Source: an optimization exercise on an open RTL-to-GDS flow (aim: small area). Production flows keep margins and buffers that such runs may drop.
Function was checked by simulation only, so behaviour that the tests miss may differ from the original.
Not every run is shown, and edits may drop behaviour that the tests do not exercise.
The clock cells of runs 6 to 12 come from the design's own scripts or RTL, not from TritonCTS.
The clock port is modelled as an ideal driver, which makes a skipped or thinned clock tree look cheaper than it is; a real chip needs a root buffer or a tree.

==> flow/design.v <==
module randt (
    input clk,
    input rst,
    input i_Rx_Serial,
    output o_Rx_DV,
    output [7:0] o_Rx_Byte,
    output active,
    output reg tx
);
    parameter IDLE = 3'b000;
    parameter START = 3'b001;
    parameter DATA_STATE = 3'b010;
    parameter STOP = 3'b011;
    parameter CLEAN = 3'b100;
    parameter clks_bit = 434;
    reg [2:0] current_state;
    reg [8:0] clk_count;
    reg [2:0] index_bit;
    reg [7:0] data;
    reg active_reg;
    parameter S_IDLE = 3'b000;
    parameter S_RX_START_BIT = 3'b001;
    parameter S_RX_DATA_BITS = 3'b010;
    parameter S_RX_STOP_BIT = 3'b011;
    parameter S_CLEANUP = 3'b100;
    reg r_Rx_Data_R;
    reg r_Rx_Data;
    reg [12:0] r_Clock_Count;
    reg [2:0] r_Bit_Index;
    reg [7:0] r_Rx_Byte;
    reg r_Rx_DV;
    reg [2:0] r_SM_Main;
    reg start_received;
    reg stop_received;
    always @(posedge clk or posedge rst) begin
        if (rst) begin
            r_Rx_Data_R <= 1'b1;
            r_Rx_Data <= 1'b1;
        end else begin
            r_Rx_Data_R <= i_Rx_Serial;
            r_Rx_Data <= r_Rx_Data_R;
        end
    end
    always @(posedge clk or posedge rst) begin
        if (rst) begin
            r_SM_Main <= S_IDLE;
            r_Rx_DV <= 1'b0;
            r_Clock_Count <= 0;
            r_Bit_Index <= 0;
            r_Rx_Byte <= 8'b0;
            start_received <= 0;
            stop_received <= 0;
        end else begin
            case (r_SM_Main)
                S_IDLE: begin
                    r_Rx_DV <= 1'b0;
                    r_Clock_Count <= 0;
                    r_Bit_Index <= 0;
                    if (r_Rx_Data == 1'b0) 
                        r_SM_Main <= S_RX_START_BIT;
                end
                S_RX_START_BIT: begin
                    if (r_Clock_Count == (clks_bit - 1) / 2) begin
                        if (r_Rx_Data == 1'b0) begin
                            r_Clock_Count <= 0;
                            r_SM_Main <= S_RX_DATA_BITS;
                        end else begin
                            r_SM_Main <= S_IDLE;
                        end
                    end else begin
                        r_Clock_Count <= r_Clock_Count + 1;
                    end
                end
                S_RX_DATA_BITS: begin
                    if (r_Clock_Count < clks_bit - 1) begin
                        r_Clock_Count <= r_Clock_Count + 1;
                    end else begin
                        r_Clock_Count <= 0;
                        r_Rx_Byte[r_Bit_Index] <= r_Rx_Data;
                        if (r_Bit_Index < 7) begin
                            r_Bit_Index <= r_Bit_Index + 1;
                        end else begin
                            r_SM_Main <= S_RX_STOP_BIT;
                        end
                    end
                end
                S_RX_STOP_BIT: begin
                    if (r_Clock_Count < clks_bit - 1) begin
                        r_Clock_Count <= r_Clock_Count + 1;
                    end else begin
                        r_Rx_DV <= 1'b1;
                        r_Clock_Count <= 0;
                        r_SM_Main <= S_CLEANUP;
                    end
                end
                S_CLEANUP: begin
                    r_SM_Main <= S_IDLE;
                    r_Rx_DV <= 1'b0;
                end
            endcase
        end
    end
    assign o_Rx_DV = r_Rx_DV;
    assign o_Rx_Byte = r_Rx_Byte;
  always @(posedge clk or posedge rst) begin
    if (rst) begin
        current_state <= IDLE;
        tx <= 1'b1;
        active_reg <= 0;
        clk_count <= 0;
        index_bit <= 0;
    end else begin
        case (current_state)
            IDLE: begin
                if (o_Rx_DV) begin
                    data <= o_Rx_Byte;
                    active_reg <= 1'b1;
                    index_bit <= 0;   
                    current_state <= START;
                end
            end
            START: begin
                tx <= 1'b0;
                if (clk_count < clks_bit - 1) clk_count <= clk_count + 1;
                else begin
                    clk_count <= 0;
                    current_state <= DATA_STATE;
                end
            end
            DATA_STATE: begin
                tx <= data[index_bit];
                if (clk_count < clks_bit - 1) begin
                    clk_count <= clk_count + 1;
                end else begin
                    clk_count <= 0;
                    if (index_bit < 7) begin
                        index_bit <= index_bit + 1;
                    end else begin
                        current_state <= STOP;
                    end
                end
            end
            STOP: begin
                tx <= 1'b1;
                if (clk_count < clks_bit - 1) clk_count <= clk_count + 1;
                else begin
                    clk_count <= 0;
                    active_reg <= 1'b0;
                    current_state <= IDLE;   
                end
            end
        endcase
    end
end
    assign active = active_reg;
endmodule
==> flow/run.sh <==
#!/bin/bash
# synth_recipe.tcl (not shown) runs the flow's synth.tcl, then flattens the netlist and writes it again
# the make line also repeats each setting of config.mk as NAME=value (left out here)
make -C /OpenROAD-flow-scripts/flow DESIGN_CONFIG=/design/flow/config.mk WORK_HOME=/design/flow/orfs CLKGATE_MAP_FILE= SYNTH_SCRIPT=/design/flow/synth_recipe.tcl finish
==> flow/config.mk <==
export PLATFORM = sky130hd
export DESIGN_NAME = randt
export DESIGN_NICKNAME = randt
export VERILOG_FILES = /design/flow/design.v
export SDC_FILE = /design/flow/constraint.sdc
export NUM_CORES = 4
export LEC_CHECK = 0
export CAP_MARGIN = 20
export CORE_MARGIN = 2
export CORE_UTILIZATION = 40
export SLEW_MARGIN = 20
==> flow/constraint.sdc <==
create_clock -name core_clock -period 20.0 [get_ports {clk}]
set_input_delay 4.0000 -clock core_clock [delete_from_list [all_inputs] [get_ports {clk}]]
set_output_delay 4.0000 -clock core_clock [all_outputs]
set_load 0.01 [all_outputs]
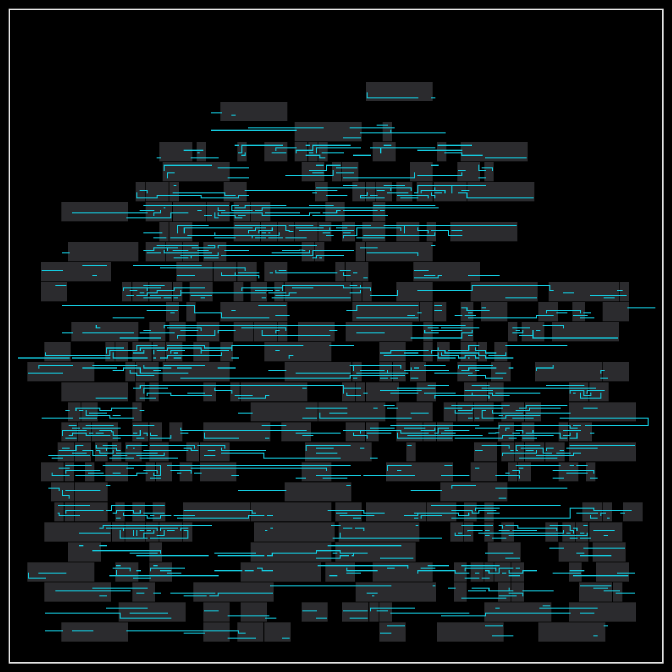
(run_1/m1.png)
- main direction: horizontal
- wire length on this layer: 2890 microns
- longest straight run: 40.9 microns
- nets with wire on the layer: 283
- share of all routed wire: 51%

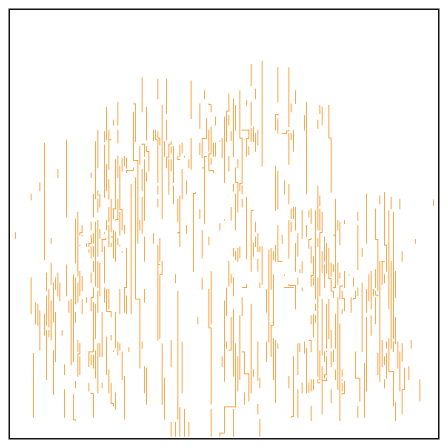
(run_1/m2.png)
- wire length on this layer: 2590 microns
- main direction: vertical
- nets with wire on the layer: 245
- share of all routed wire: 45%
- longest straight run: 26.9 microns
DR vias: 2172
GR Layer Usage met2: 24.3%
Detailed Route WL: 5690 microns

==> results_dict.tcl, run 1 <==
set metrics [dict create \
    status "no timing/DRC/antenna violations" \
    async_reset_ff_share_pct 85.2 \
    final_cell_mix "dfrtp_1, nand2_1, nand3_1, nor2_1, inv_1" \
    place.gp.congestion 0.811 \
    num_rows 30 \
    final_common_cell "dfrtp_1" \
    cp.required_ps 16000 \
    synth_edf_count 8 \
    fin_tns_setup_ps 0 \
    cp-start-kind "flop" \
    crit_chain "clkdlybuf4s50_1" \
    endpoint_kind "primary output" \
    wl_met3_microns 186 \
    dp_hpwl_microns 4000 \
    fillers 658 \
    yosysTopAreaCell "dfrtp_1" \
    clkbuf_count 6 \
    grt_pass1_wl_microns 9890 \
    grt_setup_unrepaired "false" \
    seq_cells 54 \
    synthXorXnorAreaFrac_pct 3.67 \
    track_usage_pct 16.1 \
    dieHeight_microns 88.6 \
    maxSlewHeadroom_pct 46.2 \
    m1WireLength_microns 2890 \
    path_clk_slew_ps 100 \
    antenna_cells 0 \
    cp-startpoint "tx$_DFFE_PP1N_" \
    yosysMostFrequentCell "dfrtp_1" \
    synth_nets 297 \
    largest_class "flip-flops and latches" \
    post-route-drc-count 0 \
    clock_latency_ps 300 \
    use_met1_pct 23.5 \
    grt_max_degree 47 \
    period_share_pct 26.8 \
    multi_input_area_sq_um 1360 \
    r2r_end "r_Rx_Byte[0]$_DFFE_PP0P_" \
    multi_input_area_share_pct 42.9 \
    maxSlewViolCount 0 \
    wl_per_cell_microns 14.6 \
    postSynthCellCount 283 \
    final-nonclk-buf-share_pct 4.82 \
    dieArea_sq_um 7850 \
    holdCritStartpoint "r_Rx_Data_R$_DFF_PP1_" \
    root_buffer "clkbuf_8" \
    synthTopCellsByArea "dfrtp_1, edfxtp_1, ha_1, nand3_1, xnor2_1" \
    clock_path_buffers 2 \
    clkCellAreaFrac_pct 2.57 \
    wl_met2_microns 2590 \
    largest_reg_flops 13 \
    drive_above_1_share_pct 7.82 \
    buffers 16 \
    hold_viol_final 0 \
    hold_slack_ps 362 \
    seq_area_frac_synth_pct 48.7 \
    fin_nets 307 \
    worstPathMaxFanout 2 \
    dpl.cell_count 382 \
    fin_area_sq_um 3170 \
    synth_cell_types 55 \
    cp-endpoint "tx" \
    synth_adder_area_share_pct 4.81 \
    taps 96 \
]
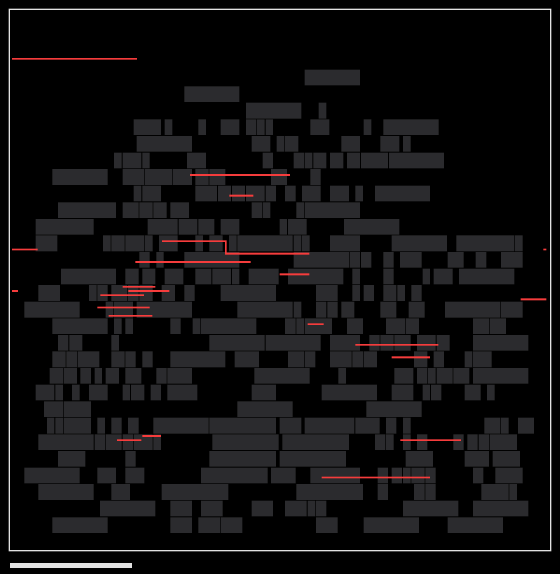
(run_1/m3.png)
The bar under the picture is 20 microns long.
- wire length on this layer: 187 microns
- share of all routed wire: 3.3%
GR Util met3: 3.64%

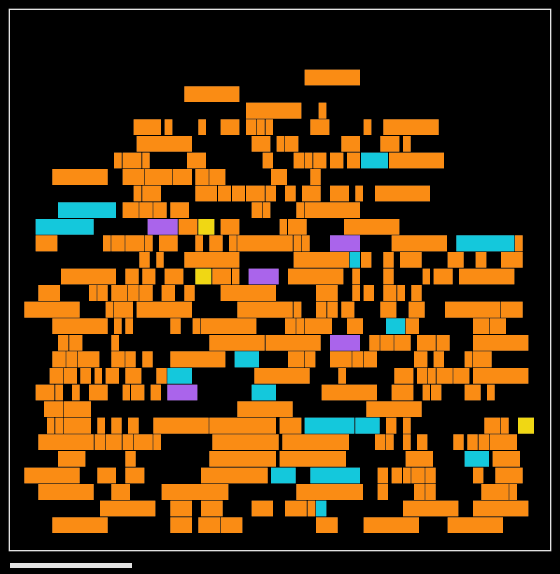
(run_1/sizing.png)
The bar under the picture is 20 microns long.
- yellow: x3 and x4 (cells 3; share 1.0%; most used buf_4)
- cyan: x2 (cells 15; share 5.1%; most used mux2_2)
- orange: x1 and smaller (cells 271; share 92%; most used dfrtp_1)
- purple: x6 and larger (cells 5; share 1.7%; most used clkbuf_8)

==> run_1/cts.png <==
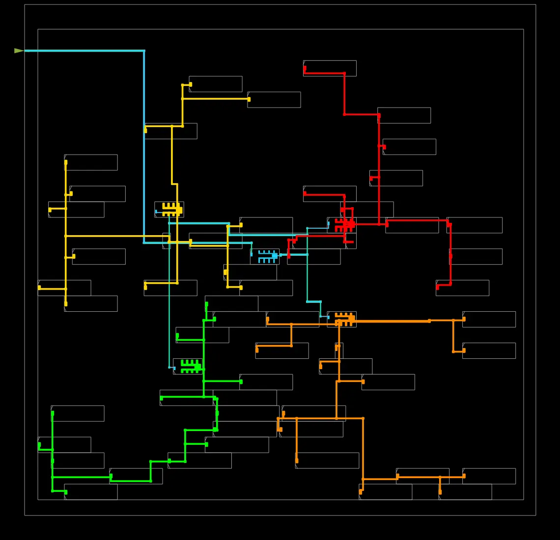

==> run 2: changes to the inputs <==
==> flow/design.v (replaced) <==
module randt (
    input clk,
    input rst,
    input i_Rx_Serial,
    output o_Rx_DV,
    output [7:0] o_Rx_Byte,
    output active,
    output reg tx
);
    localparam [8:0] C216 = 9'b000011101;
    localparam [8:0] C433 = 9'b110010010;
    localparam [8:0] C0   = 9'b000000000;
    localparam [3:0] R_IDLE  = 4'd0;
    localparam [3:0] R_START = 4'd1;
    localparam [3:0] R_STOP  = 4'd2;
    localparam [3:0] R_CLEAN = 4'd3;
    localparam [3:0] T_IDLE  = 4'd0;
    localparam [3:0] T_START = 4'd1;
    localparam [3:0] T_STOP  = 4'd2;
    reg r_Rx_Data_R;
    reg r_Rx_Data;
    reg [3:0] rs;
    reg [8:0] rc;
    reg [7:0] data;
    reg [3:0] ts;
    reg [8:0] tc;
    always @(posedge clk or posedge rst) begin
        if (rst) begin
            r_Rx_Data_R <= 1'b1;
            r_Rx_Data <= 1'b1;
        end else begin
            r_Rx_Data_R <= i_Rx_Serial;
            r_Rx_Data <= r_Rx_Data_R;
        end
    end
    wire r_hit = (rs == R_START) ? (rc == C216) : (rc == C433);
    wire r_clr = (rs == R_IDLE) || (rs == R_CLEAN) || r_hit;
    always @(posedge clk) begin
        rc[0] <= ~((rc[8] ^ rc[4]) | r_clr);
        rc[8:1] <= ~(rc[7:0] | {8{r_clr}});
    end
    always @(posedge clk or posedge rst) begin
        if (rst) begin
            rs <= R_IDLE;
        end else begin
            case (rs)
                R_IDLE:  if (!r_Rx_Data) rs <= R_START;
                R_START: if (r_hit) rs <= r_Rx_Data ? R_IDLE : 4'b1000;
                R_STOP:  if (r_hit) rs <= R_CLEAN;
                R_CLEAN: rs <= R_IDLE;
                default: if (rs[3] && r_hit) rs <= (rs == 4'b1111) ? R_STOP : rs + 4'd1;
            endcase
        end
    end
    always @(posedge clk) begin
        if (rs[3] && r_hit) data[rs[2:0]] <= r_Rx_Data;
    end
    assign o_Rx_DV = (rs == R_CLEAN);
    assign o_Rx_Byte = data;
    wire t_hit = (tc == C433);
    wire t_clr = (ts == T_IDLE) || t_hit;
    always @(posedge clk) begin
        tc[0] <= ~((tc[8] ^ tc[4]) | t_clr);
        tc[8:1] <= ~(tc[7:0] | {8{t_clr}});
    end
    always @(posedge clk or posedge rst) begin
        if (rst) begin
            ts <= T_IDLE;
        end else begin
            case (ts)
                T_IDLE:  if (o_Rx_DV) ts <= T_START;
                T_START: if (t_hit) ts <= 4'b1000;
                T_STOP:  if (t_hit) ts <= T_IDLE;
                default: if (ts[3] && t_hit) ts <= (ts == 4'b1111) ? T_STOP : ts + 4'd1;
            endcase
        end
    end
    always @(posedge clk or posedge rst) begin
        if (rst) begin
            tx <= 1'b1;
        end else if (tc == C0) begin
            tx <= (ts == T_START) ? 1'b0 : ts[3] ? data[ts[2:0]] : 1'b1;
        end
    end
    assign active = (ts != T_IDLE);
endmodule
==> flow/flow/run.sh (new file) <==
#!/bin/bash
# Standard ORFS layout, with two changes:
#  - synthesis maps logic with an area-oriented ABC script and without the
#    half/full-adder extraction step (same Yosys script, same registers);
#  - ports are buffered with the smallest buffer instead of clkdlybuf4s50_1.
set -euo pipefail
rm -rf myscripts
cp -r "$FLOW_HOME/scripts" myscripts
cp flow/abc_area.script myscripts/abc_area.script
bash standard.sh SCRIPTS_DIR="$PWD/myscripts" ABC_AREA=1 ADDER_MAP_FILE= synth > synth.log 2>&1
bash standard.sh "BUFFER_PORTS_ARGS=-buffer_cell sky130_fd_sc_hd__buf_1" finish > layout.log 2>&1
==> flow/flow/abc_area.script (new file) <==
strash
&get -n
&fraig -x
&put
scorr
dc2
strash
dch -f
map -a
strash
dch -f
map -a
==> flow/standard.sh (new file) <==
#!/bin/bash
# synth_recipe.tcl (not shown) runs the flow's synth.tcl, then flattens the netlist and writes it again
# the make line also repeats each setting of config.mk as NAME=value (left out here)
make -C /OpenROAD-flow-scripts/flow DESIGN_CONFIG=/design/flow/config.mk WORK_HOME=/design/flow/orfs CLKGATE_MAP_FILE= SYNTH_SCRIPT=/design/flow/synth_recipe.tcl "${@:-finish}"
removed: flow/run.sh
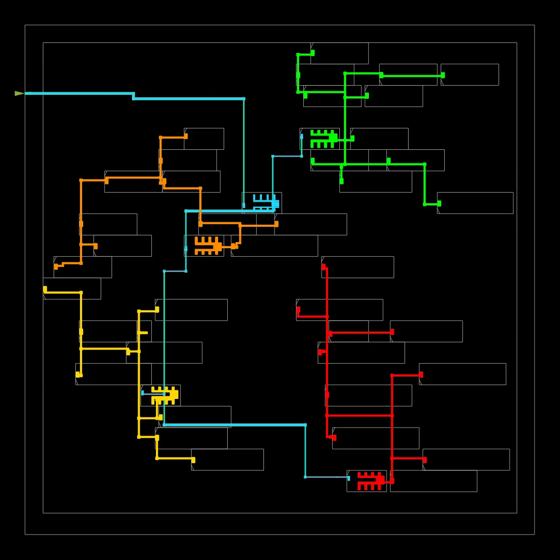
(run_2/cts.png)
# clock sinks: 37
Seq cells: 37
Root Buffer: clkbuf_8

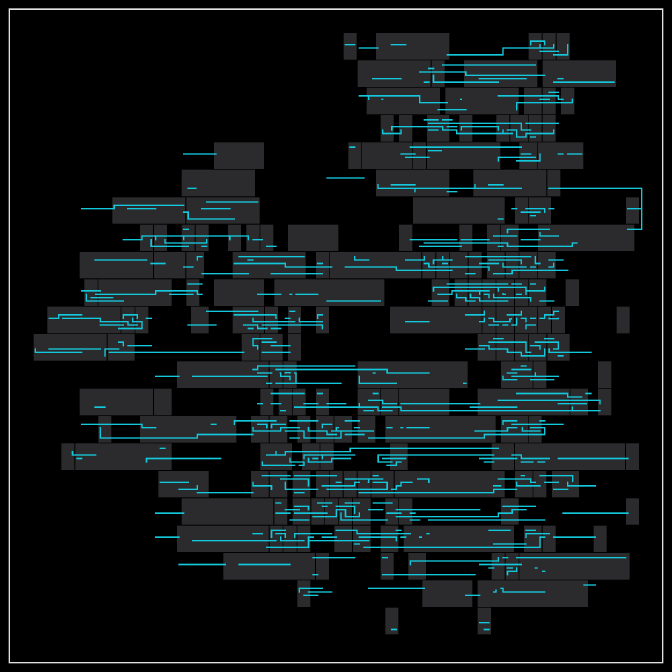
(run_2/m1.png)
- wire length on this layer: 1250 microns
- nets with wire on the layer: 170
- main direction: horizontal
- share of all routed wire: 45%
- longest straight run: 19.8 microns
Detailed Route WL: 2770 microns
DR vias: 1188

==> results_dict.tcl, run 2 <==
set metrics [dict create \
    status "no timing/DRC/antenna violations" \
    fin_area_sq_um 1690 \
    cp-startpoint "rs[0]$_DFFE_PP0P_" \
    maxSlewHeadroom_pct 47.5 \
    reg2reg_from "rs[0]$_DFFE_PP0P_" \
    muxShareOfSynthArea_pct 0 \
    wl_met2_microns 1330 \
    r2r_cells 10 \
    cts_max_level 2 \
    ys_seq_elements 37 \
    worst_pin_slew_ps 785 \
    final_cell_mix "nor2_1, clkinv_1, dfxtp_1" \
    maxCapViolCount 0 \
    first_global_vias 1065 \
    fin_crit_ps 5620 \
    holdCritStartpoint "r_Rx_Data_R$_DFF_PP1_" \
    grt_setup_unrepaired "false" \
    r2r_end "rs[1]$_DFFE_PP0P_" \
    dp_hpwl_microns 2120 \
    synth_top_family_by_area "simple AND/OR/NAND/NOR gates" \
    cp.required_ps 16000 \
    post-route-drc-count 0 \
    final_common_cell "nor2_1" \
    antenna_found_initial 0 \
    synth_edf_count 8 \
    buffers 13 \
    core_area_sq_um 3610 \
    grt_overflow 0 \
    crit_family "buffers and inverters" \
    grt_use_met3_pct 5.90 \
    use_met2_pct 22.9 \
    clock_latency_ps 280 \
    setup_violations 0 \
    grt_max_degree 13 \
    grt.busiest_layer "met2" \
    yosysWarningCount 1 \
    place.gp.congestion 0.873 \
    grt_pass1_wl_microns 4640 \
    async_reset_ff_share_pct 29.7 \
    hold_slack_ps 356 \
    crit_cells 5 \
    wl_per_cell_microns 11.6 \
    synth_nets 172 \
    initial_core_util_pct 41.0 \
    dpl.cell_count 230 \
    crit_chain "clkinv_1 > nor2_1 > clkinv_1 > nor3_1 > buf_1" \
    synthTopCellsByArea "dfxtp_1, edfxtp_1, dfrtp_1, nor2_1, dfstp_2" \
    fin_tns_setup_ps 0 \
    multi_input_area_sq_um 529 \
    multi_input_gates 112 \
    seq_area_frac_synth_pct 59.5 \
    critical_path.most_common_cell "clkinv_1" \
    final-nonclk-buf-share_pct 2.88 \
    yosysTopAreaCell "dfxtp_1" \
    finClkSkew_ps 4.82 \
    clkCellAreaFrac_pct 5.98 \
    fillers 354 \
    wl_met3_microns 189 \
    track_usage_pct 14.7 \
    m1WireLength_microns 1250 \
    final_util_pct 47.0 \
    place_area_sq_um 1590 \
    fin_nets 192 \
    endpoint_kind "primary output" \
    taps 48 \
    netlist_top_cells_count "nor2_1, clkinv_1, dfxtp_1" \
    cp_slowest_cell "dfrtp_1" \
    worstPathMaxFanout 6 \
    hold_viol_final 0 \
    num_rows 22 \
    fin_ws_ps 14380 \
    cts_buffers 5 \
    post_cts_resized 0 \
    dieHeight_microns 64.8 \
    drive_above_1_share_pct 6.84 \
    cp-start-kind "flop" \
    antenna_cells 0 \
    synth_cell_types 22 \
    seq_share_pct 51.9 \
    largest_class "flip-flops and latches" \
    period_share_pct 28.1 \
    top_layer "met3" \
    critPathBufInv 3 \
    dieArea_sq_um 4200 \
    synthXorXnorAreaFrac_pct 0.592 \
    clock_path_buffers 2 \
    multi_input_area_share_pct 31.2 \
    use_met1_pct 18.0 \
    synth_adder_area_share_pct 0 \
    whs_path_depth 0 \
    path_clk_slew_ps 60 \
    cp-endpoint "o_Rx_DV" \
    yosysMostFrequentCell "nor2_1" \
    hp-class "reg -> reg" \
    clkbuf_count 7 \
    postSynthCellCount 169 \
    maxSlewViolCount 0 \
]
==> run_2/m2.png <==
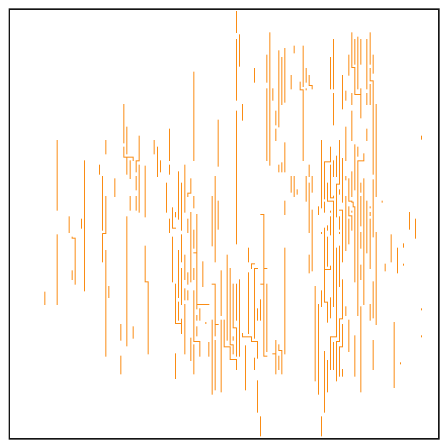

==> run 3: changes to the inputs <==
--- a/flow/flow/run.sh
+++ b/flow/flow/run.sh
@@ -8,4 +8,4 @@
 cp -r "$FLOW_HOME/scripts" myscripts
 cp flow/abc_area.script myscripts/abc_area.script
 bash standard.sh SCRIPTS_DIR="$PWD/myscripts" ABC_AREA=1 ADDER_MAP_FILE= synth > synth.log 2>&1
-bash standard.sh "BUFFER_PORTS_ARGS=-buffer_cell sky130_fd_sc_hd__buf_1" finish > layout.log 2>&1
+bash standard.sh "BUFFER_PORTS_ARGS=-buffer_cell sky130_fd_sc_hd__buf_1" "CTS_ARGS=-sink_clustering_enable -sink_clustering_size 50 -sink_clustering_max_diameter 500 -buf_list sky130_fd_sc_hd__clkbuf_8 -root_buf sky130_fd_sc_hd__clkbuf_8 -dont_use_dummy_load -repair_clock_nets" finish > layout.log 2>&1
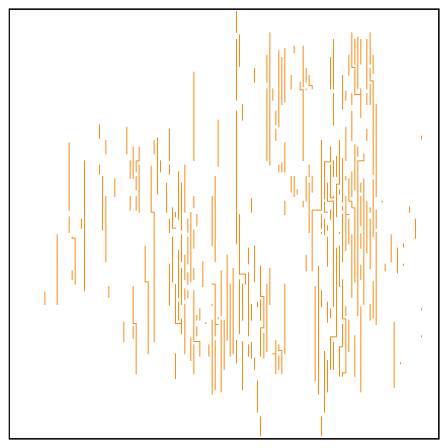
(run_3/m2.png)
- wire length on this layer: 1300 microns
- nets with wire on the layer: 165
- main direction: vertical
- longest straight run: 23.5 microns

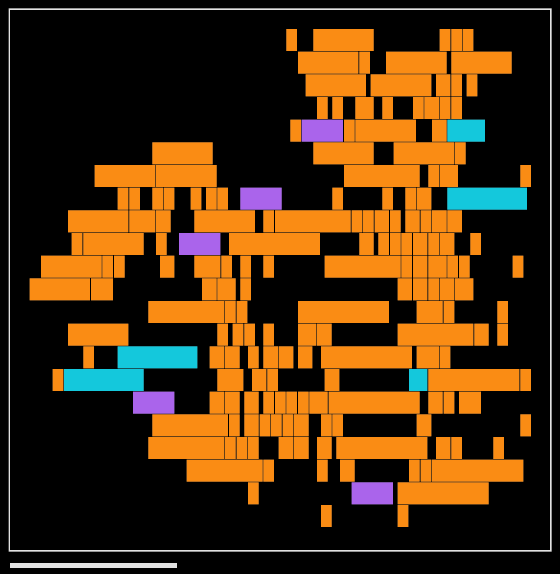
(run_3/sizing.png)
The bar under the picture is 20 microns long.
- cyan: x2 (cells 5; share 2.7%; most used dfstp_2)
- purple: x6 and larger (cells 5; share 2.7%; most used clkbuf_8)
- orange: x1 and smaller (cells 177; share 95%; most used nor2_1)
Buffers, non-clock: 13
Final Cell Area: 1660 sq um
Area growth, synth to finish: 12.4%
Worst Setup Slack, final: 14380 ps

==> results_dict.tcl, run 3 <==
set metrics [dict create \
    dpl.cell_count 230 \
    top_layer "met3" \
    seq_cells 37 \
    hold_viol_final 0 \
    post-route-drc-count 0 \
    maxSlewViolCount 0 \
    ios 14 \
    grt_max_degree 13 \
    critPathBufInv 3 \
    clock_latency_ps 280 \
    initial_core_util_pct 41.0 \
    worst_pin_slew_ps 786 \
    reg2reg_from "rs[0]$_DFFE_PP0P_" \
    ys_seq_elements 37 \
    cp-endpoint "o_Rx_DV" \
    seq_area_frac_synth_pct 59.5 \
    synthTopCellsByArea "dfxtp_1, edfxtp_1, dfrtp_1, nor2_1, dfstp_2" \
    crit_cells 5 \
    grt_use_met3_pct 5.90 \
    dp_hpwl_microns 2120 \
    yosysTopAreaCell "dfxtp_1" \
    netlist_top_cells_count "nor2_1, clkinv_1, dfxtp_1" \
    fin_crit_ps 5620 \
    synth_top_family_by_area "simple AND/OR/NAND/NOR gates" \
    setup_violations 0 \
    use_met1_pct 18.0 \
    cts_buffers 5 \
    largest_class "flip-flops and latches" \
    maxCapViolCount 0 \
    endpoint_kind "primary output" \
    final_util_pct 46.1 \
    synthXorXnorAreaFrac_pct 0.592 \
    period_share_pct 28.1 \
    cp_slowest_cell "dfrtp_1" \
    cp-startpoint "rs[0]$_DFFE_PP0P_" \
    first_global_vias 1063 \
    wl_met2_microns 1300 \
    num_rows 22 \
    status "no timing/DRC/antenna violations" \
    cp.required_ps 16000 \
    port_buffers 13 \
    core_area_sq_um 3610 \
    wl_microns 2750 \
    wl_per_cell_microns 11.7 \
    crit_chain "clkinv_1 > nor2_1 > clkinv_1 > nor3_1 > buf_1" \
    finClkSkew_ps 8.96 \
    dieHeight_microns 64.8 \
    clock_path_buffers 2 \
    fin_nets 192 \
    grt_overflow 0 \
    muxShareOfSynthArea_pct 0 \
    holdCritStartpoint "r_Rx_Data_R$_DFF_PP1_" \
    crit_family "buffers and inverters" \
    whs_path_depth 0 \
    grt.busiest_layer "met2" \
    synth_cell_types 22 \
    critical_path.most_common_cell "clkinv_1" \
    m1WireLength_microns 1280 \
    grt_setup_unrepaired "false" \
    synth_adder_area_share_pct 0 \
    hp-class "reg -> reg" \
    r2r_cells 10 \
    multi_input_gates 112 \
    clkbuf_count 5 \
    yosysWarningCount 1 \
    seq_share_pct 52.9 \
    worstPathMaxFanout 6 \
    via_count 1182 \
    final-nonclk-buf-share_pct 2.94 \
    grt_pass1_wl_microns 4620 \
    synth_edf_count 8 \
    taps 48 \
    cts_sinks 37 \
    track_usage_pct 14.7 \
    hold_slack_ps 354 \
    cts_max_level 2 \
    antenna_cells 0 \
    multi_input_area_sq_um 529 \
    path_clk_slew_ps 50 \
    antenna_found_initial 0 \
    synth_nets 172 \
    post_cts_resized 0 \
    place.gp.congestion 0.873 \
    fillers 357 \
    use_met2_pct 22.8 \
    r2r_end "rs[1]$_DFFE_PP0P_" \
    maxSlewHeadroom_pct 47.4 \
    drive_above_1_share_pct 5.35 \
    place_area_sq_um 1590 \
]
==> run_3/m1.png <==
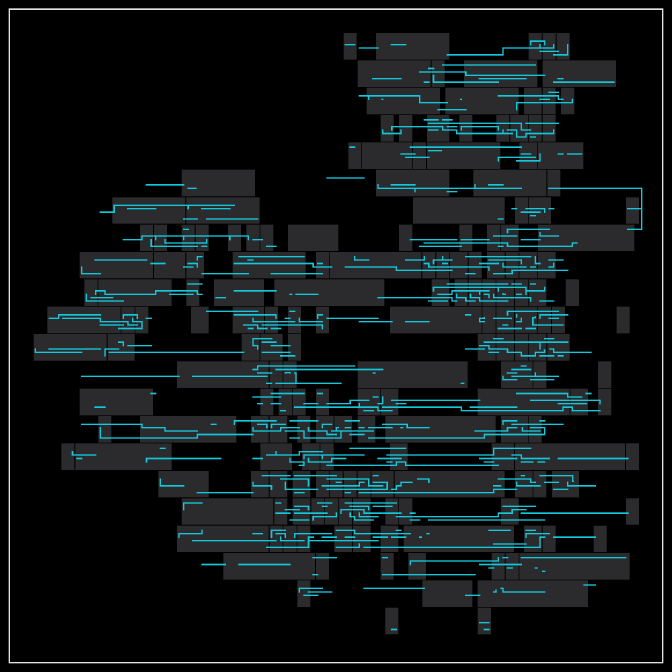

==> run 4: changes to the inputs <==
==> flow/flow/run.sh (replaced) <==
#!/bin/bash
# Standard ORFS layout, with two changes:
#  - synthesis maps logic with an area-oriented ABC script and without the
#    half/full-adder extraction step (same Yosys script, same registers);
#  - ports are buffered with the smallest buffer instead of clkdlybuf4s50_1.
set -euo pipefail
rm -rf myscripts
cp -r "$FLOW_HOME/scripts" myscripts
cp flow/abc_area.script myscripts/abc_area.script
bash standard.sh SCRIPTS_DIR="$PWD/myscripts" ABC_AREA=1 ADDER_MAP_FILE= synth > synth.log 2>&1
bash standard.sh "BUFFER_PORTS_ARGS=-buffer_cell sky130_fd_sc_hd__buf_1" "CTS_ARGS=-sink_clustering_enable -sink_clustering_size 50 -sink_clustering_max_diameter 500 -buf_list sky130_fd_sc_hd__clkbuf_4 -root_buf sky130_fd_sc_hd__clkbuf_4 -dont_use_dummy_load -repair_clock_nets" finish > layout.log 2>&1
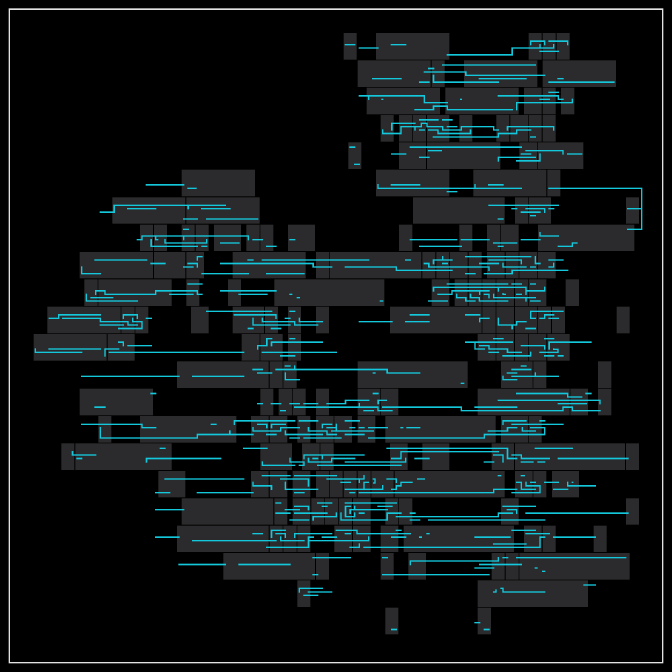
(run_4/m1.png)
- longest straight run: 17.5 microns
- nets with wire on the layer: 173

==> results_dict.tcl, run 4 <==
set metrics [dict create \
    status "no timing/DRC/antenna violations" \
    use_met1_pct 18.1 \
    largest_class "flip-flops and latches" \
    num_rows 22 \
    dieHeight_microns 64.8 \
    yosysTopAreaCell "dfxtp_1" \
    wl_microns 2730 \
    root_buffer "clkbuf_4" \
    clock_path_buffers 2 \
    fillers 359 \
    grt_setup_unrepaired "false" \
    maxCapViolCount 0 \
    crit_chain "clkinv_1 > nor2_1 > clkinv_1 > nor3_1 > buf_1" \
    yosysMostFrequentCell "nor2_1" \
    fin_crit_ps 5650 \
    reg2reg_from "rs[0]$_DFFE_PP0P_" \
    cp_slowest_cell "dfrtp_1" \
    muxShareOfSynthArea_pct 0 \
    taps 48 \
    path_clk_slew_ps 80 \
    track_usage_pct 14.5 \
    setup_violations 0 \
    wl_met3_microns 207 \
    worstPathMaxFanout 6 \
    period_share_pct 28.3 \
    async_reset_ff_share_pct 29.7 \
    crit_cells 5 \
    synth_nets 172 \
    cts_sinks 37 \
    clock_latency_ps 330 \
    drive_above_1_share_pct 5.35 \
    r2r_end "rs[1]$_DFFE_PP0P_" \
    cts_tree "built" \
    seq_cells 37 \
    place_area_sq_um 1590 \
    final_cell_mix "nor2_1, clkinv_1, dfxtp_1" \
    ios 14 \
    hold_slack_ps 358 \
    yosysWarningCount 1 \
    cp.required_ps 16000 \
    port_buffers 13 \
    grt_pass1_wl_microns 4620 \
    antenna_found_initial 0 \
    endpoint_kind "primary output" \
    use_met2_pct 22.8 \
    maxSlewViolCount 0 \
    cts_buffers 5 \
    ant_nets 0 \
    dp_hpwl_microns 2120 \
    seq_share_pct 54.0 \
    synthXorXnorAreaFrac_pct 0.592 \
    dieArea_sq_um 4200 \
    seq_area_frac_synth_pct 59.5 \
    grt_max_degree 13 \
    place.gp.congestion 0.873 \
    dpl.cell_count 230 \
    first_global_vias 1061 \
    layout.cells.non_filler 235 \
    ys_seq_elements 37 \
    multi_input_area_sq_um 529 \
    antenna_cells 0 \
    via_count 1183 \
    wl_met2_microns 1280 \
    crit_family "buffers and inverters" \
    post_cts_resized 0 \
    maxSlewHeadroom_pct 47.8 \
    m1WireLength_microns 1220 \
    fin_nets 192 \
    hold_viol_final 0 \
    hp-class "reg -> reg" \
    grt_overflow 0 \
    grt.busiest_layer "met2" \
    buffers 13 \
    fin_tns_setup_ps 0 \
    multi_input_area_share_pct 32.5 \
    final-nonclk-buf-share_pct 2.99 \
    holdCritStartpoint "r_Rx_Data_R$_DFF_PP1_" \
    cp-start-kind "flop" \
    clkCellAreaFrac_pct 2.30 \
    multi_input_gates 112 \
    r2r_cells 10 \
    synthTopCellsByArea "dfxtp_1, edfxtp_1, dfrtp_1, nor2_1, dfstp_2" \
    final_common_cell "nor2_1" \
    synth_top_family_by_area "simple AND/OR/NAND/NOR gates" \
    cp-endpoint "o_Rx_DV" \
    cp-startpoint "rs[0]$_DFFE_PP0P_" \
    critical_path.most_common_cell "clkinv_1" \
    top_layer "met4" \
    core_area_sq_um 3610 \
    postSynthCellCount 169 \
    grt_use_met3_pct 5.38 \
    synth_cell_types 22 \
    worst_pin_slew_ps 779 \
    finClkSkew_ps 16.8 \
    critPathBufInv 3 \
    initial_core_util_pct 41.0 \
    whs_path_depth 0 \
    netlist_top_cells_count "nor2_1, clkinv_1, dfxtp_1" \
    wl_per_cell_microns 11.6 \
    post-route-drc-count 0 \
    cts_max_level 2 \
    clkbuf_count 5 \
    synth_edf_count 8 \
    synth_adder_area_share_pct 0 \
]
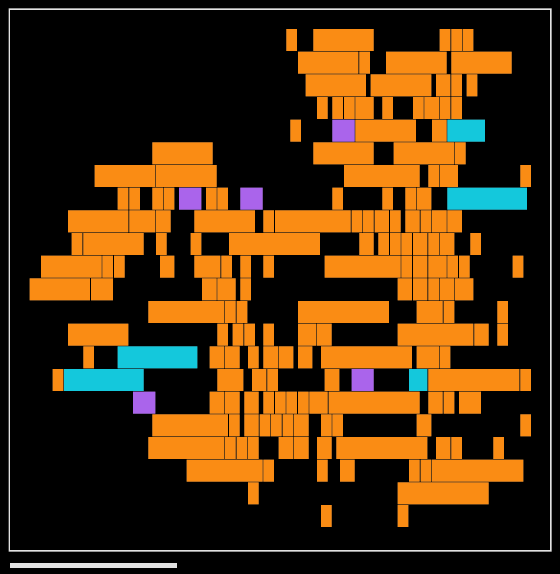
(run_4/sizing.png)
The bar under the picture is 20 microns long.
Worst Setup Slack, final: 14350 ps
Final Cell Area: 1630 sq um
Area growth, synth to finish: 10.2%

==> run_4/cts.png <==
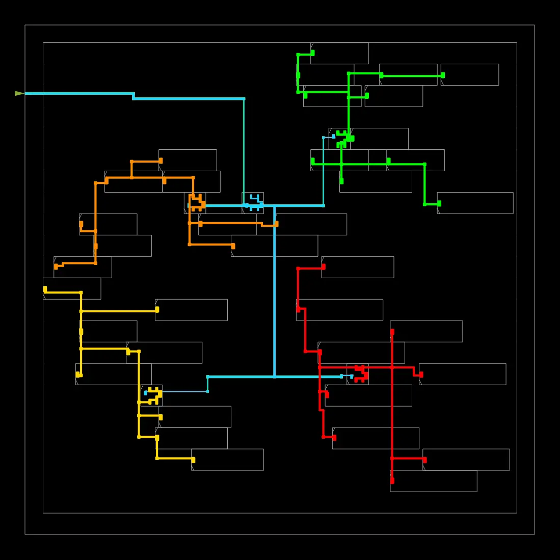

==> run 5: changes to the inputs <==
==> flow/run.sh (new file) <==
#!/bin/bash
# synth_recipe.tcl (not shown) runs the flow's synth.tcl, then flattens the netlist and writes it again
# the make line also repeats each setting of config.mk as NAME=value (left out here)
make -C /OpenROAD-flow-scripts/flow DESIGN_CONFIG=/design/flow/config.mk WORK_HOME=/design/flow/orfs CLKGATE_MAP_FILE= SYNTH_SCRIPT=/design/flow/synth_recipe.tcl finish
removed: flow/flow/run.sh
removed: flow/flow/abc_area.script
removed: flow/standard.sh
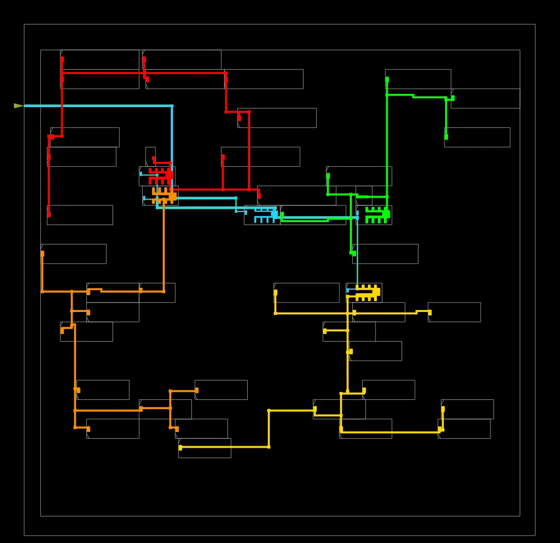
(run_5/cts.png)
cts bufs inserted: 5
depth of the CTS H-tree: 2

==> results_dict.tcl, run 5 <==
set metrics [dict create \
    synthTopCellsByArea "dfxtp_1, edfxtp_1, dfrtp_1, ha_1, nor2_1" \
    post_cts_resized 0 \
    multi_input_gates 129 \
    worstPathMaxFanout 12 \
    post-route-drc-count 0 \
    seq_area_frac_synth_pct 48.1 \
    cp-startpoint "rs[0]$_DFFE_PP0P_" \
    wl_per_cell_microns 14.8 \
    top_layer "met4" \
    cp_slowest_cell "clkdlybuf4s50_1" \
    core_area_sq_um 4380 \
    synth_top_family_by_area "simple AND/OR/NAND/NOR gates" \
    postSynthCellCount 184 \
    drtPass1Iterations 4 \
    worst_pin_slew_ps 744 \
    maxSlewHeadroom_pct 50.3 \
    wl_met2_microns 1730 \
    grt_pass1_wl_microns 6620 \
    hp-class "reg -> reg" \
    dp_hpwl_microns 2770 \
    use_met2_pct 24.7 \
    status "no timing/DRC/antenna violations" \
    ios 14 \
    clkCellAreaFrac_pct 4.43 \
    die_w_microns 71.6 \
    synthXorXnorAreaFrac_pct 2.40 \
    fin_ws_ps 13660 \
    cp.required_ps 16000 \
    grt_max_degree 13 \
    m1WireLength_microns 1810 \
    reg2reg_from "ts[0]$_DFFE_PP0P_" \
    hold_viol_final 0 \
    r2r_cells 6 \
    synth_cell_types 48 \
    synth_adder_area_share_pct 6.84 \
    grt.busiest_layer "met2" \
    clock_path_buffers 2 \
    async_reset_ff_share_pct 29.7 \
    clock_latency_ps 280 \
    layout.cells.non_filler 251 \
    root_buffer "clkbuf_8" \
    fin_tns_setup_ps 0 \
    dieHeight_microns 71.6 \
    syn2layout_area_growth_pct 14.3 \
    grt_overflow 0 \
    synth_nets 197 \
    endpoint_kind "primary output" \
    yosysMostFrequentCell "nor2_1" \
    muxShareOfSynthArea_pct 5.54 \
    whs_path_depth 0 \
    inverters 12 \
    finClkSkew_ps 11.7 \
    holdCritStartpoint "r_Rx_Data_R$_DFF_PP1_" \
    via_count 1417 \
    track_usage_pct 16.2 \
    r2r_end "ts[1]$_DFFE_PP0P_" \
    largest_class "flip-flops and latches" \
    cp-start-kind "flop" \
    seq_share_pct 42.1 \
    final_util_pct 47.7 \
    synth_edf_count 8 \
    setup_violations 0 \
    fillers 412 \
    cp-endpoint "o_Rx_DV" \
    taps 52 \
    maxSlewViolCount 0 \
    path_clk_slew_ps 80 \
    ant_nets 0 \
    fin_area_sq_um 2090 \
    ys_seq_elements 37 \
    fin_crit_ps 6340 \
    final-nonclk-buf-share_pct 6.23 \
    grt_use_met3_pct 3.80 \
    yosysTopAreaCell "dfxtp_1" \
    antenna_cells 0 \
    final_cell_mix "nor2_1, dfxtp_1, o21ai_0, clkdlybuf4s50_1" \
    wl_met3_microns 140 \
    crit_family "buffers and inverters" \
    buffers 13 \
    place.gp.congestion 0.926 \
    multi_input_area_sq_um 877 \
    grt_setup_unrepaired "false" \
    period_share_pct 31.7 \
    dieArea_sq_um 5130 \
    initial_core_util_pct 41.7 \
    dpl.cell_count 243 \
    drive_above_1_share_pct 10.6 \
    cts_sinks 37 \
    crit_chain "ha_1 > nor3b_1 > clkdlybuf4s50_1" \
    crit_cells 3 \
    final_common_cell "nor2_1" \
    fmax_mhz 158 \
    seq_cells 37 \
    critPathBufInv 1 \
    num_rows 24 \
    yosysWarningCount 1 \
    netlist_top_cells_count "nor2_1, dfxtp_1, o21ai_0" \
    port_buffers 13 \
    first_global_vias 1338 \
    fin_nets 211 \
    place_area_sq_um 2000 \
    clkbuf_count 7 \
    antenna_found_initial 0 \
    hold_slack_ps 361 \
    multi_input_area_share_pct 42.0 \
]
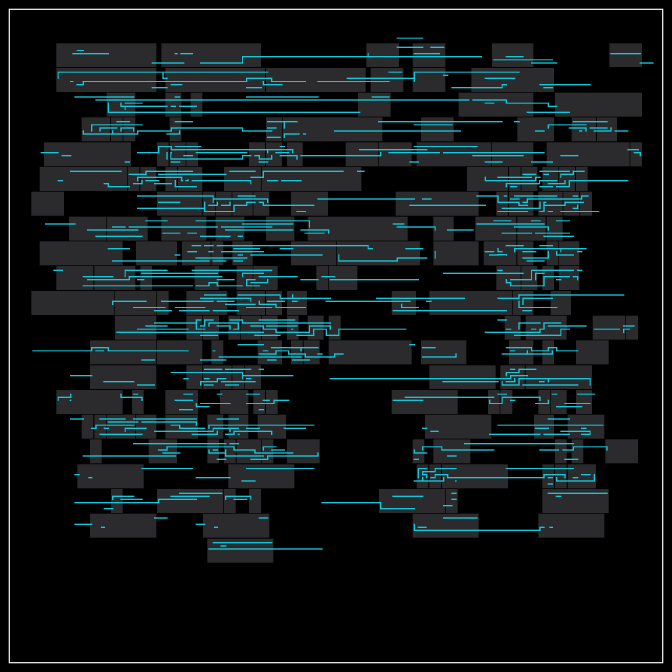
(run_5/m1.png)
M1 GR Usage: 23.5%
Detailed Route WL: 3700 microns

==> run_5/sizing.png <==
The bar under the picture is 20 microns long.
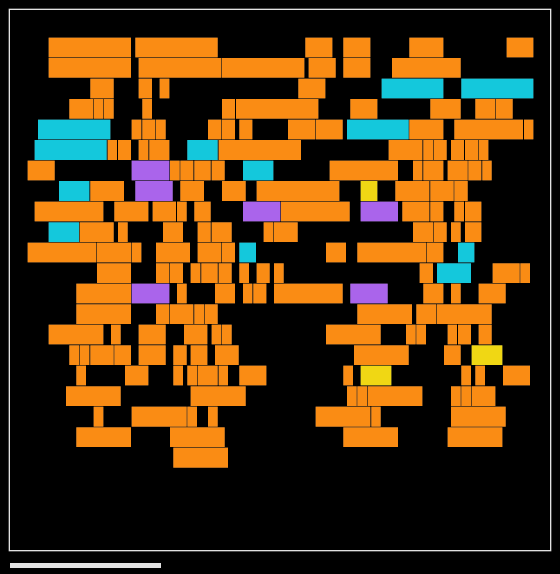

--- run 6 (changed files replaced; the others as in run 5) ---
removed: flow/run.sh
==> flow/design.v <==
module randt (
    input clk,
    input rst,
    input i_Rx_Serial,
    output o_Rx_DV,
    output [7:0] o_Rx_Byte,
    output active,
    output reg tx
);
    localparam [8:0] C216 = 9'b000011101;
    localparam [8:0] C433 = 9'b110010010;
    localparam [8:0] C0   = 9'b000000000;
    reg r_Rx_Data_R, r_Rx_Data;
    reg [3:0] rs;
    reg [8:0] rc;
    reg [7:0] data;
    reg [3:0] ts;
    reg [8:0] tc;
    always @(posedge clk or posedge rst) begin
        if (rst) begin
            r_Rx_Data_R <= 1'b1;
            r_Rx_Data <= 1'b1;
        end else begin
            r_Rx_Data_R <= i_Rx_Serial;
            r_Rx_Data <= r_Rx_Data_R;
        end
    end
    wire r_idle = (rs[3:2] == 2'b00);
    wire r_start = (rs == 4'b0100);
    wire r_clean = (rs == 4'b0110);
    wire r_hit = r_start ? (rc == C216) : (rc == C433);
    wire r_clr = r_idle || r_clean || r_hit;
    always @(posedge clk) begin
        rc[0] <= ~((rc[8] ^ rc[4]) | r_clr);
        rc[8:1] <= ~(rc[7:0] | {8{r_clr}});
    end
    reg [3:0] rs_n;
    always @(*) begin
        rs_n = rs;
        if (r_idle) begin
            if (!r_Rx_Data) rs_n = 4'b0100;
        end else case (rs)
            4'b0100: if (r_hit) rs_n = r_Rx_Data ? 4'b00xx : 4'b1000;
            4'b1000: if (r_hit) rs_n = 4'b1001;
            4'b1001: if (r_hit) rs_n = 4'b1010;
            4'b1010: if (r_hit) rs_n = 4'b1011;
            4'b1011: if (r_hit) rs_n = 4'b1100;
            4'b1100: if (r_hit) rs_n = 4'b1101;
            4'b1101: if (r_hit) rs_n = 4'b1110;
            4'b1110: if (r_hit) rs_n = 4'b1111;
            4'b1111: if (r_hit) rs_n = 4'b0101;
            4'b0101: if (r_hit) rs_n = 4'b0110;
            4'b0110: rs_n = 4'b00xx;
            default: rs_n = 4'bxxxx;
        endcase
    end
    always @(posedge clk or posedge rst) begin
        if (rst) rs[3:2] <= 2'b00;
        else rs[3:2] <= rs_n[3:2];
    end
    always @(posedge clk) rs[1:0] <= rs_n[1:0];
    reg [7:0] we;
    always @(*) begin
        we = 8'b0;
        case (rs)
            4'b1000: we[0] = r_hit;
            4'b1001: we[1] = r_hit;
            4'b1010: we[2] = r_hit;
            4'b1011: we[3] = r_hit;
            4'b1100: we[4] = r_hit;
            4'b1101: we[5] = r_hit;
            4'b1110: we[6] = r_hit;
            4'b1111: we[7] = r_hit;
            default: we = 8'b0;
        endcase
    end
    integer i;
    always @(posedge clk) begin
        for (i = 0; i < 8; i = i + 1)
            if (we[i]) data[i] <= r_Rx_Data;
    end
    assign o_Rx_DV = r_clean;
    assign o_Rx_Byte = data;
    wire t_idle = (ts[3:2] == 2'b00);
    wire t_hit = (tc == C433);
    wire t_clr = t_idle || t_hit;
    always @(posedge clk) begin
        tc[0] <= ~((tc[8] ^ tc[4]) | t_clr);
        tc[8:1] <= ~(tc[7:0] | {8{t_clr}});
    end
    reg [3:0] ts_n;
    reg tbit;
    always @(*) begin
        ts_n = ts;
        tbit = 1'b1;
        if (t_idle) begin
            if (o_Rx_DV) ts_n = 4'b0100;
        end else case (ts)
            4'b0100: begin tbit = 1'b0; if (t_hit) ts_n = 4'b1000; end
            4'b1000: begin tbit = data[0]; if (t_hit) ts_n = 4'b1001; end
            4'b1001: begin tbit = data[1]; if (t_hit) ts_n = 4'b1010; end
            4'b1010: begin tbit = data[2]; if (t_hit) ts_n = 4'b1011; end
            4'b1011: begin tbit = data[3]; if (t_hit) ts_n = 4'b1100; end
            4'b1100: begin tbit = data[4]; if (t_hit) ts_n = 4'b1101; end
            4'b1101: begin tbit = data[5]; if (t_hit) ts_n = 4'b1110; end
            4'b1110: begin tbit = data[6]; if (t_hit) ts_n = 4'b1111; end
            4'b1111: begin tbit = data[7]; if (t_hit) ts_n = 4'b0101; end
            4'b0101: if (t_hit) ts_n = 4'b00xx;
            default: begin ts_n = 4'bxxxx; tbit = 1'bx; end
        endcase
    end
    always @(posedge clk or posedge rst) begin
        if (rst) ts[3:2] <= 2'b00;
        else ts[3:2] <= ts_n[3:2];
    end
    always @(posedge clk) ts[1:0] <= ts_n[1:0];
    always @(posedge clk or posedge rst) begin
        if (rst) tx <= 1'b1;
        else if (tc == C0) tx <= tbit;
    end
    assign active = ~t_idle;
endmodule
==> flow/flow/run.sh <==
#!/bin/bash
# Standard ORFS layout (standard.sh), with these changes:
#  - synthesis runs the standard flow's Yosys script unchanged but maps logic with an
#    area-oriented ABC script and skips the half/full-adder extraction step;
#  - ports are buffered with sky130_fd_sc_hd__buf_1;
#  - clock tree: the clock port drives a few leaf clock buffers, one per
#    cluster of registers (flow/cts.tcl), instead of TritonCTS's H-tree.
set -euo pipefail
rm -rf myscripts
cp -r "$FLOW_HOME/scripts" myscripts
cp flow/abc_area.script myscripts/abc_area.script
cp flow/cts.tcl myscripts/cts.tcl
export MY_CTS_LEAVES=${MY_CTS_LEAVES:-4}
export MY_CTS_BUF=${MY_CTS_BUF:-sky130_fd_sc_hd__clkbuf_4}
bash standard.sh SCRIPTS_DIR="$PWD/myscripts" ABC_AREA=1 ADDER_MAP_FILE= synth > synth.log 2>&1
bash standard.sh SCRIPTS_DIR="$PWD/myscripts" "BUFFER_PORTS_ARGS=-buffer_cell sky130_fd_sc_hd__buf_1" finish > layout.log 2>&1
==> flow/flow/abc_area.script <==
strash
dc2
dch -f
map -a
strash
dc2
dch -f
map -a
strash
dc2
dch -f
map -a
==> flow/flow/cts.tcl <==
utl::set_metrics_stage "cts__{}"
source $::env(SCRIPTS_DIR)/load.tcl
erase_non_stage_variables cts
load_design 3_place.odb 3_place.sdc

# Clock distribution: the clock port drives a few leaf clock buffers
# directly, each serving one cluster of registers (split by x position).
set nleaf $::env(MY_CTS_LEAVES)
set bufcell $::env(MY_CTS_BUF)
set block [ord::get_db_block]
set dbu [$block getDefUnits]
set sinks {}
foreach pin [get_pins -of_objects [get_nets clk]] {
  set it [sta::sta_to_db_pin $pin]
  set inst [$it getInst]
  lassign [$inst getLocation] x y
  lappend sinks [list $x $y $pin]
}
set sinks [lsort -integer -index 0 $sinks]
set n [llength $sinks]
puts "clock sinks: $n, leaves: $nleaf"
for {set g 0} {$g < $nleaf} {incr g} {
  set lo [expr {($g * $n) / $nleaf}]
  set hi [expr {(($g + 1) * $n) / $nleaf - 1}]
  set pins {}
  set sx 0; set sy 0
  foreach s [lrange $sinks $lo $hi] {
    lassign $s x y pin
    set sx [expr {$sx + $x}]; set sy [expr {$sy + $y}]
    lappend pins $pin
  }
  set cnt [expr {$hi - $lo + 1}]
  set cx [expr {double($sx) / $cnt / $dbu}]
  set cy [expr {double($sy) / $cnt / $dbu}]
  insert_buffer -buffer_cell $bufcell -net clk -load_pins $pins -location [list $cx $cy] -buffer_name clkleaf_$g -net_name clknet_leaf_$g
}
set_propagated_clock [all_clocks]

log_cmd estimate_parasitics -placement

set_placement_padding -global \
  -left $::env(CELL_PAD_IN_SITES_DETAIL_PLACEMENT) \
  -right $::env(CELL_PAD_IN_SITES_DETAIL_PLACEMENT)
detailed_placement
log_cmd estimate_parasitics -placement

repair_timing_helper
detailed_placement
check_placement -verbose

report_metrics 4 "cts final"
orfs_write_db $::env(RESULTS_DIR)/4_1_cts.odb
orfs_write_sdc $::env(RESULTS_DIR)/4_cts.sdc
==> flow/standard.sh <==
#!/bin/bash
# synth_recipe.tcl (not shown) runs the flow's synth.tcl, then flattens the netlist and writes it again
# the make line also repeats each setting of config.mk as NAME=value (left out here)
make -C /OpenROAD-flow-scripts/flow DESIGN_CONFIG=/design/flow/config.mk WORK_HOME=/design/flow/orfs CLKGATE_MAP_FILE= SYNTH_SCRIPT=/design/flow/synth_recipe.tcl "${@:-finish}"
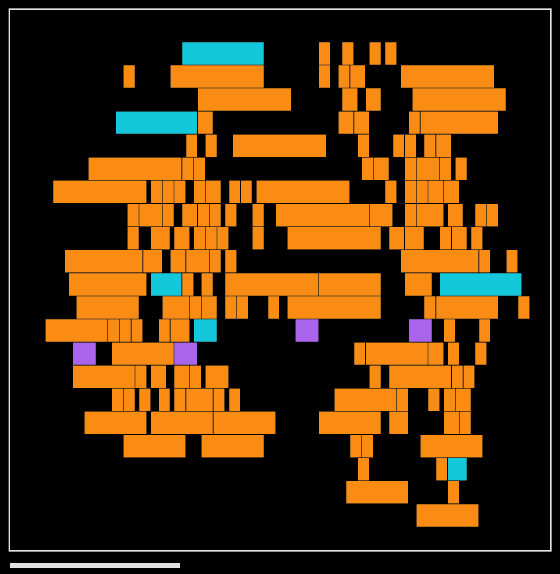
(run_6/sizing.png)
The bar under the picture is 20 microns long.
- purple: x3 and x4 (cells 4; share 2.4%; most used clkbuf_4)
- cyan: x2 (cells 6; share 3.6%; most used dfstp_2)
- orange: x1 and smaller (cells 158; share 94%; most used nor2_1)

==> results_dict.tcl, run 6 <==
set metrics [dict create \
    status "no timing/DRC/antenna violations" \
    vias_per_cell 4.97 \
    whs_endpoint "r_Rx_Data$_DFF_PP1_" \
    fin_nets 173 \
    cp_slowest_cell "dfrtp_1" \
    r2r_end "rs[0]$_SDFFCE_PP0P_" \
    clkCellAreaFrac_pct 1.93 \
    synth_edf_count 12 \
    final_cell_mix "nor2_1, dfxtp_1, clkinv_1" \
    grt_max_degree 12 \
    ios 14 \
    antenna_cells 0 \
    seq_cells 37 \
    endpoint_kind "primary output" \
    hold_buffers 0 \
    core_area_sq_um 3360 \
    synth_cell_types 25 \
    cp-start-kind "flop" \
    seq_share_pct 57.8 \
    buffers 13 \
    post_cts_resized 0 \
    synthXorXnorAreaFrac_pct 0.617 \
    clkbuf_count 4 \
    syn_area_per_cell_sq_um 9.40 \
    fin_crit_ps 5460 \
    ant_nets 0 \
    final_common_cell "nor2_1" \
    dieArea_sq_um 4040 \
    fin_ws_ps 14540 \
    multi_input_gates 99 \
    maxSlewHeadroom_pct 73.9 \
    yosysTopAreaCell "dfxtp_1" \
    cp-startpoint "rs[2]$_DFFE_PP0P_" \
    track_usage_pct 12.4 \
    ys.flop_type "dfxtp_1" \
    m1WireLength_microns 1130 \
    place_area_sq_um 1530 \
    yosysMostFrequentCell "nor2_1" \
    path_class "reg -> out" \
    synth_area_sq_um 1420 \
    crit_cells 5 \
    drive_above_1_share_pct 5.95 \
    netlist_top_cells_count "nor2_1, dfxtp_1, clkinv_1" \
    worst_pin_slew_ps 387 \
    synth_adder_area_share_pct 0 \
    clock_latency_ps 160 \
    finClkSkew_ps 15.5 \
    r2r_cells 7 \
    grt_pass1_wl_microns 4190 \
    reg2reg_from "rs[2]$_DFFE_PP0P_" \
    grt_overflow 0 \
    post-route-drc-count 0 \
    wl_per_cell_microns 11.6 \
    multi_input_area_sq_um 464 \
    crit_family "buffers and inverters" \
    final_util_pct 46.3 \
    drtPass1Iterations 4 \
    dp_hpwl_microns 1930 \
    initial_core_util_pct 42.2 \
    maxSlewViolCount 0 \
    use_met2_pct 24.5 \
    dpl.cell_count 210 \
    hp-class "reg -> reg" \
    dieHeight_microns 63.6 \
    worstPathMaxFanout 5 \
    critPathBufInv 3 \
    whs_path_depth 0 \
    final-nonclk-buf-share_pct 3.14 \
    fillers 334 \
    period_share_pct 27.3 \
    fmax_mhz 183 \
    wl_met3_microns 61 \
    critPathArrivalTime_ps 1460 \
    hold_slack_ps 364 \
    path_clk_slew_ps 100 \
    cp.required_ps 16000 \
    die_w_microns 63.6 \
    largest_class "flip-flops and latches" \
    syn2layout_area_growth_pct 9.60 \
    num_rows 21 \
    top_layer "met4" \
    synthTopCellsByArea "dfxtp_1, edfxtp_1, nor2_1, dfrtp_1, dfstp_2" \
    cts_setup_buffers 0 \
    synth-compound-area-share_pct 8.37 \
    grt_setup_unrepaired "false" \
    postSynthCellCount 151 \
    use_met1_pct 14.8 \
    synth_top_area_share_pct 25.4 \
    place.gp.congestion 0.906 \
    max_stage_delay_ps 430 \
    fin_tns_setup_ps 0 \
    synth-simple-area-share_pct 23.7 \
    first_global_vias 986 \
    rrSetupSlack_ps 18080 \
    seq_area_frac_synth_pct 63.3 \
    muxShareOfSynthArea_pct 0 \
    synth_top_family_by_area "simple AND/OR/NAND/NOR gates" \
    synth_nets 154 \
    layout.cells.non_filler 214 \
    fin_area_sq_um 1560 \
    cp-endpoint "o_Rx_DV" \
    crit_chain "clkinv_1 > nor2_1 > clkinv_1 > nor2_1 > buf_1" \
    port_buffers 13 \
    wl_met2_microns 1250 \
    antenna_found_initial 0 \
    grt.busiest_layer "met2" \
    regArea_sq_um 900 \
    ys_seq_elements 37 \
    async_reset_ff_share_pct 18.9 \
    yosysWarningCount 1 \
    multi_input_area_share_pct 29.8 \
    hold_viol_final 0 \
    dp_slack_ps 14740 \
    holdCritStartpoint "r_Rx_Data_R$_DFF_PP1_" \
    setup_violations 0 \
    taps 46 \
    maxCapViolCount 0 \
    inverters 15 \
    drt_first_iter_violations 51 \
]
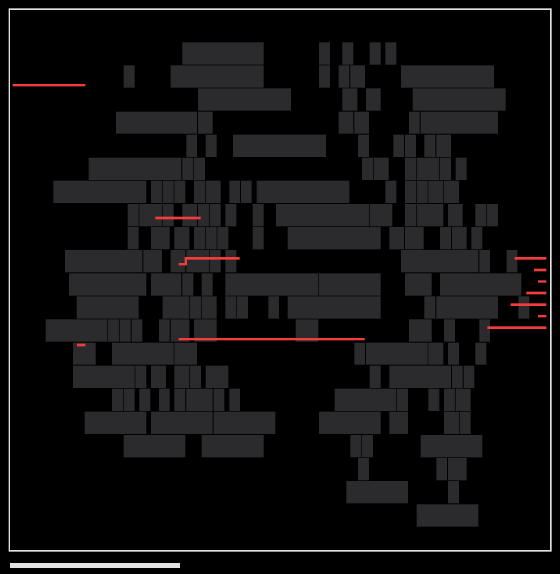
(run_6/m3.png)
The bar under the picture is 20 microns long.
GR Util met3: 1.07%
Detailed Route WL: 2470 microns
DR vias: 1063

==> run_6/m1.png <==
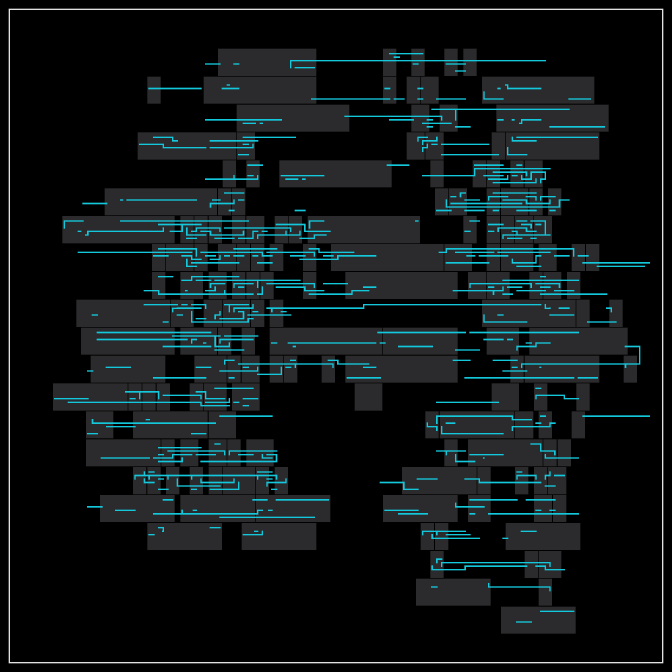

==> run 7: changes to the inputs <==
--- a/flow/flow/run.sh
+++ b/flow/flow/run.sh
@@ -10,7 +10,7 @@
 cp -r "$FLOW_HOME/scripts" myscripts
 cp flow/abc_area.script myscripts/abc_area.script
 cp flow/cts.tcl myscripts/cts.tcl
-export MY_CTS_LEAVES=${MY_CTS_LEAVES:-4}
-export MY_CTS_BUF=${MY_CTS_BUF:-sky130_fd_sc_hd__clkbuf_4}
+export MY_CTS_LEAVES=${MY_CTS_LEAVES:-1}
+export MY_CTS_BUF=${MY_CTS_BUF:-sky130_fd_sc_hd__clkbuf_16}
 bash standard.sh SCRIPTS_DIR="$PWD/myscripts" ABC_AREA=1 ADDER_MAP_FILE= synth > synth.log 2>&1
 bash standard.sh SCRIPTS_DIR="$PWD/myscripts" "BUFFER_PORTS_ARGS=-buffer_cell sky130_fd_sc_hd__buf_1" finish > layout.log 2>&1
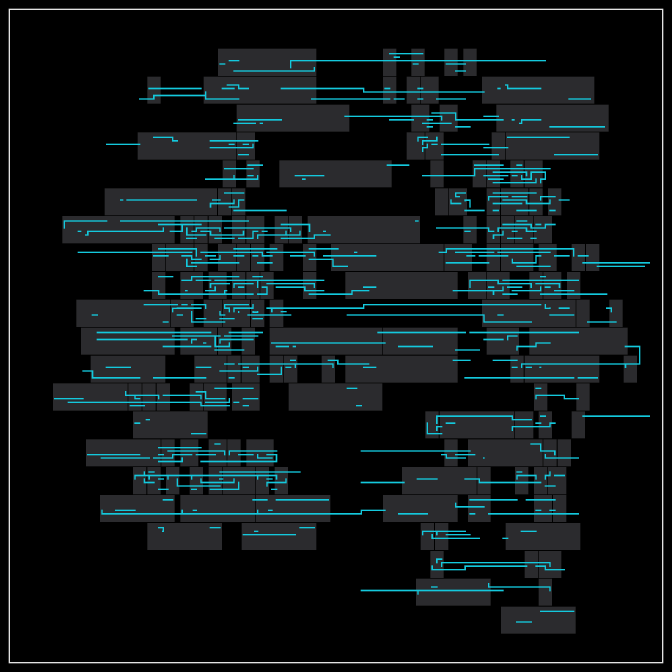
(run_7/m1.png)
- longest straight run: 25.3 microns
- main direction: horizontal
- nets with wire on the layer: 160
- wire length on this layer: 1160 microns
- share of all routed wire: 47%

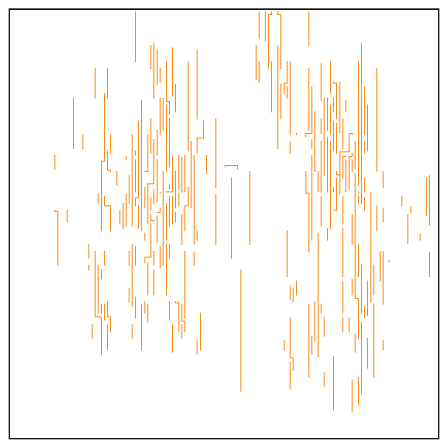
(run_7/m2.png)
- main direction: vertical
- wire length on this layer: 1200 microns
- nets with wire on the layer: 149
- longest straight run: 23.8 microns
DR vias: 1069
Detailed Route WL: 2470 microns
GR Layer Usage met2: 22.8%

==> results_dict.tcl, run 7 <==
set metrics [dict create \
    synth_top_area_share_pct 25.4 \
    synth-compound-area-share_pct 8.37 \
    muxShareOfSynthArea_pct 0 \
    post-route-drc-count 0 \
    grt_overflow 0 \
    fin_area_sq_um 1550 \
    ant_nets 0 \
    buffers 13 \
    synth_adder_area_share_pct 0 \
    grt_use_met3_pct 0.536 \
    grt_setup_unrepaired "false" \
    dp_hpwl_microns 1930 \
    core_area_sq_um 3360 \
    syn_area_per_cell_sq_um 9.40 \
    post_cts_resized 0 \
    fin_ws_ps 14480 \
    path_class "reg -> out" \
    postSynthCellCount 151 \
    synth-simple-area-share_pct 23.7 \
    ys.flop_type "dfxtp_1" \
    seq_area_frac_synth_pct 63.3 \
    drt_first_iter_violations 55 \
    setup_violations 0 \
    r2r_cells 7 \
    path_clk_slew_ps 120 \
    wl_per_cell_microns 11.7 \
    crit_cells 5 \
    max_stage_delay_ps 450 \
    dp_slack_ps 14740 \
    track_usage_pct 12.3 \
    rrSetupSlack_ps 18080 \
    fillers 335 \
    initial_core_util_pct 42.2 \
    yosysMostFrequentCell "nor2_1" \
    fin_nets 170 \
    cp.required_ps 16000 \
    dieArea_sq_um 4040 \
    maxSlewViolCount 0 \
    vias_per_cell 5.07 \
    multi_input_area_share_pct 29.9 \
    netlist_top_cells_count "nor2_1, dfxtp_1, clkinv_1" \
    maxCapViolCount 0 \
    status "no timing/DRC/antenna violations" \
    synth_area_sq_um 1420 \
    dieHeight_microns 63.6 \
    fmax_mhz 181 \
    m1WireLength_microns 1160 \
    drtPass1Iterations 4 \
    use_met1_pct 16.6 \
    ios 14 \
    cts_setup_buffers 0 \
    cp-startpoint "rs[2]$_DFFE_PP0P_" \
    synthXorXnorAreaFrac_pct 0.617 \
    multi_input_gates 99 \
    cp_slowest_cell "dfrtp_1" \
    synthTopCellsByArea "dfxtp_1, edfxtp_1, nor2_1, dfrtp_1, dfstp_2" \
    async_reset_ff_share_pct 18.9 \
    yosysWarningCount 1 \
    dpl.cell_count 210 \
    die_w_microns 63.6 \
    clkbuf_count 1 \
    crit_family "buffers and inverters" \
    maxSlewHeadroom_pct 73.8 \
    final_cell_mix "nor2_1, dfxtp_1, clkinv_1" \
    finClkSkew_ps 2.60 \
    syn2layout_area_growth_pct 9.25 \
    seq_cells 37 \
    r2r_end "rs[0]$_SDFFCE_PP0P_" \
    final-nonclk-buf-share_pct 3.15 \
    reg2reg_from "rs[2]$_DFFE_PP0P_" \
    cp-endpoint "o_Rx_DV" \
    fin_crit_ps 5520 \
    drive_above_1_share_pct 4.24 \
    top_layer "met4" \
    largest_class "flip-flops and latches" \
    inverters 15 \
    final_util_pct 46.1 \
    wl_met3_microns 70 \
    holdCritStartpoint "r_Rx_Data_R$_DFF_PP1_" \
    worstPathMaxFanout 5 \
    fin_tns_setup_ps 0 \
    grt.busiest_layer "met2" \
    period_share_pct 27.6 \
    clock_latency_ps 180 \
    final_common_cell "nor2_1" \
    num_rows 21 \
    grt_max_degree 38 \
    first_global_vias 948 \
    whs_endpoint "r_Rx_Data$_DFF_PP1_" \
    regArea_sq_um 900 \
    hold_viol_final 0 \
    place.gp.congestion 0.906 \
    antenna_found_initial 0 \
    wl_met2_microns 1200 \
    critPathArrivalTime_ps 1520 \
    crit_chain "clkinv_1 > nor2_1 > clkinv_1 > nor2_1 > buf_1" \
    endpoint_kind "primary output" \
    critPathBufInv 3 \
    taps 46 \
    place_area_sq_um 1530 \
    synth_edf_count 12 \
    antenna_cells 0 \
    multi_input_area_sq_um 464 \
    clkCellAreaFrac_pct 1.61 \
    whs_path_depth 0 \
    grt_pass1_wl_microns 4170 \
    cp-start-kind "flop" \
    hp-class "reg -> reg" \
    port_buffers 13 \
    layout.cells.non_filler 211 \
    worst_pin_slew_ps 388 \
    ys_seq_elements 37 \
    synth_cell_types 25 \
    yosysTopAreaCell "dfxtp_1" \
    seq_share_pct 58.0 \
    hold_slack_ps 368 \
    synth_top_family_by_area "simple AND/OR/NAND/NOR gates" \
    synth_nets 154 \
    hold_buffers 0 \
]
==> run_7/sizing.png <==
The bar under the picture is 20 microns long.
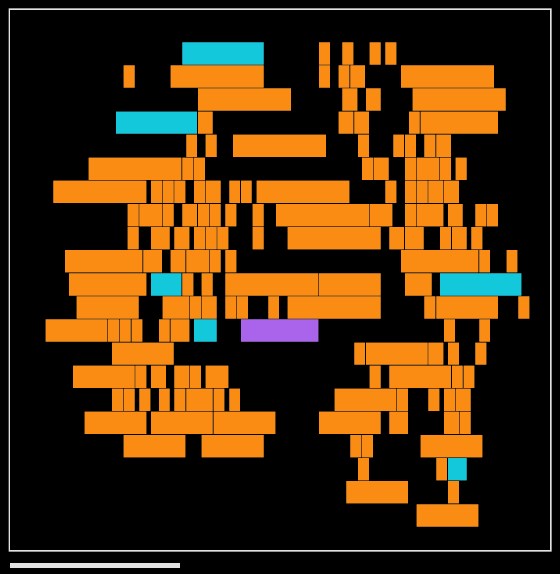

==> run 8: changes to the inputs <==
--- a/flow/flow/run.sh
+++ b/flow/flow/run.sh
@@ -10,7 +10,7 @@
 cp -r "$FLOW_HOME/scripts" myscripts
 cp flow/abc_area.script myscripts/abc_area.script
 cp flow/cts.tcl myscripts/cts.tcl
-export MY_CTS_LEAVES=${MY_CTS_LEAVES:-1}
-export MY_CTS_BUF=${MY_CTS_BUF:-sky130_fd_sc_hd__clkbuf_16}
+export MY_CTS_LEAVES=${MY_CTS_LEAVES:-2}
+export MY_CTS_BUF=${MY_CTS_BUF:-sky130_fd_sc_hd__clkbuf_8}
 bash standard.sh SCRIPTS_DIR="$PWD/myscripts" ABC_AREA=1 ADDER_MAP_FILE= synth > synth.log 2>&1
 bash standard.sh SCRIPTS_DIR="$PWD/myscripts" "BUFFER_PORTS_ARGS=-buffer_cell sky130_fd_sc_hd__buf_1" finish > layout.log 2>&1
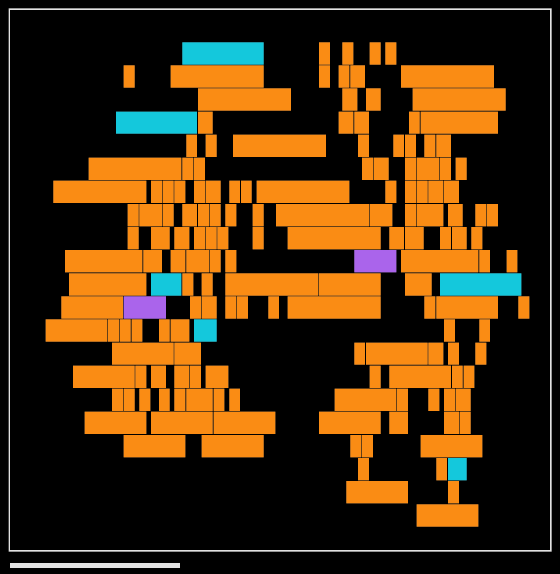
(run_8/sizing.png)
The bar under the picture is 20 microns long.
Final Cell Area: 1550 sq um
Worst Setup Slack, final: 14520 ps

==> results_dict.tcl, run 8 <==
set metrics [dict create \
    maxSlewHeadroom_pct 74.2 \
    post-route-drc-count 0 \
    async_reset_ff_share_pct 18.9 \
    whs_path_depth 0 \
    status "no timing/DRC/antenna violations" \
    synth-simple-area-share_pct 23.7 \
    final_util_pct 46.2 \
    synth_top_area_share_pct 25.4 \
    yosysMostFrequentCell "nor2_1" \
    buffers 13 \
    seq_area_frac_synth_pct 63.3 \
    muxShareOfSynthArea_pct 0 \
    synth_nets 154 \
    final_cell_mix "nor2_1, dfxtp_1, clkinv_1" \
    grt_use_met3_pct 0.893 \
    grt_overflow 0 \
    fillers 333 \
    ys_seq_elements 37 \
    first_global_vias 960 \
    drt_first_iter_violations 88 \
    critPathArrivalTime_ps 1480 \
    core_area_sq_um 3360 \
    grt_pass1_wl_microns 4140 \
    r2r_cells 7 \
    grt.busiest_layer "met2" \
    clkCellAreaFrac_pct 1.77 \
    clock_latency_ps 160 \
    postSynthCellCount 151 \
    track_usage_pct 12.1 \
    dp_hpwl_microns 1930 \
    final_common_cell "nor2_1" \
    largest_class "flip-flops and latches" \
    synth_adder_area_share_pct 0 \
    inverters 15 \
    cp-endpoint "o_Rx_DV" \
    initial_core_util_pct 42.2 \
    reg2reg_from "rs[2]$_DFFE_PP0P_" \
    worst_pin_slew_ps 382 \
    seq_cells 37 \
    final-nonclk-buf-share_pct 3.14 \
    fin_nets 171 \
    ys.flop_type "dfxtp_1" \
    maxCapViolCount 0 \
    multi_input_area_sq_um 464 \
    taps 46 \
    cp-start-kind "flop" \
    cts_setup_buffers 0 \
    fin_tns_setup_ps 0 \
    synth_top_family_by_area "simple AND/OR/NAND/NOR gates" \
    whs_endpoint "r_Rx_Data$_DFF_PP1_" \
    period_share_pct 27.4 \
    wl_met3_microns 79 \
    syn_area_per_cell_sq_um 9.40 \
    layout.cells.non_filler 212 \
    dieHeight_microns 63.6 \
    syn2layout_area_growth_pct 9.43 \
    wl_per_cell_microns 11.6 \
    top_layer "met4" \
    hold_slack_ps 363 \
    grt_max_degree 20 \
    synth-compound-area-share_pct 8.37 \
    crit_family "buffers and inverters" \
    ant_nets 0 \
    m1WireLength_microns 1140 \
    post_cts_resized 0 \
    path_clk_slew_ps 100 \
    yosysTopAreaCell "dfxtp_1" \
    port_buffers 13 \
    yosysWarningCount 1 \
    finClkSkew_ps 10.7 \
    multi_input_area_share_pct 29.9 \
    die_w_microns 63.6 \
    place.gp.congestion 0.906 \
    dp_slack_ps 14740 \
]
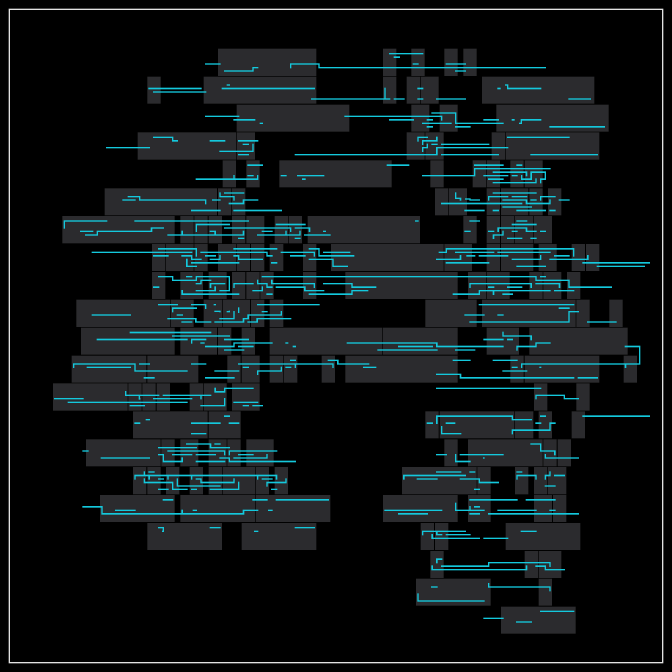
(run_8/m1.png)
Detailed Route WL: 2450 microns
M1 GR Usage: 15.5%
DR vias: 1077

==> run_8/m3.png <==
The bar under the picture is 20 microns long.
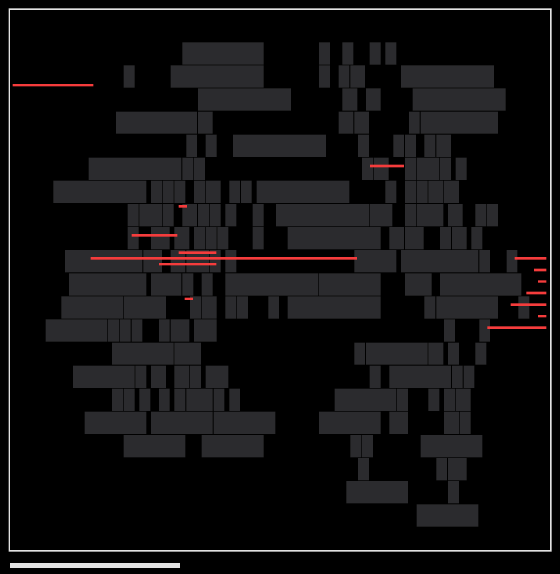

==> run 9: changes to the inputs <==
==> flow/design.v (replaced) <==
module randt (
    input clk,
    input rst,
    input i_Rx_Serial,
    output o_Rx_DV,
    output [7:0] o_Rx_Byte,
    output active,
    output reg tx
);
    localparam [8:0] C_HALF = 9'b111000100;   
    localparam [8:0] C_END  = 9'b110010010;   
    reg r_Rx_Data_R;
    reg r_Rx_Data;
    reg [3:0] rs;
    reg [8:0] rc;
    reg [7:0] data;
    reg [3:0] ts;
    reg [8:0] tc;
    always @(posedge clk or posedge rst) begin
        if (rst) begin
            r_Rx_Data_R <= 1'b1;
            r_Rx_Data <= 1'b1;
        end else begin
            r_Rx_Data_R <= i_Rx_Serial;
            r_Rx_Data <= r_Rx_Data_R;
        end
    end
    wire s = r_Rx_Data;
    wire r_idle = ~(rs[3] | rs[2]);
    wire r_clean = ~rs[3] & rs[2] & ~rs[1] & rs[0];
    wire r_hit = (rc == C_END);
    wire r_ld = r_idle | r_clean;
    always @(posedge clk) begin
        if (r_ld) rc <= C_HALF;
        else if (r_hit) rc <= 9'd0;
        else rc <= ~{rc[7:0], rc[8] ^ rc[4]};
    end
    always @(posedge clk or posedge rst) begin
        if (rst) begin
            rs[3:2] <= 2'b00;
        end else begin
            rs[3] <= rs[3] ? ~(r_hit & rs[2] & rs[1] & rs[0])
                           : (r_hit & rs[2] & rs[1] & ~s);
            rs[2] <= rs[3] ? (rs[2] | (r_hit & rs[1] & rs[0]))
                           : rs[2] ? (rs[1] ? ~r_hit : ~rs[0])
                                   : ~s;
        end
    end
    always @(posedge clk) begin
        rs[1] <= r_idle | (rs[1] ^ (r_hit & rs[0]));
        rs[0] <= r_idle | (rs[0] ^ r_hit);
    end
    wire r_wr = r_hit & rs[3];
    wire [3:0] r_lo = {rs[1] & rs[0], rs[1] & ~rs[0], ~rs[1] & rs[0], ~rs[1] & ~rs[0]};
    wire [1:0] r_hi = {r_wr & rs[2], r_wr & ~rs[2]};
    wire [7:0] r_we = {{4{r_hi[1]}} & r_lo, {4{r_hi[0]}} & r_lo};
    integer i;
    always @(posedge clk) begin
        for (i = 0; i < 8; i = i + 1)
            if (r_we[i]) data[i] <= s;
    end
    assign o_Rx_DV = r_clean;
    assign o_Rx_Byte = data;
    wire t_idle = ~(ts[3] | ts[2]);
    wire t_hit = (tc == C_END);
    wire t_clr = t_idle | t_hit;
    always @(posedge clk) begin
        tc[0] <= ~((tc[8] ^ tc[4]) | t_clr);
        tc[8:1] <= ~(tc[7:0] | {8{t_clr}});
    end
    always @(posedge clk or posedge rst) begin
        if (rst) begin
            ts[3:2] <= 2'b00;
        end else begin
            ts[3] <= ts[3] ^ (t_hit & ts[2] & ts[1] & ts[0]);
            ts[2] <= ts[3] ? (ts[2] | (t_hit & ts[1] & ts[0]))
                           : ts[2] ? ~t_hit : o_Rx_DV;
        end
    end
    always @(posedge clk) begin
        ts[1] <= t_idle | (ts[1] ^ (t_hit & ts[0]));
        ts[0] <= t_idle | (ts[0] ^ t_hit);
    end
    wire [3:0] t_m1 = ts[0] ? {data[7], data[5], data[3], data[1]} : {data[6], data[4], data[2], data[0]};
    wire [1:0] t_m2 = ts[1] ? {t_m1[3], t_m1[1]} : {t_m1[2], t_m1[0]};
    wire t_m3 = ts[2] ? t_m2[1] : t_m2[0];
    wire tbit = ts[3] ? t_m3 : ~(ts[2] & ts[1]);
    always @(posedge clk or posedge rst) begin
        if (rst) tx <= 1'b1;
        else if (tc == 9'd0) tx <= tbit;
    end
    assign active = ~t_idle;
endmodule
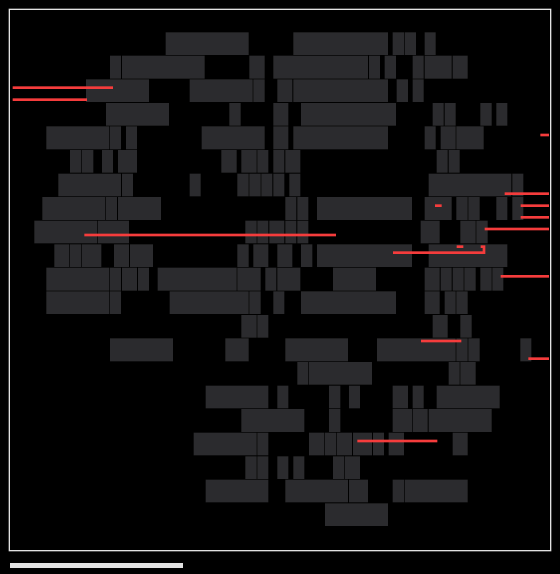
(run_9/m3.png)
The bar under the picture is 20 microns long.
- longest straight run: 28.8 microns
- nets with wire on the layer: 12
- main direction: horizontal
- wire length on this layer: 99.3 microns
- share of all routed wire: 4.3%
DR vias: 1011
GR Util met3: 1.99%
Detailed Route WL: 2290 microns

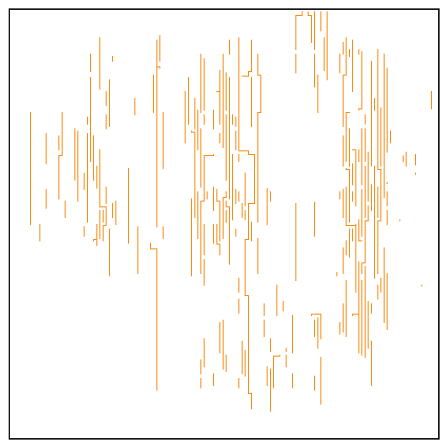
(run_9/m2.png)
GR Layer Usage met2: 24.0%

==> results_dict.tcl, run 9 <==
set metrics [dict create \
    status "no timing/DRC/antenna violations" \
    cp-startpoint "rs[0]$_DFF_P_" \
    syn2layout_area_growth_pct 9.83 \
    multi_input_gates 94 \
    clkCellAreaFrac_pct 1.84 \
    fillers 344 \
    synth-simple-area-share_pct 23.1 \
    cts_setup_buffers 0 \
    die_w_microns 62.4 \
    worstPathMaxFanout 6 \
    async_reset_ff_share_pct 18.9 \
    fin_nets 168 \
    first_global_vias 1033 \
    dpl.cell_count 207 \
    final_common_cell "nor2_1" \
    finClkSkew_ps 6.77 \
    grt.busiest_layer "met2" \
    r2r_cells 9 \
    wl_met2_microns 1140 \
    synthXorXnorAreaFrac_pct 0 \
    layout.cells.non_filler 209 \
    buffers 13 \
    ant_nets 0 \
    port_buffers 13 \
    yosysMostFrequentCell "nor2_1" \
    worst_pin_slew_ps 550 \
    use_met1_pct 15.1 \
    cp-start-kind "flop" \
    period_share_pct 27.0 \
    top_layer "met4" \
    critPathBufInv 3 \
    seq_share_pct 57.4 \
    holdCritStartpoint "r_Rx_Data_R$_DFF_PP1_" \
    whs_path_depth 0 \
    grt_setup_unrepaired "false" \
    synth-compound-area-share_pct 9.09 \
    yosysWarningCount 1 \
    seq_area_frac_synth_pct 63.1 \
    place_area_sq_um 1470 \
    multi_input_area_share_pct 29.3 \
    grt_pass1_wl_microns 4250 \
    taps 46 \
    r2r_end "data[7]$_DFFE_PP_" \
    synth_edf_count 8 \
    vias_per_cell 4.84 \
    num_rows 21 \
    critPathArrivalTime_ps 1390 \
    dp_slack_ps 14800 \
    syn_area_per_cell_sq_um 9.21 \
    maxSlewHeadroom_pct 63.0 \
    postSynthCellCount 148 \
    muxShareOfSynthArea_pct 0 \
    max_stage_delay_ps 420 \
    ios 14 \
    fin_ws_ps 14610 \
    ys.flop_type "dfxtp_1" \
    grt_max_degree 20 \
    m1WireLength_microns 1000 \
    maxSlewViolCount 0 \
    crit_cells 5 \
    synth_cell_types 21 \
    crit_chain "clkinv_1 > nor2_1 > clkinv_1 > nor2_1 > buf_1" \
    endpoint_kind "primary output" \
    synth_nets 151 \
    initial_core_util_pct 41.2 \
    fmax_mhz 185 \
    largest_class "flip-flops and latches" \
    cp.required_ps 16000 \
    drt_first_iter_violations 37 \
    post-route-drc-count 0 \
    final_cell_mix "nor2_1, dfxtp_1, clkinv_1" \
    clkbuf_count 2 \
    track_usage_pct 12.8 \
    drtPass1Iterations 4 \
    fin_crit_ps 5390 \
    place.gp.congestion 0.851 \
    dieHeight_microns 62.4 \
    maxCapViolCount 0 \
    drive_above_1_share_pct 6.13 \
    dieArea_sq_um 3890 \
    reg2reg_from "rc[4]$_SDFF_PP0_" \
    path_class "reg -> out" \
    clock_latency_ps 160 \
    yosysTopAreaCell "dfxtp_1" \
    synth_top_area_share_pct 32.3 \
    post_cts_resized 0 \
    synth_area_sq_um 1360 \
    cp_slowest_cell "dfxtp_1" \
    hold_buffers 0 \
    synth_top_family_by_area "simple AND/OR/NAND/NOR gates" \
    antenna_found_initial 0 \
    ys_seq_elements 37 \
    crit_family "buffers and inverters" \
    synth_adder_area_share_pct 0 \
    path_clk_slew_ps 100 \
    core_area_sq_um 3310 \
    regArea_sq_um 860 \
    whs_endpoint "r_Rx_Data$_DFF_PP1_" \
    hold_slack_ps 362 \
    dp_hpwl_microns 1820 \
    netlist_top_cells_count "nor2_1, dfxtp_1, clkinv_1" \
    hp-class "reg -> reg" \
    hold_viol_final 0 \
    grt_overflow 0 \
    final_util_pct 45.2 \
]
==> run_9/sizing.png <==
The bar under the picture is 20 microns long.
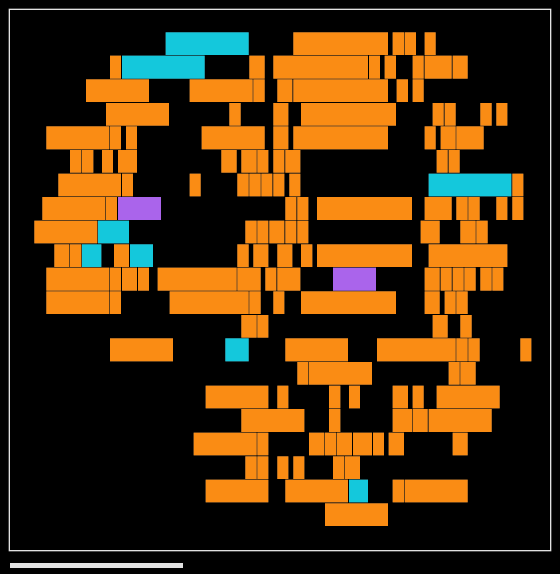

==> run 10: changes to the inputs <==
==> flow/flow/abc_area.script (replaced) <==
strash
&get -n
&deepsyn -T 30
&put
dch -f
map -a
strash
dch -f
map -a
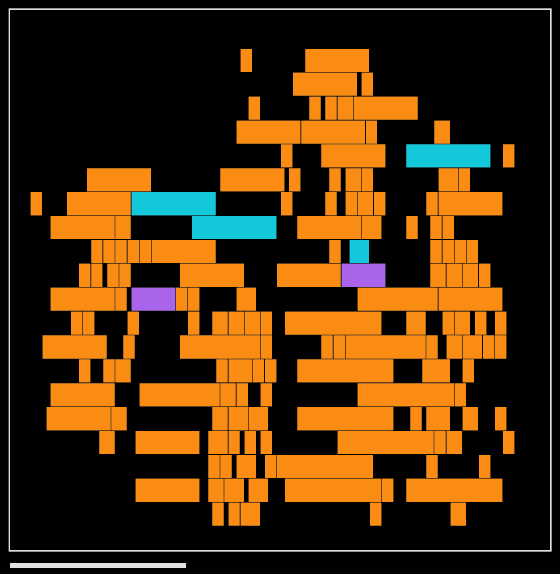
(run_10/sizing.png)
The bar under the picture is 20 microns long.
- purple: x6 and larger (cells 2; share 1.3%; most used clkbuf_8)
- cyan: x2 (cells 4; share 2.6%; most used dfstp_2)
- orange: x1 and smaller (cells 150; share 96%; most used nor2_1)

==> results_dict.tcl, run 10 <==
set metrics [dict create \
    r2r_cells 10 \
    fillers 337 \
    fin_tns_setup_ps 0 \
    grt.busiest_layer "met2" \
    post-route-drc-count 0 \
    vias_per_cell 5.05 \
    period_share_pct 28.6 \
    use_met1_pct 16.4 \
    dp_slack_ps 14490 \
    seq_area_frac_synth_pct 65.0 \
    muxShareOfSynthArea_pct 0 \
    multi_input_gates 86 \
    dieArea_sq_um 3780 \
    grt_max_degree 20 \
    core_area_sq_um 3100 \
    layout.cells.non_filler 200 \
    yosysMostFrequentCell "nor2_1" \
    grt_overflow 0 \
    inverters 18 \
    rrSetupSlack_ps 17760 \
    final_common_cell "nor2_1" \
    yosysTopAreaCell "dfxtp_1" \
    ios 14 \
    netlist_top_cells_count "nor2_1, dfxtp_1, clkinv_1" \
    place_area_sq_um 1430 \
    status "no timing/DRC/antenna violations" \
    synth-compound-area-share_pct 9.56 \
    critPathBufInv 2 \
    crit_cells 3 \
    track_usage_pct 13.7 \
    buffers 13 \
    hold_viol_final 0 \
    dpl.cell_count 198 \
    ys_seq_elements 37 \
    synth_top_area_share_pct 33.3 \
    grt_use_met3_pct 1.26 \
    async_reset_ff_share_pct 18.9 \
    synth_cell_types 18 \
    path_clk_slew_ps 90 \
    drtPass1Iterations 4 \
    wl_met2_microns 1250 \
    wl_met3_microns 105 \
    synth_edf_count 8 \
    synthXorXnorAreaFrac_pct 0.662 \
    port_buffers 13 \
    maxCapViolCount 0 \
    ant_nets 0 \
    holdCritStartpoint "r_Rx_Data_R$_DFF_PP1_" \
    place.gp.congestion 0.707 \
    synth_area_sq_um 1320 \
    max_stage_delay_ps 620 \
    drive_above_1_share_pct 3.85 \
    wl_per_cell_microns 12.2 \
    syn2layout_area_growth_pct 9.93 \
    grt_pass1_wl_microns 4000 \
    first_global_vias 911 \
    synthTopCellsByArea "dfxtp_1, edfxtp_1, nor2_1, dfrtp_1, dfstp_2" \
    cts_setup_buffers 0 \
    clkCellAreaFrac_pct 1.89 \
]
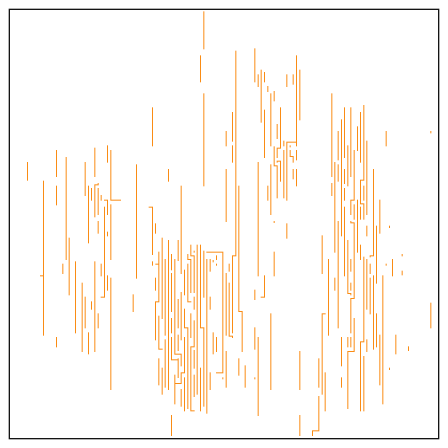
(run_10/m2.png)
GR Layer Usage met2: 27.1%
Detailed Route WL: 2440 microns
DR vias: 1010

==> run_10/m1.png <==
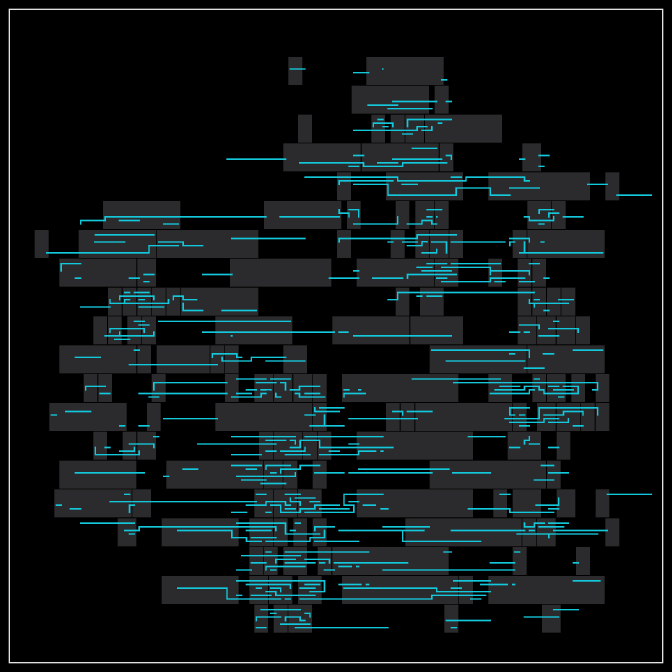

==> run 11: changes to the inputs <==
--- a/flow/design.v
+++ b/flow/design.v
@@ -8,7 +8,6 @@
     output reg tx
 );
     localparam [8:0] C_HALF = 9'b111000100;   
-    localparam [8:0] C_END  = 9'b110010010;   
     reg r_Rx_Data_R;
     reg r_Rx_Data;
     reg [3:0] rs;
@@ -28,7 +27,7 @@
     wire s = r_Rx_Data;
     wire r_idle = ~(rs[3] | rs[2]);
     wire r_clean = ~rs[3] & rs[2] & ~rs[1] & rs[0];
-    wire r_hit = (rc == C_END);
+    wire r_hit = rc[7] & ~rc[6] & ~rc[5] & rc[4] & ~rc[3] & ~rc[2] & rc[1] & ~rc[0];
     wire r_ld = r_idle | r_clean;
     always @(posedge clk) begin
         if (r_ld) rc <= C_HALF;
@@ -62,10 +61,10 @@
     assign o_Rx_DV = r_clean;
     assign o_Rx_Byte = data;
     wire t_idle = ~(ts[3] | ts[2]);
-    wire t_hit = (tc == C_END);
+    wire t_hit = tc[8] & ~tc[7] & tc[6] & tc[5] & tc[3] & tc[2] & tc[1] & ~tc[0];
     wire t_clr = t_idle | t_hit;
     always @(posedge clk) begin
-        tc[0] <= ~((tc[8] ^ tc[4]) | t_clr);
+        tc[0] <= ~((tc[8] ^ tc[6]) | t_clr);
         tc[8:1] <= ~(tc[7:0] | {8{t_clr}});
     end
     always @(posedge clk or posedge rst) begin
@@ -87,7 +86,7 @@
     wire tbit = ts[3] ? t_m3 : ~(ts[2] & ts[1]);
     always @(posedge clk or posedge rst) begin
         if (rst) tx <= 1'b1;
-        else if (tc == 9'd0) tx <= tbit;
+        else if (~tc[7] & ~tc[5] & ~tc[4] & ~tc[3] & ~tc[1]) tx <= tbit;
     end
     assign active = ~t_idle;
 endmodule
==> flow/flow/abc_area.script (replaced) <==
strash
&get -n
&deepsyn -J 200 -T 60 -S 0
&put
dch -f
map -a
strash
&get -n
&deepsyn -J 200 -T 60 -S 1
&put
dch -f
map -a
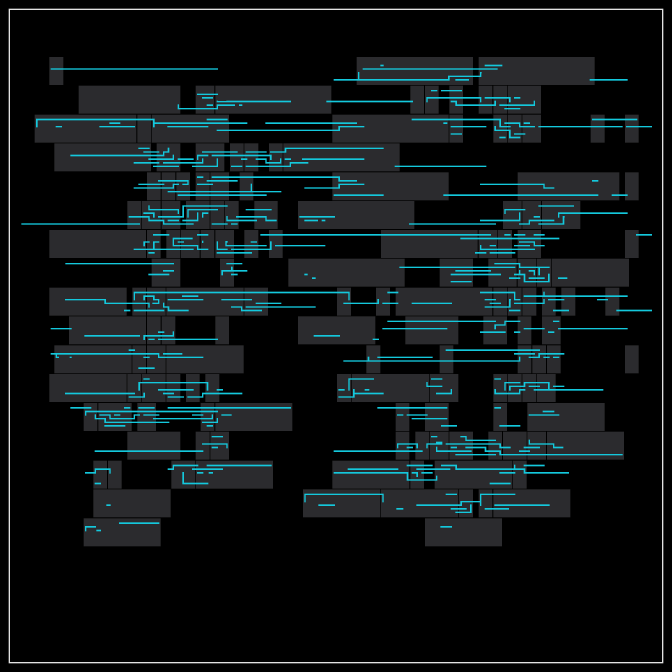
(run_11/m1.png)
Detailed Route WL: 2240 microns
DR vias: 957

==> results_dict.tcl, run 11 <==
set metrics [dict create \
    synth_area_sq_um 1320 \
    whs_path_depth 0 \
    synth-simple-area-share_pct 20.5 \
    m1WireLength_microns 1070 \
    yosysTopAreaCell "dfxtp_1" \
    cts_setup_buffers 0 \
    grt_setup_unrepaired "false" \
    track_usage_pct 12.4 \
    fin_nets 157 \
    holdCritStartpoint "r_Rx_Data_R$_DFF_PP1_" \
    synth_nets 140 \
    hold_buffers 0 \
    dp_hpwl_microns 1720 \
    maxCapViolCount 0 \
    final-nonclk-buf-share_pct 3.36 \
    cp-endpoint "o_Rx_DV" \
    hold_slack_ps 362 \
    synthTopCellsByArea "dfxtp_1, edfxtp_1, dfrtp_1, nor2_1, dfstp_2" \
    status "no timing/DRC/antenna violations" \
    async_reset_ff_share_pct 18.9 \
    grt_use_met3_pct 1.05 \
    setup_violations 0 \
    num_rows 20 \
    use_met2_pct 20.9 \
    seq_cells 37 \
    ant_nets 0 \
    cp-start-kind "flop" \
    final_util_pct 46.9 \
    dieHeight_microns 61.5 \
    fin_tns_setup_ps 0 \
    critPathBufInv 2 \
    seq_area_frac_synth_pct 65.0 \
    r2r_cells 8 \
    top_layer "met4" \
    seq_share_pct 59.1 \
    core_area_sq_um 3100 \
    initial_core_util_pct 42.6 \
    synth_edf_count 8 \
    cp-startpoint "rs[2]$_DFF_PP0_" \
    inverters 18 \
    maxSlewViolCount 0 \
    whs_endpoint "r_Rx_Data$_DFF_PP1_" \
    synth-compound-area-share_pct 8.70 \
    clkbuf_count 2 \
    grt_overflow 0 \
    fin_ws_ps 14460 \
    use_met1_pct 17.8 \
    cp.required_ps 16000 \
    path_clk_slew_ps 100 \
    port_buffers 13 \
    synthXorXnorAreaFrac_pct 0.662 \
    worst_pin_slew_ps 796 \
    grt_max_degree 20 \
    first_global_vias 875 \
    synth_adder_area_share_pct 0 \
    buffers 13 \
    taps 44 \
    syn2layout_area_growth_pct 9.93 \
    wl_met2_microns 1030 \
    ys_seq_elements 37 \
    yosysWarningCount 1 \
    place_area_sq_um 1430 \
    crit_chain "clkinv_1 > nor4_1 > buf_1" \
    drive_above_1_share_pct 5.92 \
    maxSlewHeadroom_pct 46.5 \
    antenna_found_initial 0 \
    critPathArrivalTime_ps 1550 \
    yosysMostFrequentCell "nor2_1" \
    fin_area_sq_um 1450 \
    multi_input_gates 82 \
    cp_slowest_cell "nor4_1" \
    synth_top_family_by_area "simple AND/OR/NAND/NOR gates" \
    period_share_pct 27.7 \
    hold_viol_final 0 \
    wl_met3_microns 105 \
    fillers 295 \
    multi_input_area_share_pct 27.2 \
    final_common_cell "nor2_1" \
    max_stage_delay_ps 670 \
    crit_family "simple AND/OR/NAND/NOR gates" \
    largest_class "flip-flops and latches" \
    fmax_mhz 180 \
    worstPathMaxFanout 5 \
]
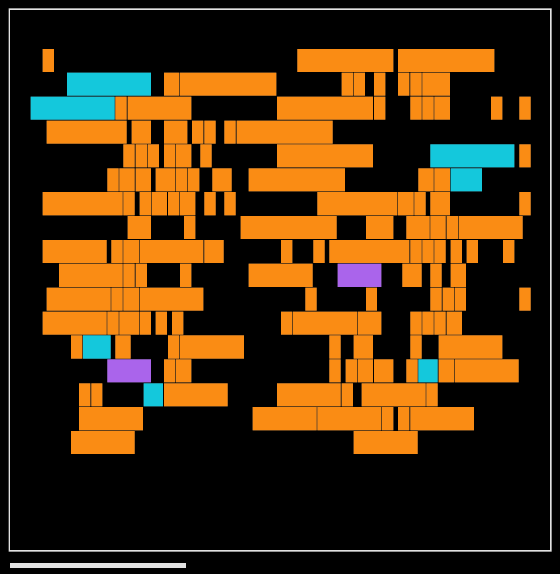
(run_11/sizing.png)
The bar under the picture is 20 microns long.
- purple: x6 and larger (cells 2; share 1.3%; most used clkbuf_8)
- cyan: x2 (cells 7; share 4.6%; most used dfstp_2)
- orange: x1 and smaller (cells 143; share 94%; most used nor2_1)

==> run_11/m3.png <==
The bar under the picture is 20 microns long.
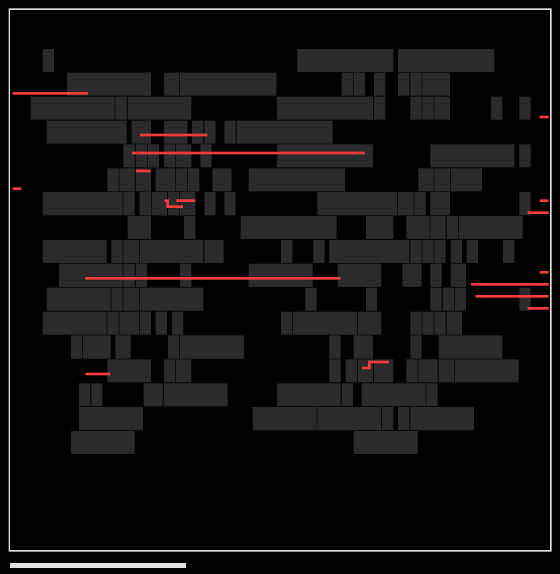

==> run 12: changes to the inputs <==
==> flow/flow/abc_area.script (replaced) <==
strash
&get -n
&deepsyn -J 200 -T 60 -S 0
&dch -f
&nf -R 1000 -p
&put
strash
&get -n
&dch -f
&nf -R 1000 -p
&put
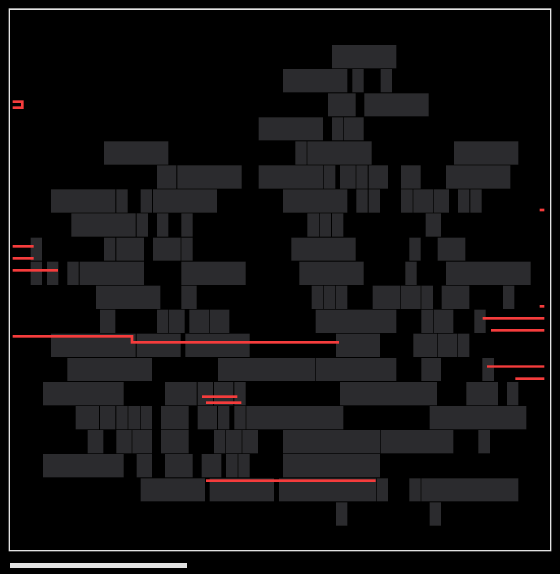
(run_12/m3.png)
The bar under the picture is 20 microns long.
GR Util met3: 1.05%
DR vias: 888
Detailed Route WL: 2110 microns

==> results_dict.tcl, run 12 <==
set metrics [dict create \
    fin_nets 138 \
    synth_cell_types 29 \
    synth-compound-area-share_pct 7.12 \
    dieHeight_microns 61.0 \
    clkbuf_count 2 \
    fin_ws_ps 14610 \
    multi_input_area_share_pct 30.0 \
    period_share_pct 26.9 \
    critPathArrivalTime_ps 1390 \
    crit_cells 3 \
    drtPass1Iterations 4 \
    fmax_mhz 186 \
    path_clk_slew_ps 100 \
    crit_chain "nor2_1 > clkinv_1 > buf_1" \
    grt.busiest_layer "met2" \
    ys.flop_type "dfxtp_1" \
    maxCapViolCount 0 \
    dieArea_sq_um 3730 \
    path_class "reg -> out" \
    hold_buffers 0 \
    fin_tns_setup_ps 0 \
    synthXorXnorAreaFrac_pct 3.37 \
    hp-class "reg -> reg" \
    m1WireLength_microns 1040 \
    fillers 302 \
    final-nonclk-buf-share_pct 3.41 \
    drt_first_iter_violations 33 \
    finClkSkew_ps 2.57 \
    multi_input_gates 78 \
    taps 44 \
    cp_slowest_cell "dfrtp_1" \
    fin_crit_ps 5390 \
    antenna_found_initial 0 \
    synth_edf_count 8 \
    synth_top_family_by_area "simple AND/OR/NAND/NOR gates" \
    cp-start-kind "flop" \
    worst_pin_slew_ps 691 \
    cp-startpoint "ts[3]$_DFF_PP0_" \
    place_area_sq_um 1410 \
    async_reset_ff_share_pct 18.9 \
    layout.cells.non_filler 177 \
    place.gp.congestion 0.778 \
    initial_core_util_pct 42.3 \
    whs_endpoint "r_Rx_Data$_DFF_PP1_" \
    yosysWarningCount 1 \
    antenna_cells 0 \
    critPathBufInv 2 \
    final_util_pct 46.5 \
    grt_setup_unrepaired "false" \
    crit_family "flip-flops" \
    synth_nets 121 \
    clkCellAreaFrac_pct 1.92 \
    vias_per_cell 5.02 \
    whs_path_depth 0 \
    syn2layout_area_growth_pct 10.1 \
    buffers 13 \
    port_buffers 13 \
    cts_setup_buffers 0 \
    syn_area_per_cell_sq_um 11.0 \
    cp-endpoint "active" \
    seq_area_frac_synth_pct 66.1 \
    core_area_sq_um 3080 \
    use_met1_pct 18.3 \
    r2r_end "data[7]$_DFFE_PP_" \
    final_cell_mix "nor2_1, dfxtp_1, nand2_1" \
    ios 14 \
    wl_per_cell_microns 11.9 \
    track_usage_pct 12.4 \
    cp.required_ps 16000 \
    seq_share_pct 60.0 \
    muxShareOfSynthArea_pct 2.50 \
    grt_pass1_wl_microns 3620 \
    rrSetupSlack_ps 17980 \
    multi_input_area_sq_um 430 \
    postSynthCellCount 118 \
    seq_cells 37 \
    status "no timing/DRC/antenna violations" \
    synth_top_area_share_pct 33.8 \
    worstPathMaxFanout 8 \
    maxSlewHeadroom_pct 53.5 \
    fin_area_sq_um 1430 \
    post_cts_resized 0 \
    setup_violations 0 \
    netlist_top_cells_count "dfxtp_1, nor2_1, nand2_1" \
    first_global_vias 805 \
    hold_viol_final 0 \
    synthTopCellsByArea "dfxtp_1, edfxtp_1, dfrtp_1, nor2_1, dfstp_2" \
    dpl.cell_count 175 \
    synth-simple-area-share_pct 20.1 \
]
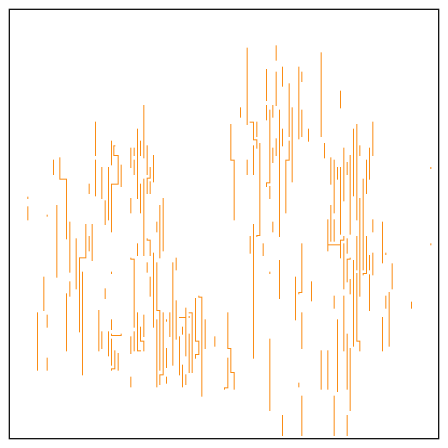
(run_12/m2.png)
GR Layer Usage met2: 20.8%

[static timing again, ports no longer ideal]
The flow's constraints put no driver on any port. The routed layouts listed below were extracted and timed again, unchanged, in two steps. Step 1: set_driving_cell puts a clkbuf_16 on clk and a buf_2 on each other input, an assumption about the parent block. Step 2 times the ports against the registers' clock, not the clock port: input delays grow and output delays shrink by t, the midpoint of the rising clock arrivals with the driver on. Slacks: ideal / step 1 / step 2; pairs: ideal / step 1.
| run | t (ns) | setup slack, ns | worst hold slack (ns) | clock arrival spread, ns | worst register clock-pin slew, ns |
|---|---|---|---|---|---|
| run 1 | 0.328 | 14.649 / 14.620 / 14.696 | 0.362 / 0.362 / 0.362 | 0.009 / 0.009 | 0.10 / 0.10 |
| run 2 | 0.299 | 14.378 / 14.357 / 14.656 | 0.356 / 0.356 / 0.356 | 0.004 / 0.005 | 0.07 / 0.07 |
| run 3 | 0.295 | 14.382 / 14.361 / 14.656 | 0.354 / 0.354 / 0.354 | 0.009 / 0.010 | 0.07 / 0.07 |
| run 4 | 0.338 | 14.347 / 14.328 / 14.666 | 0.358 / 0.358 / 0.358 | 0.018 / 0.018 | 0.10 / 0.10 |
| run 5 | 0.301 | 13.656 / 13.630 / 13.931 | 0.361 / 0.361 / 0.361 | 0.012 / 0.012 | 0.08 / 0.08 |
| run 6 | 0.187 | 14.543 / 14.507 / 14.694 | 0.364 / 0.364 / 0.364 | 0.016 / 0.016 | 0.10 / 0.10 |
| run 7 | 0.205 | 14.477 / 14.447 / 14.652 | 0.368 / 0.368 / 0.368 | 0.003 / 0.003 | 0.12 / 0.12 |
| run 8 | 0.191 | 14.519 / 14.486 / 14.676 | 0.363 / 0.363 / 0.363 | 0.012 / 0.011 | 0.11 / 0.11 |
| run 9 | 0.189 | 14.608 / 14.576 / 14.764 | 0.362 / 0.362 / 0.362 | 0.007 / 0.007 | 0.10 / 0.10 |
| run 10 | 0.189 | 14.281 / 14.248 / 14.437 | 0.360 / 0.360 / 0.360 | 0.012 / 0.011 | 0.11 / 0.11 |
| run 11 | 0.194 | 14.455 / 14.421 / 14.615 | 0.362 / 0.362 / 0.362 | 0.012 / 0.012 | 0.11 / 0.11 |
| run 12 | 0.190 | 14.614 / 14.584 / 14.773 | 0.365 / 0.365 / 0.365 | 0.003 / 0.003 | 0.10 / 0.10 |
After both steps every run listed still meets setup and hold.
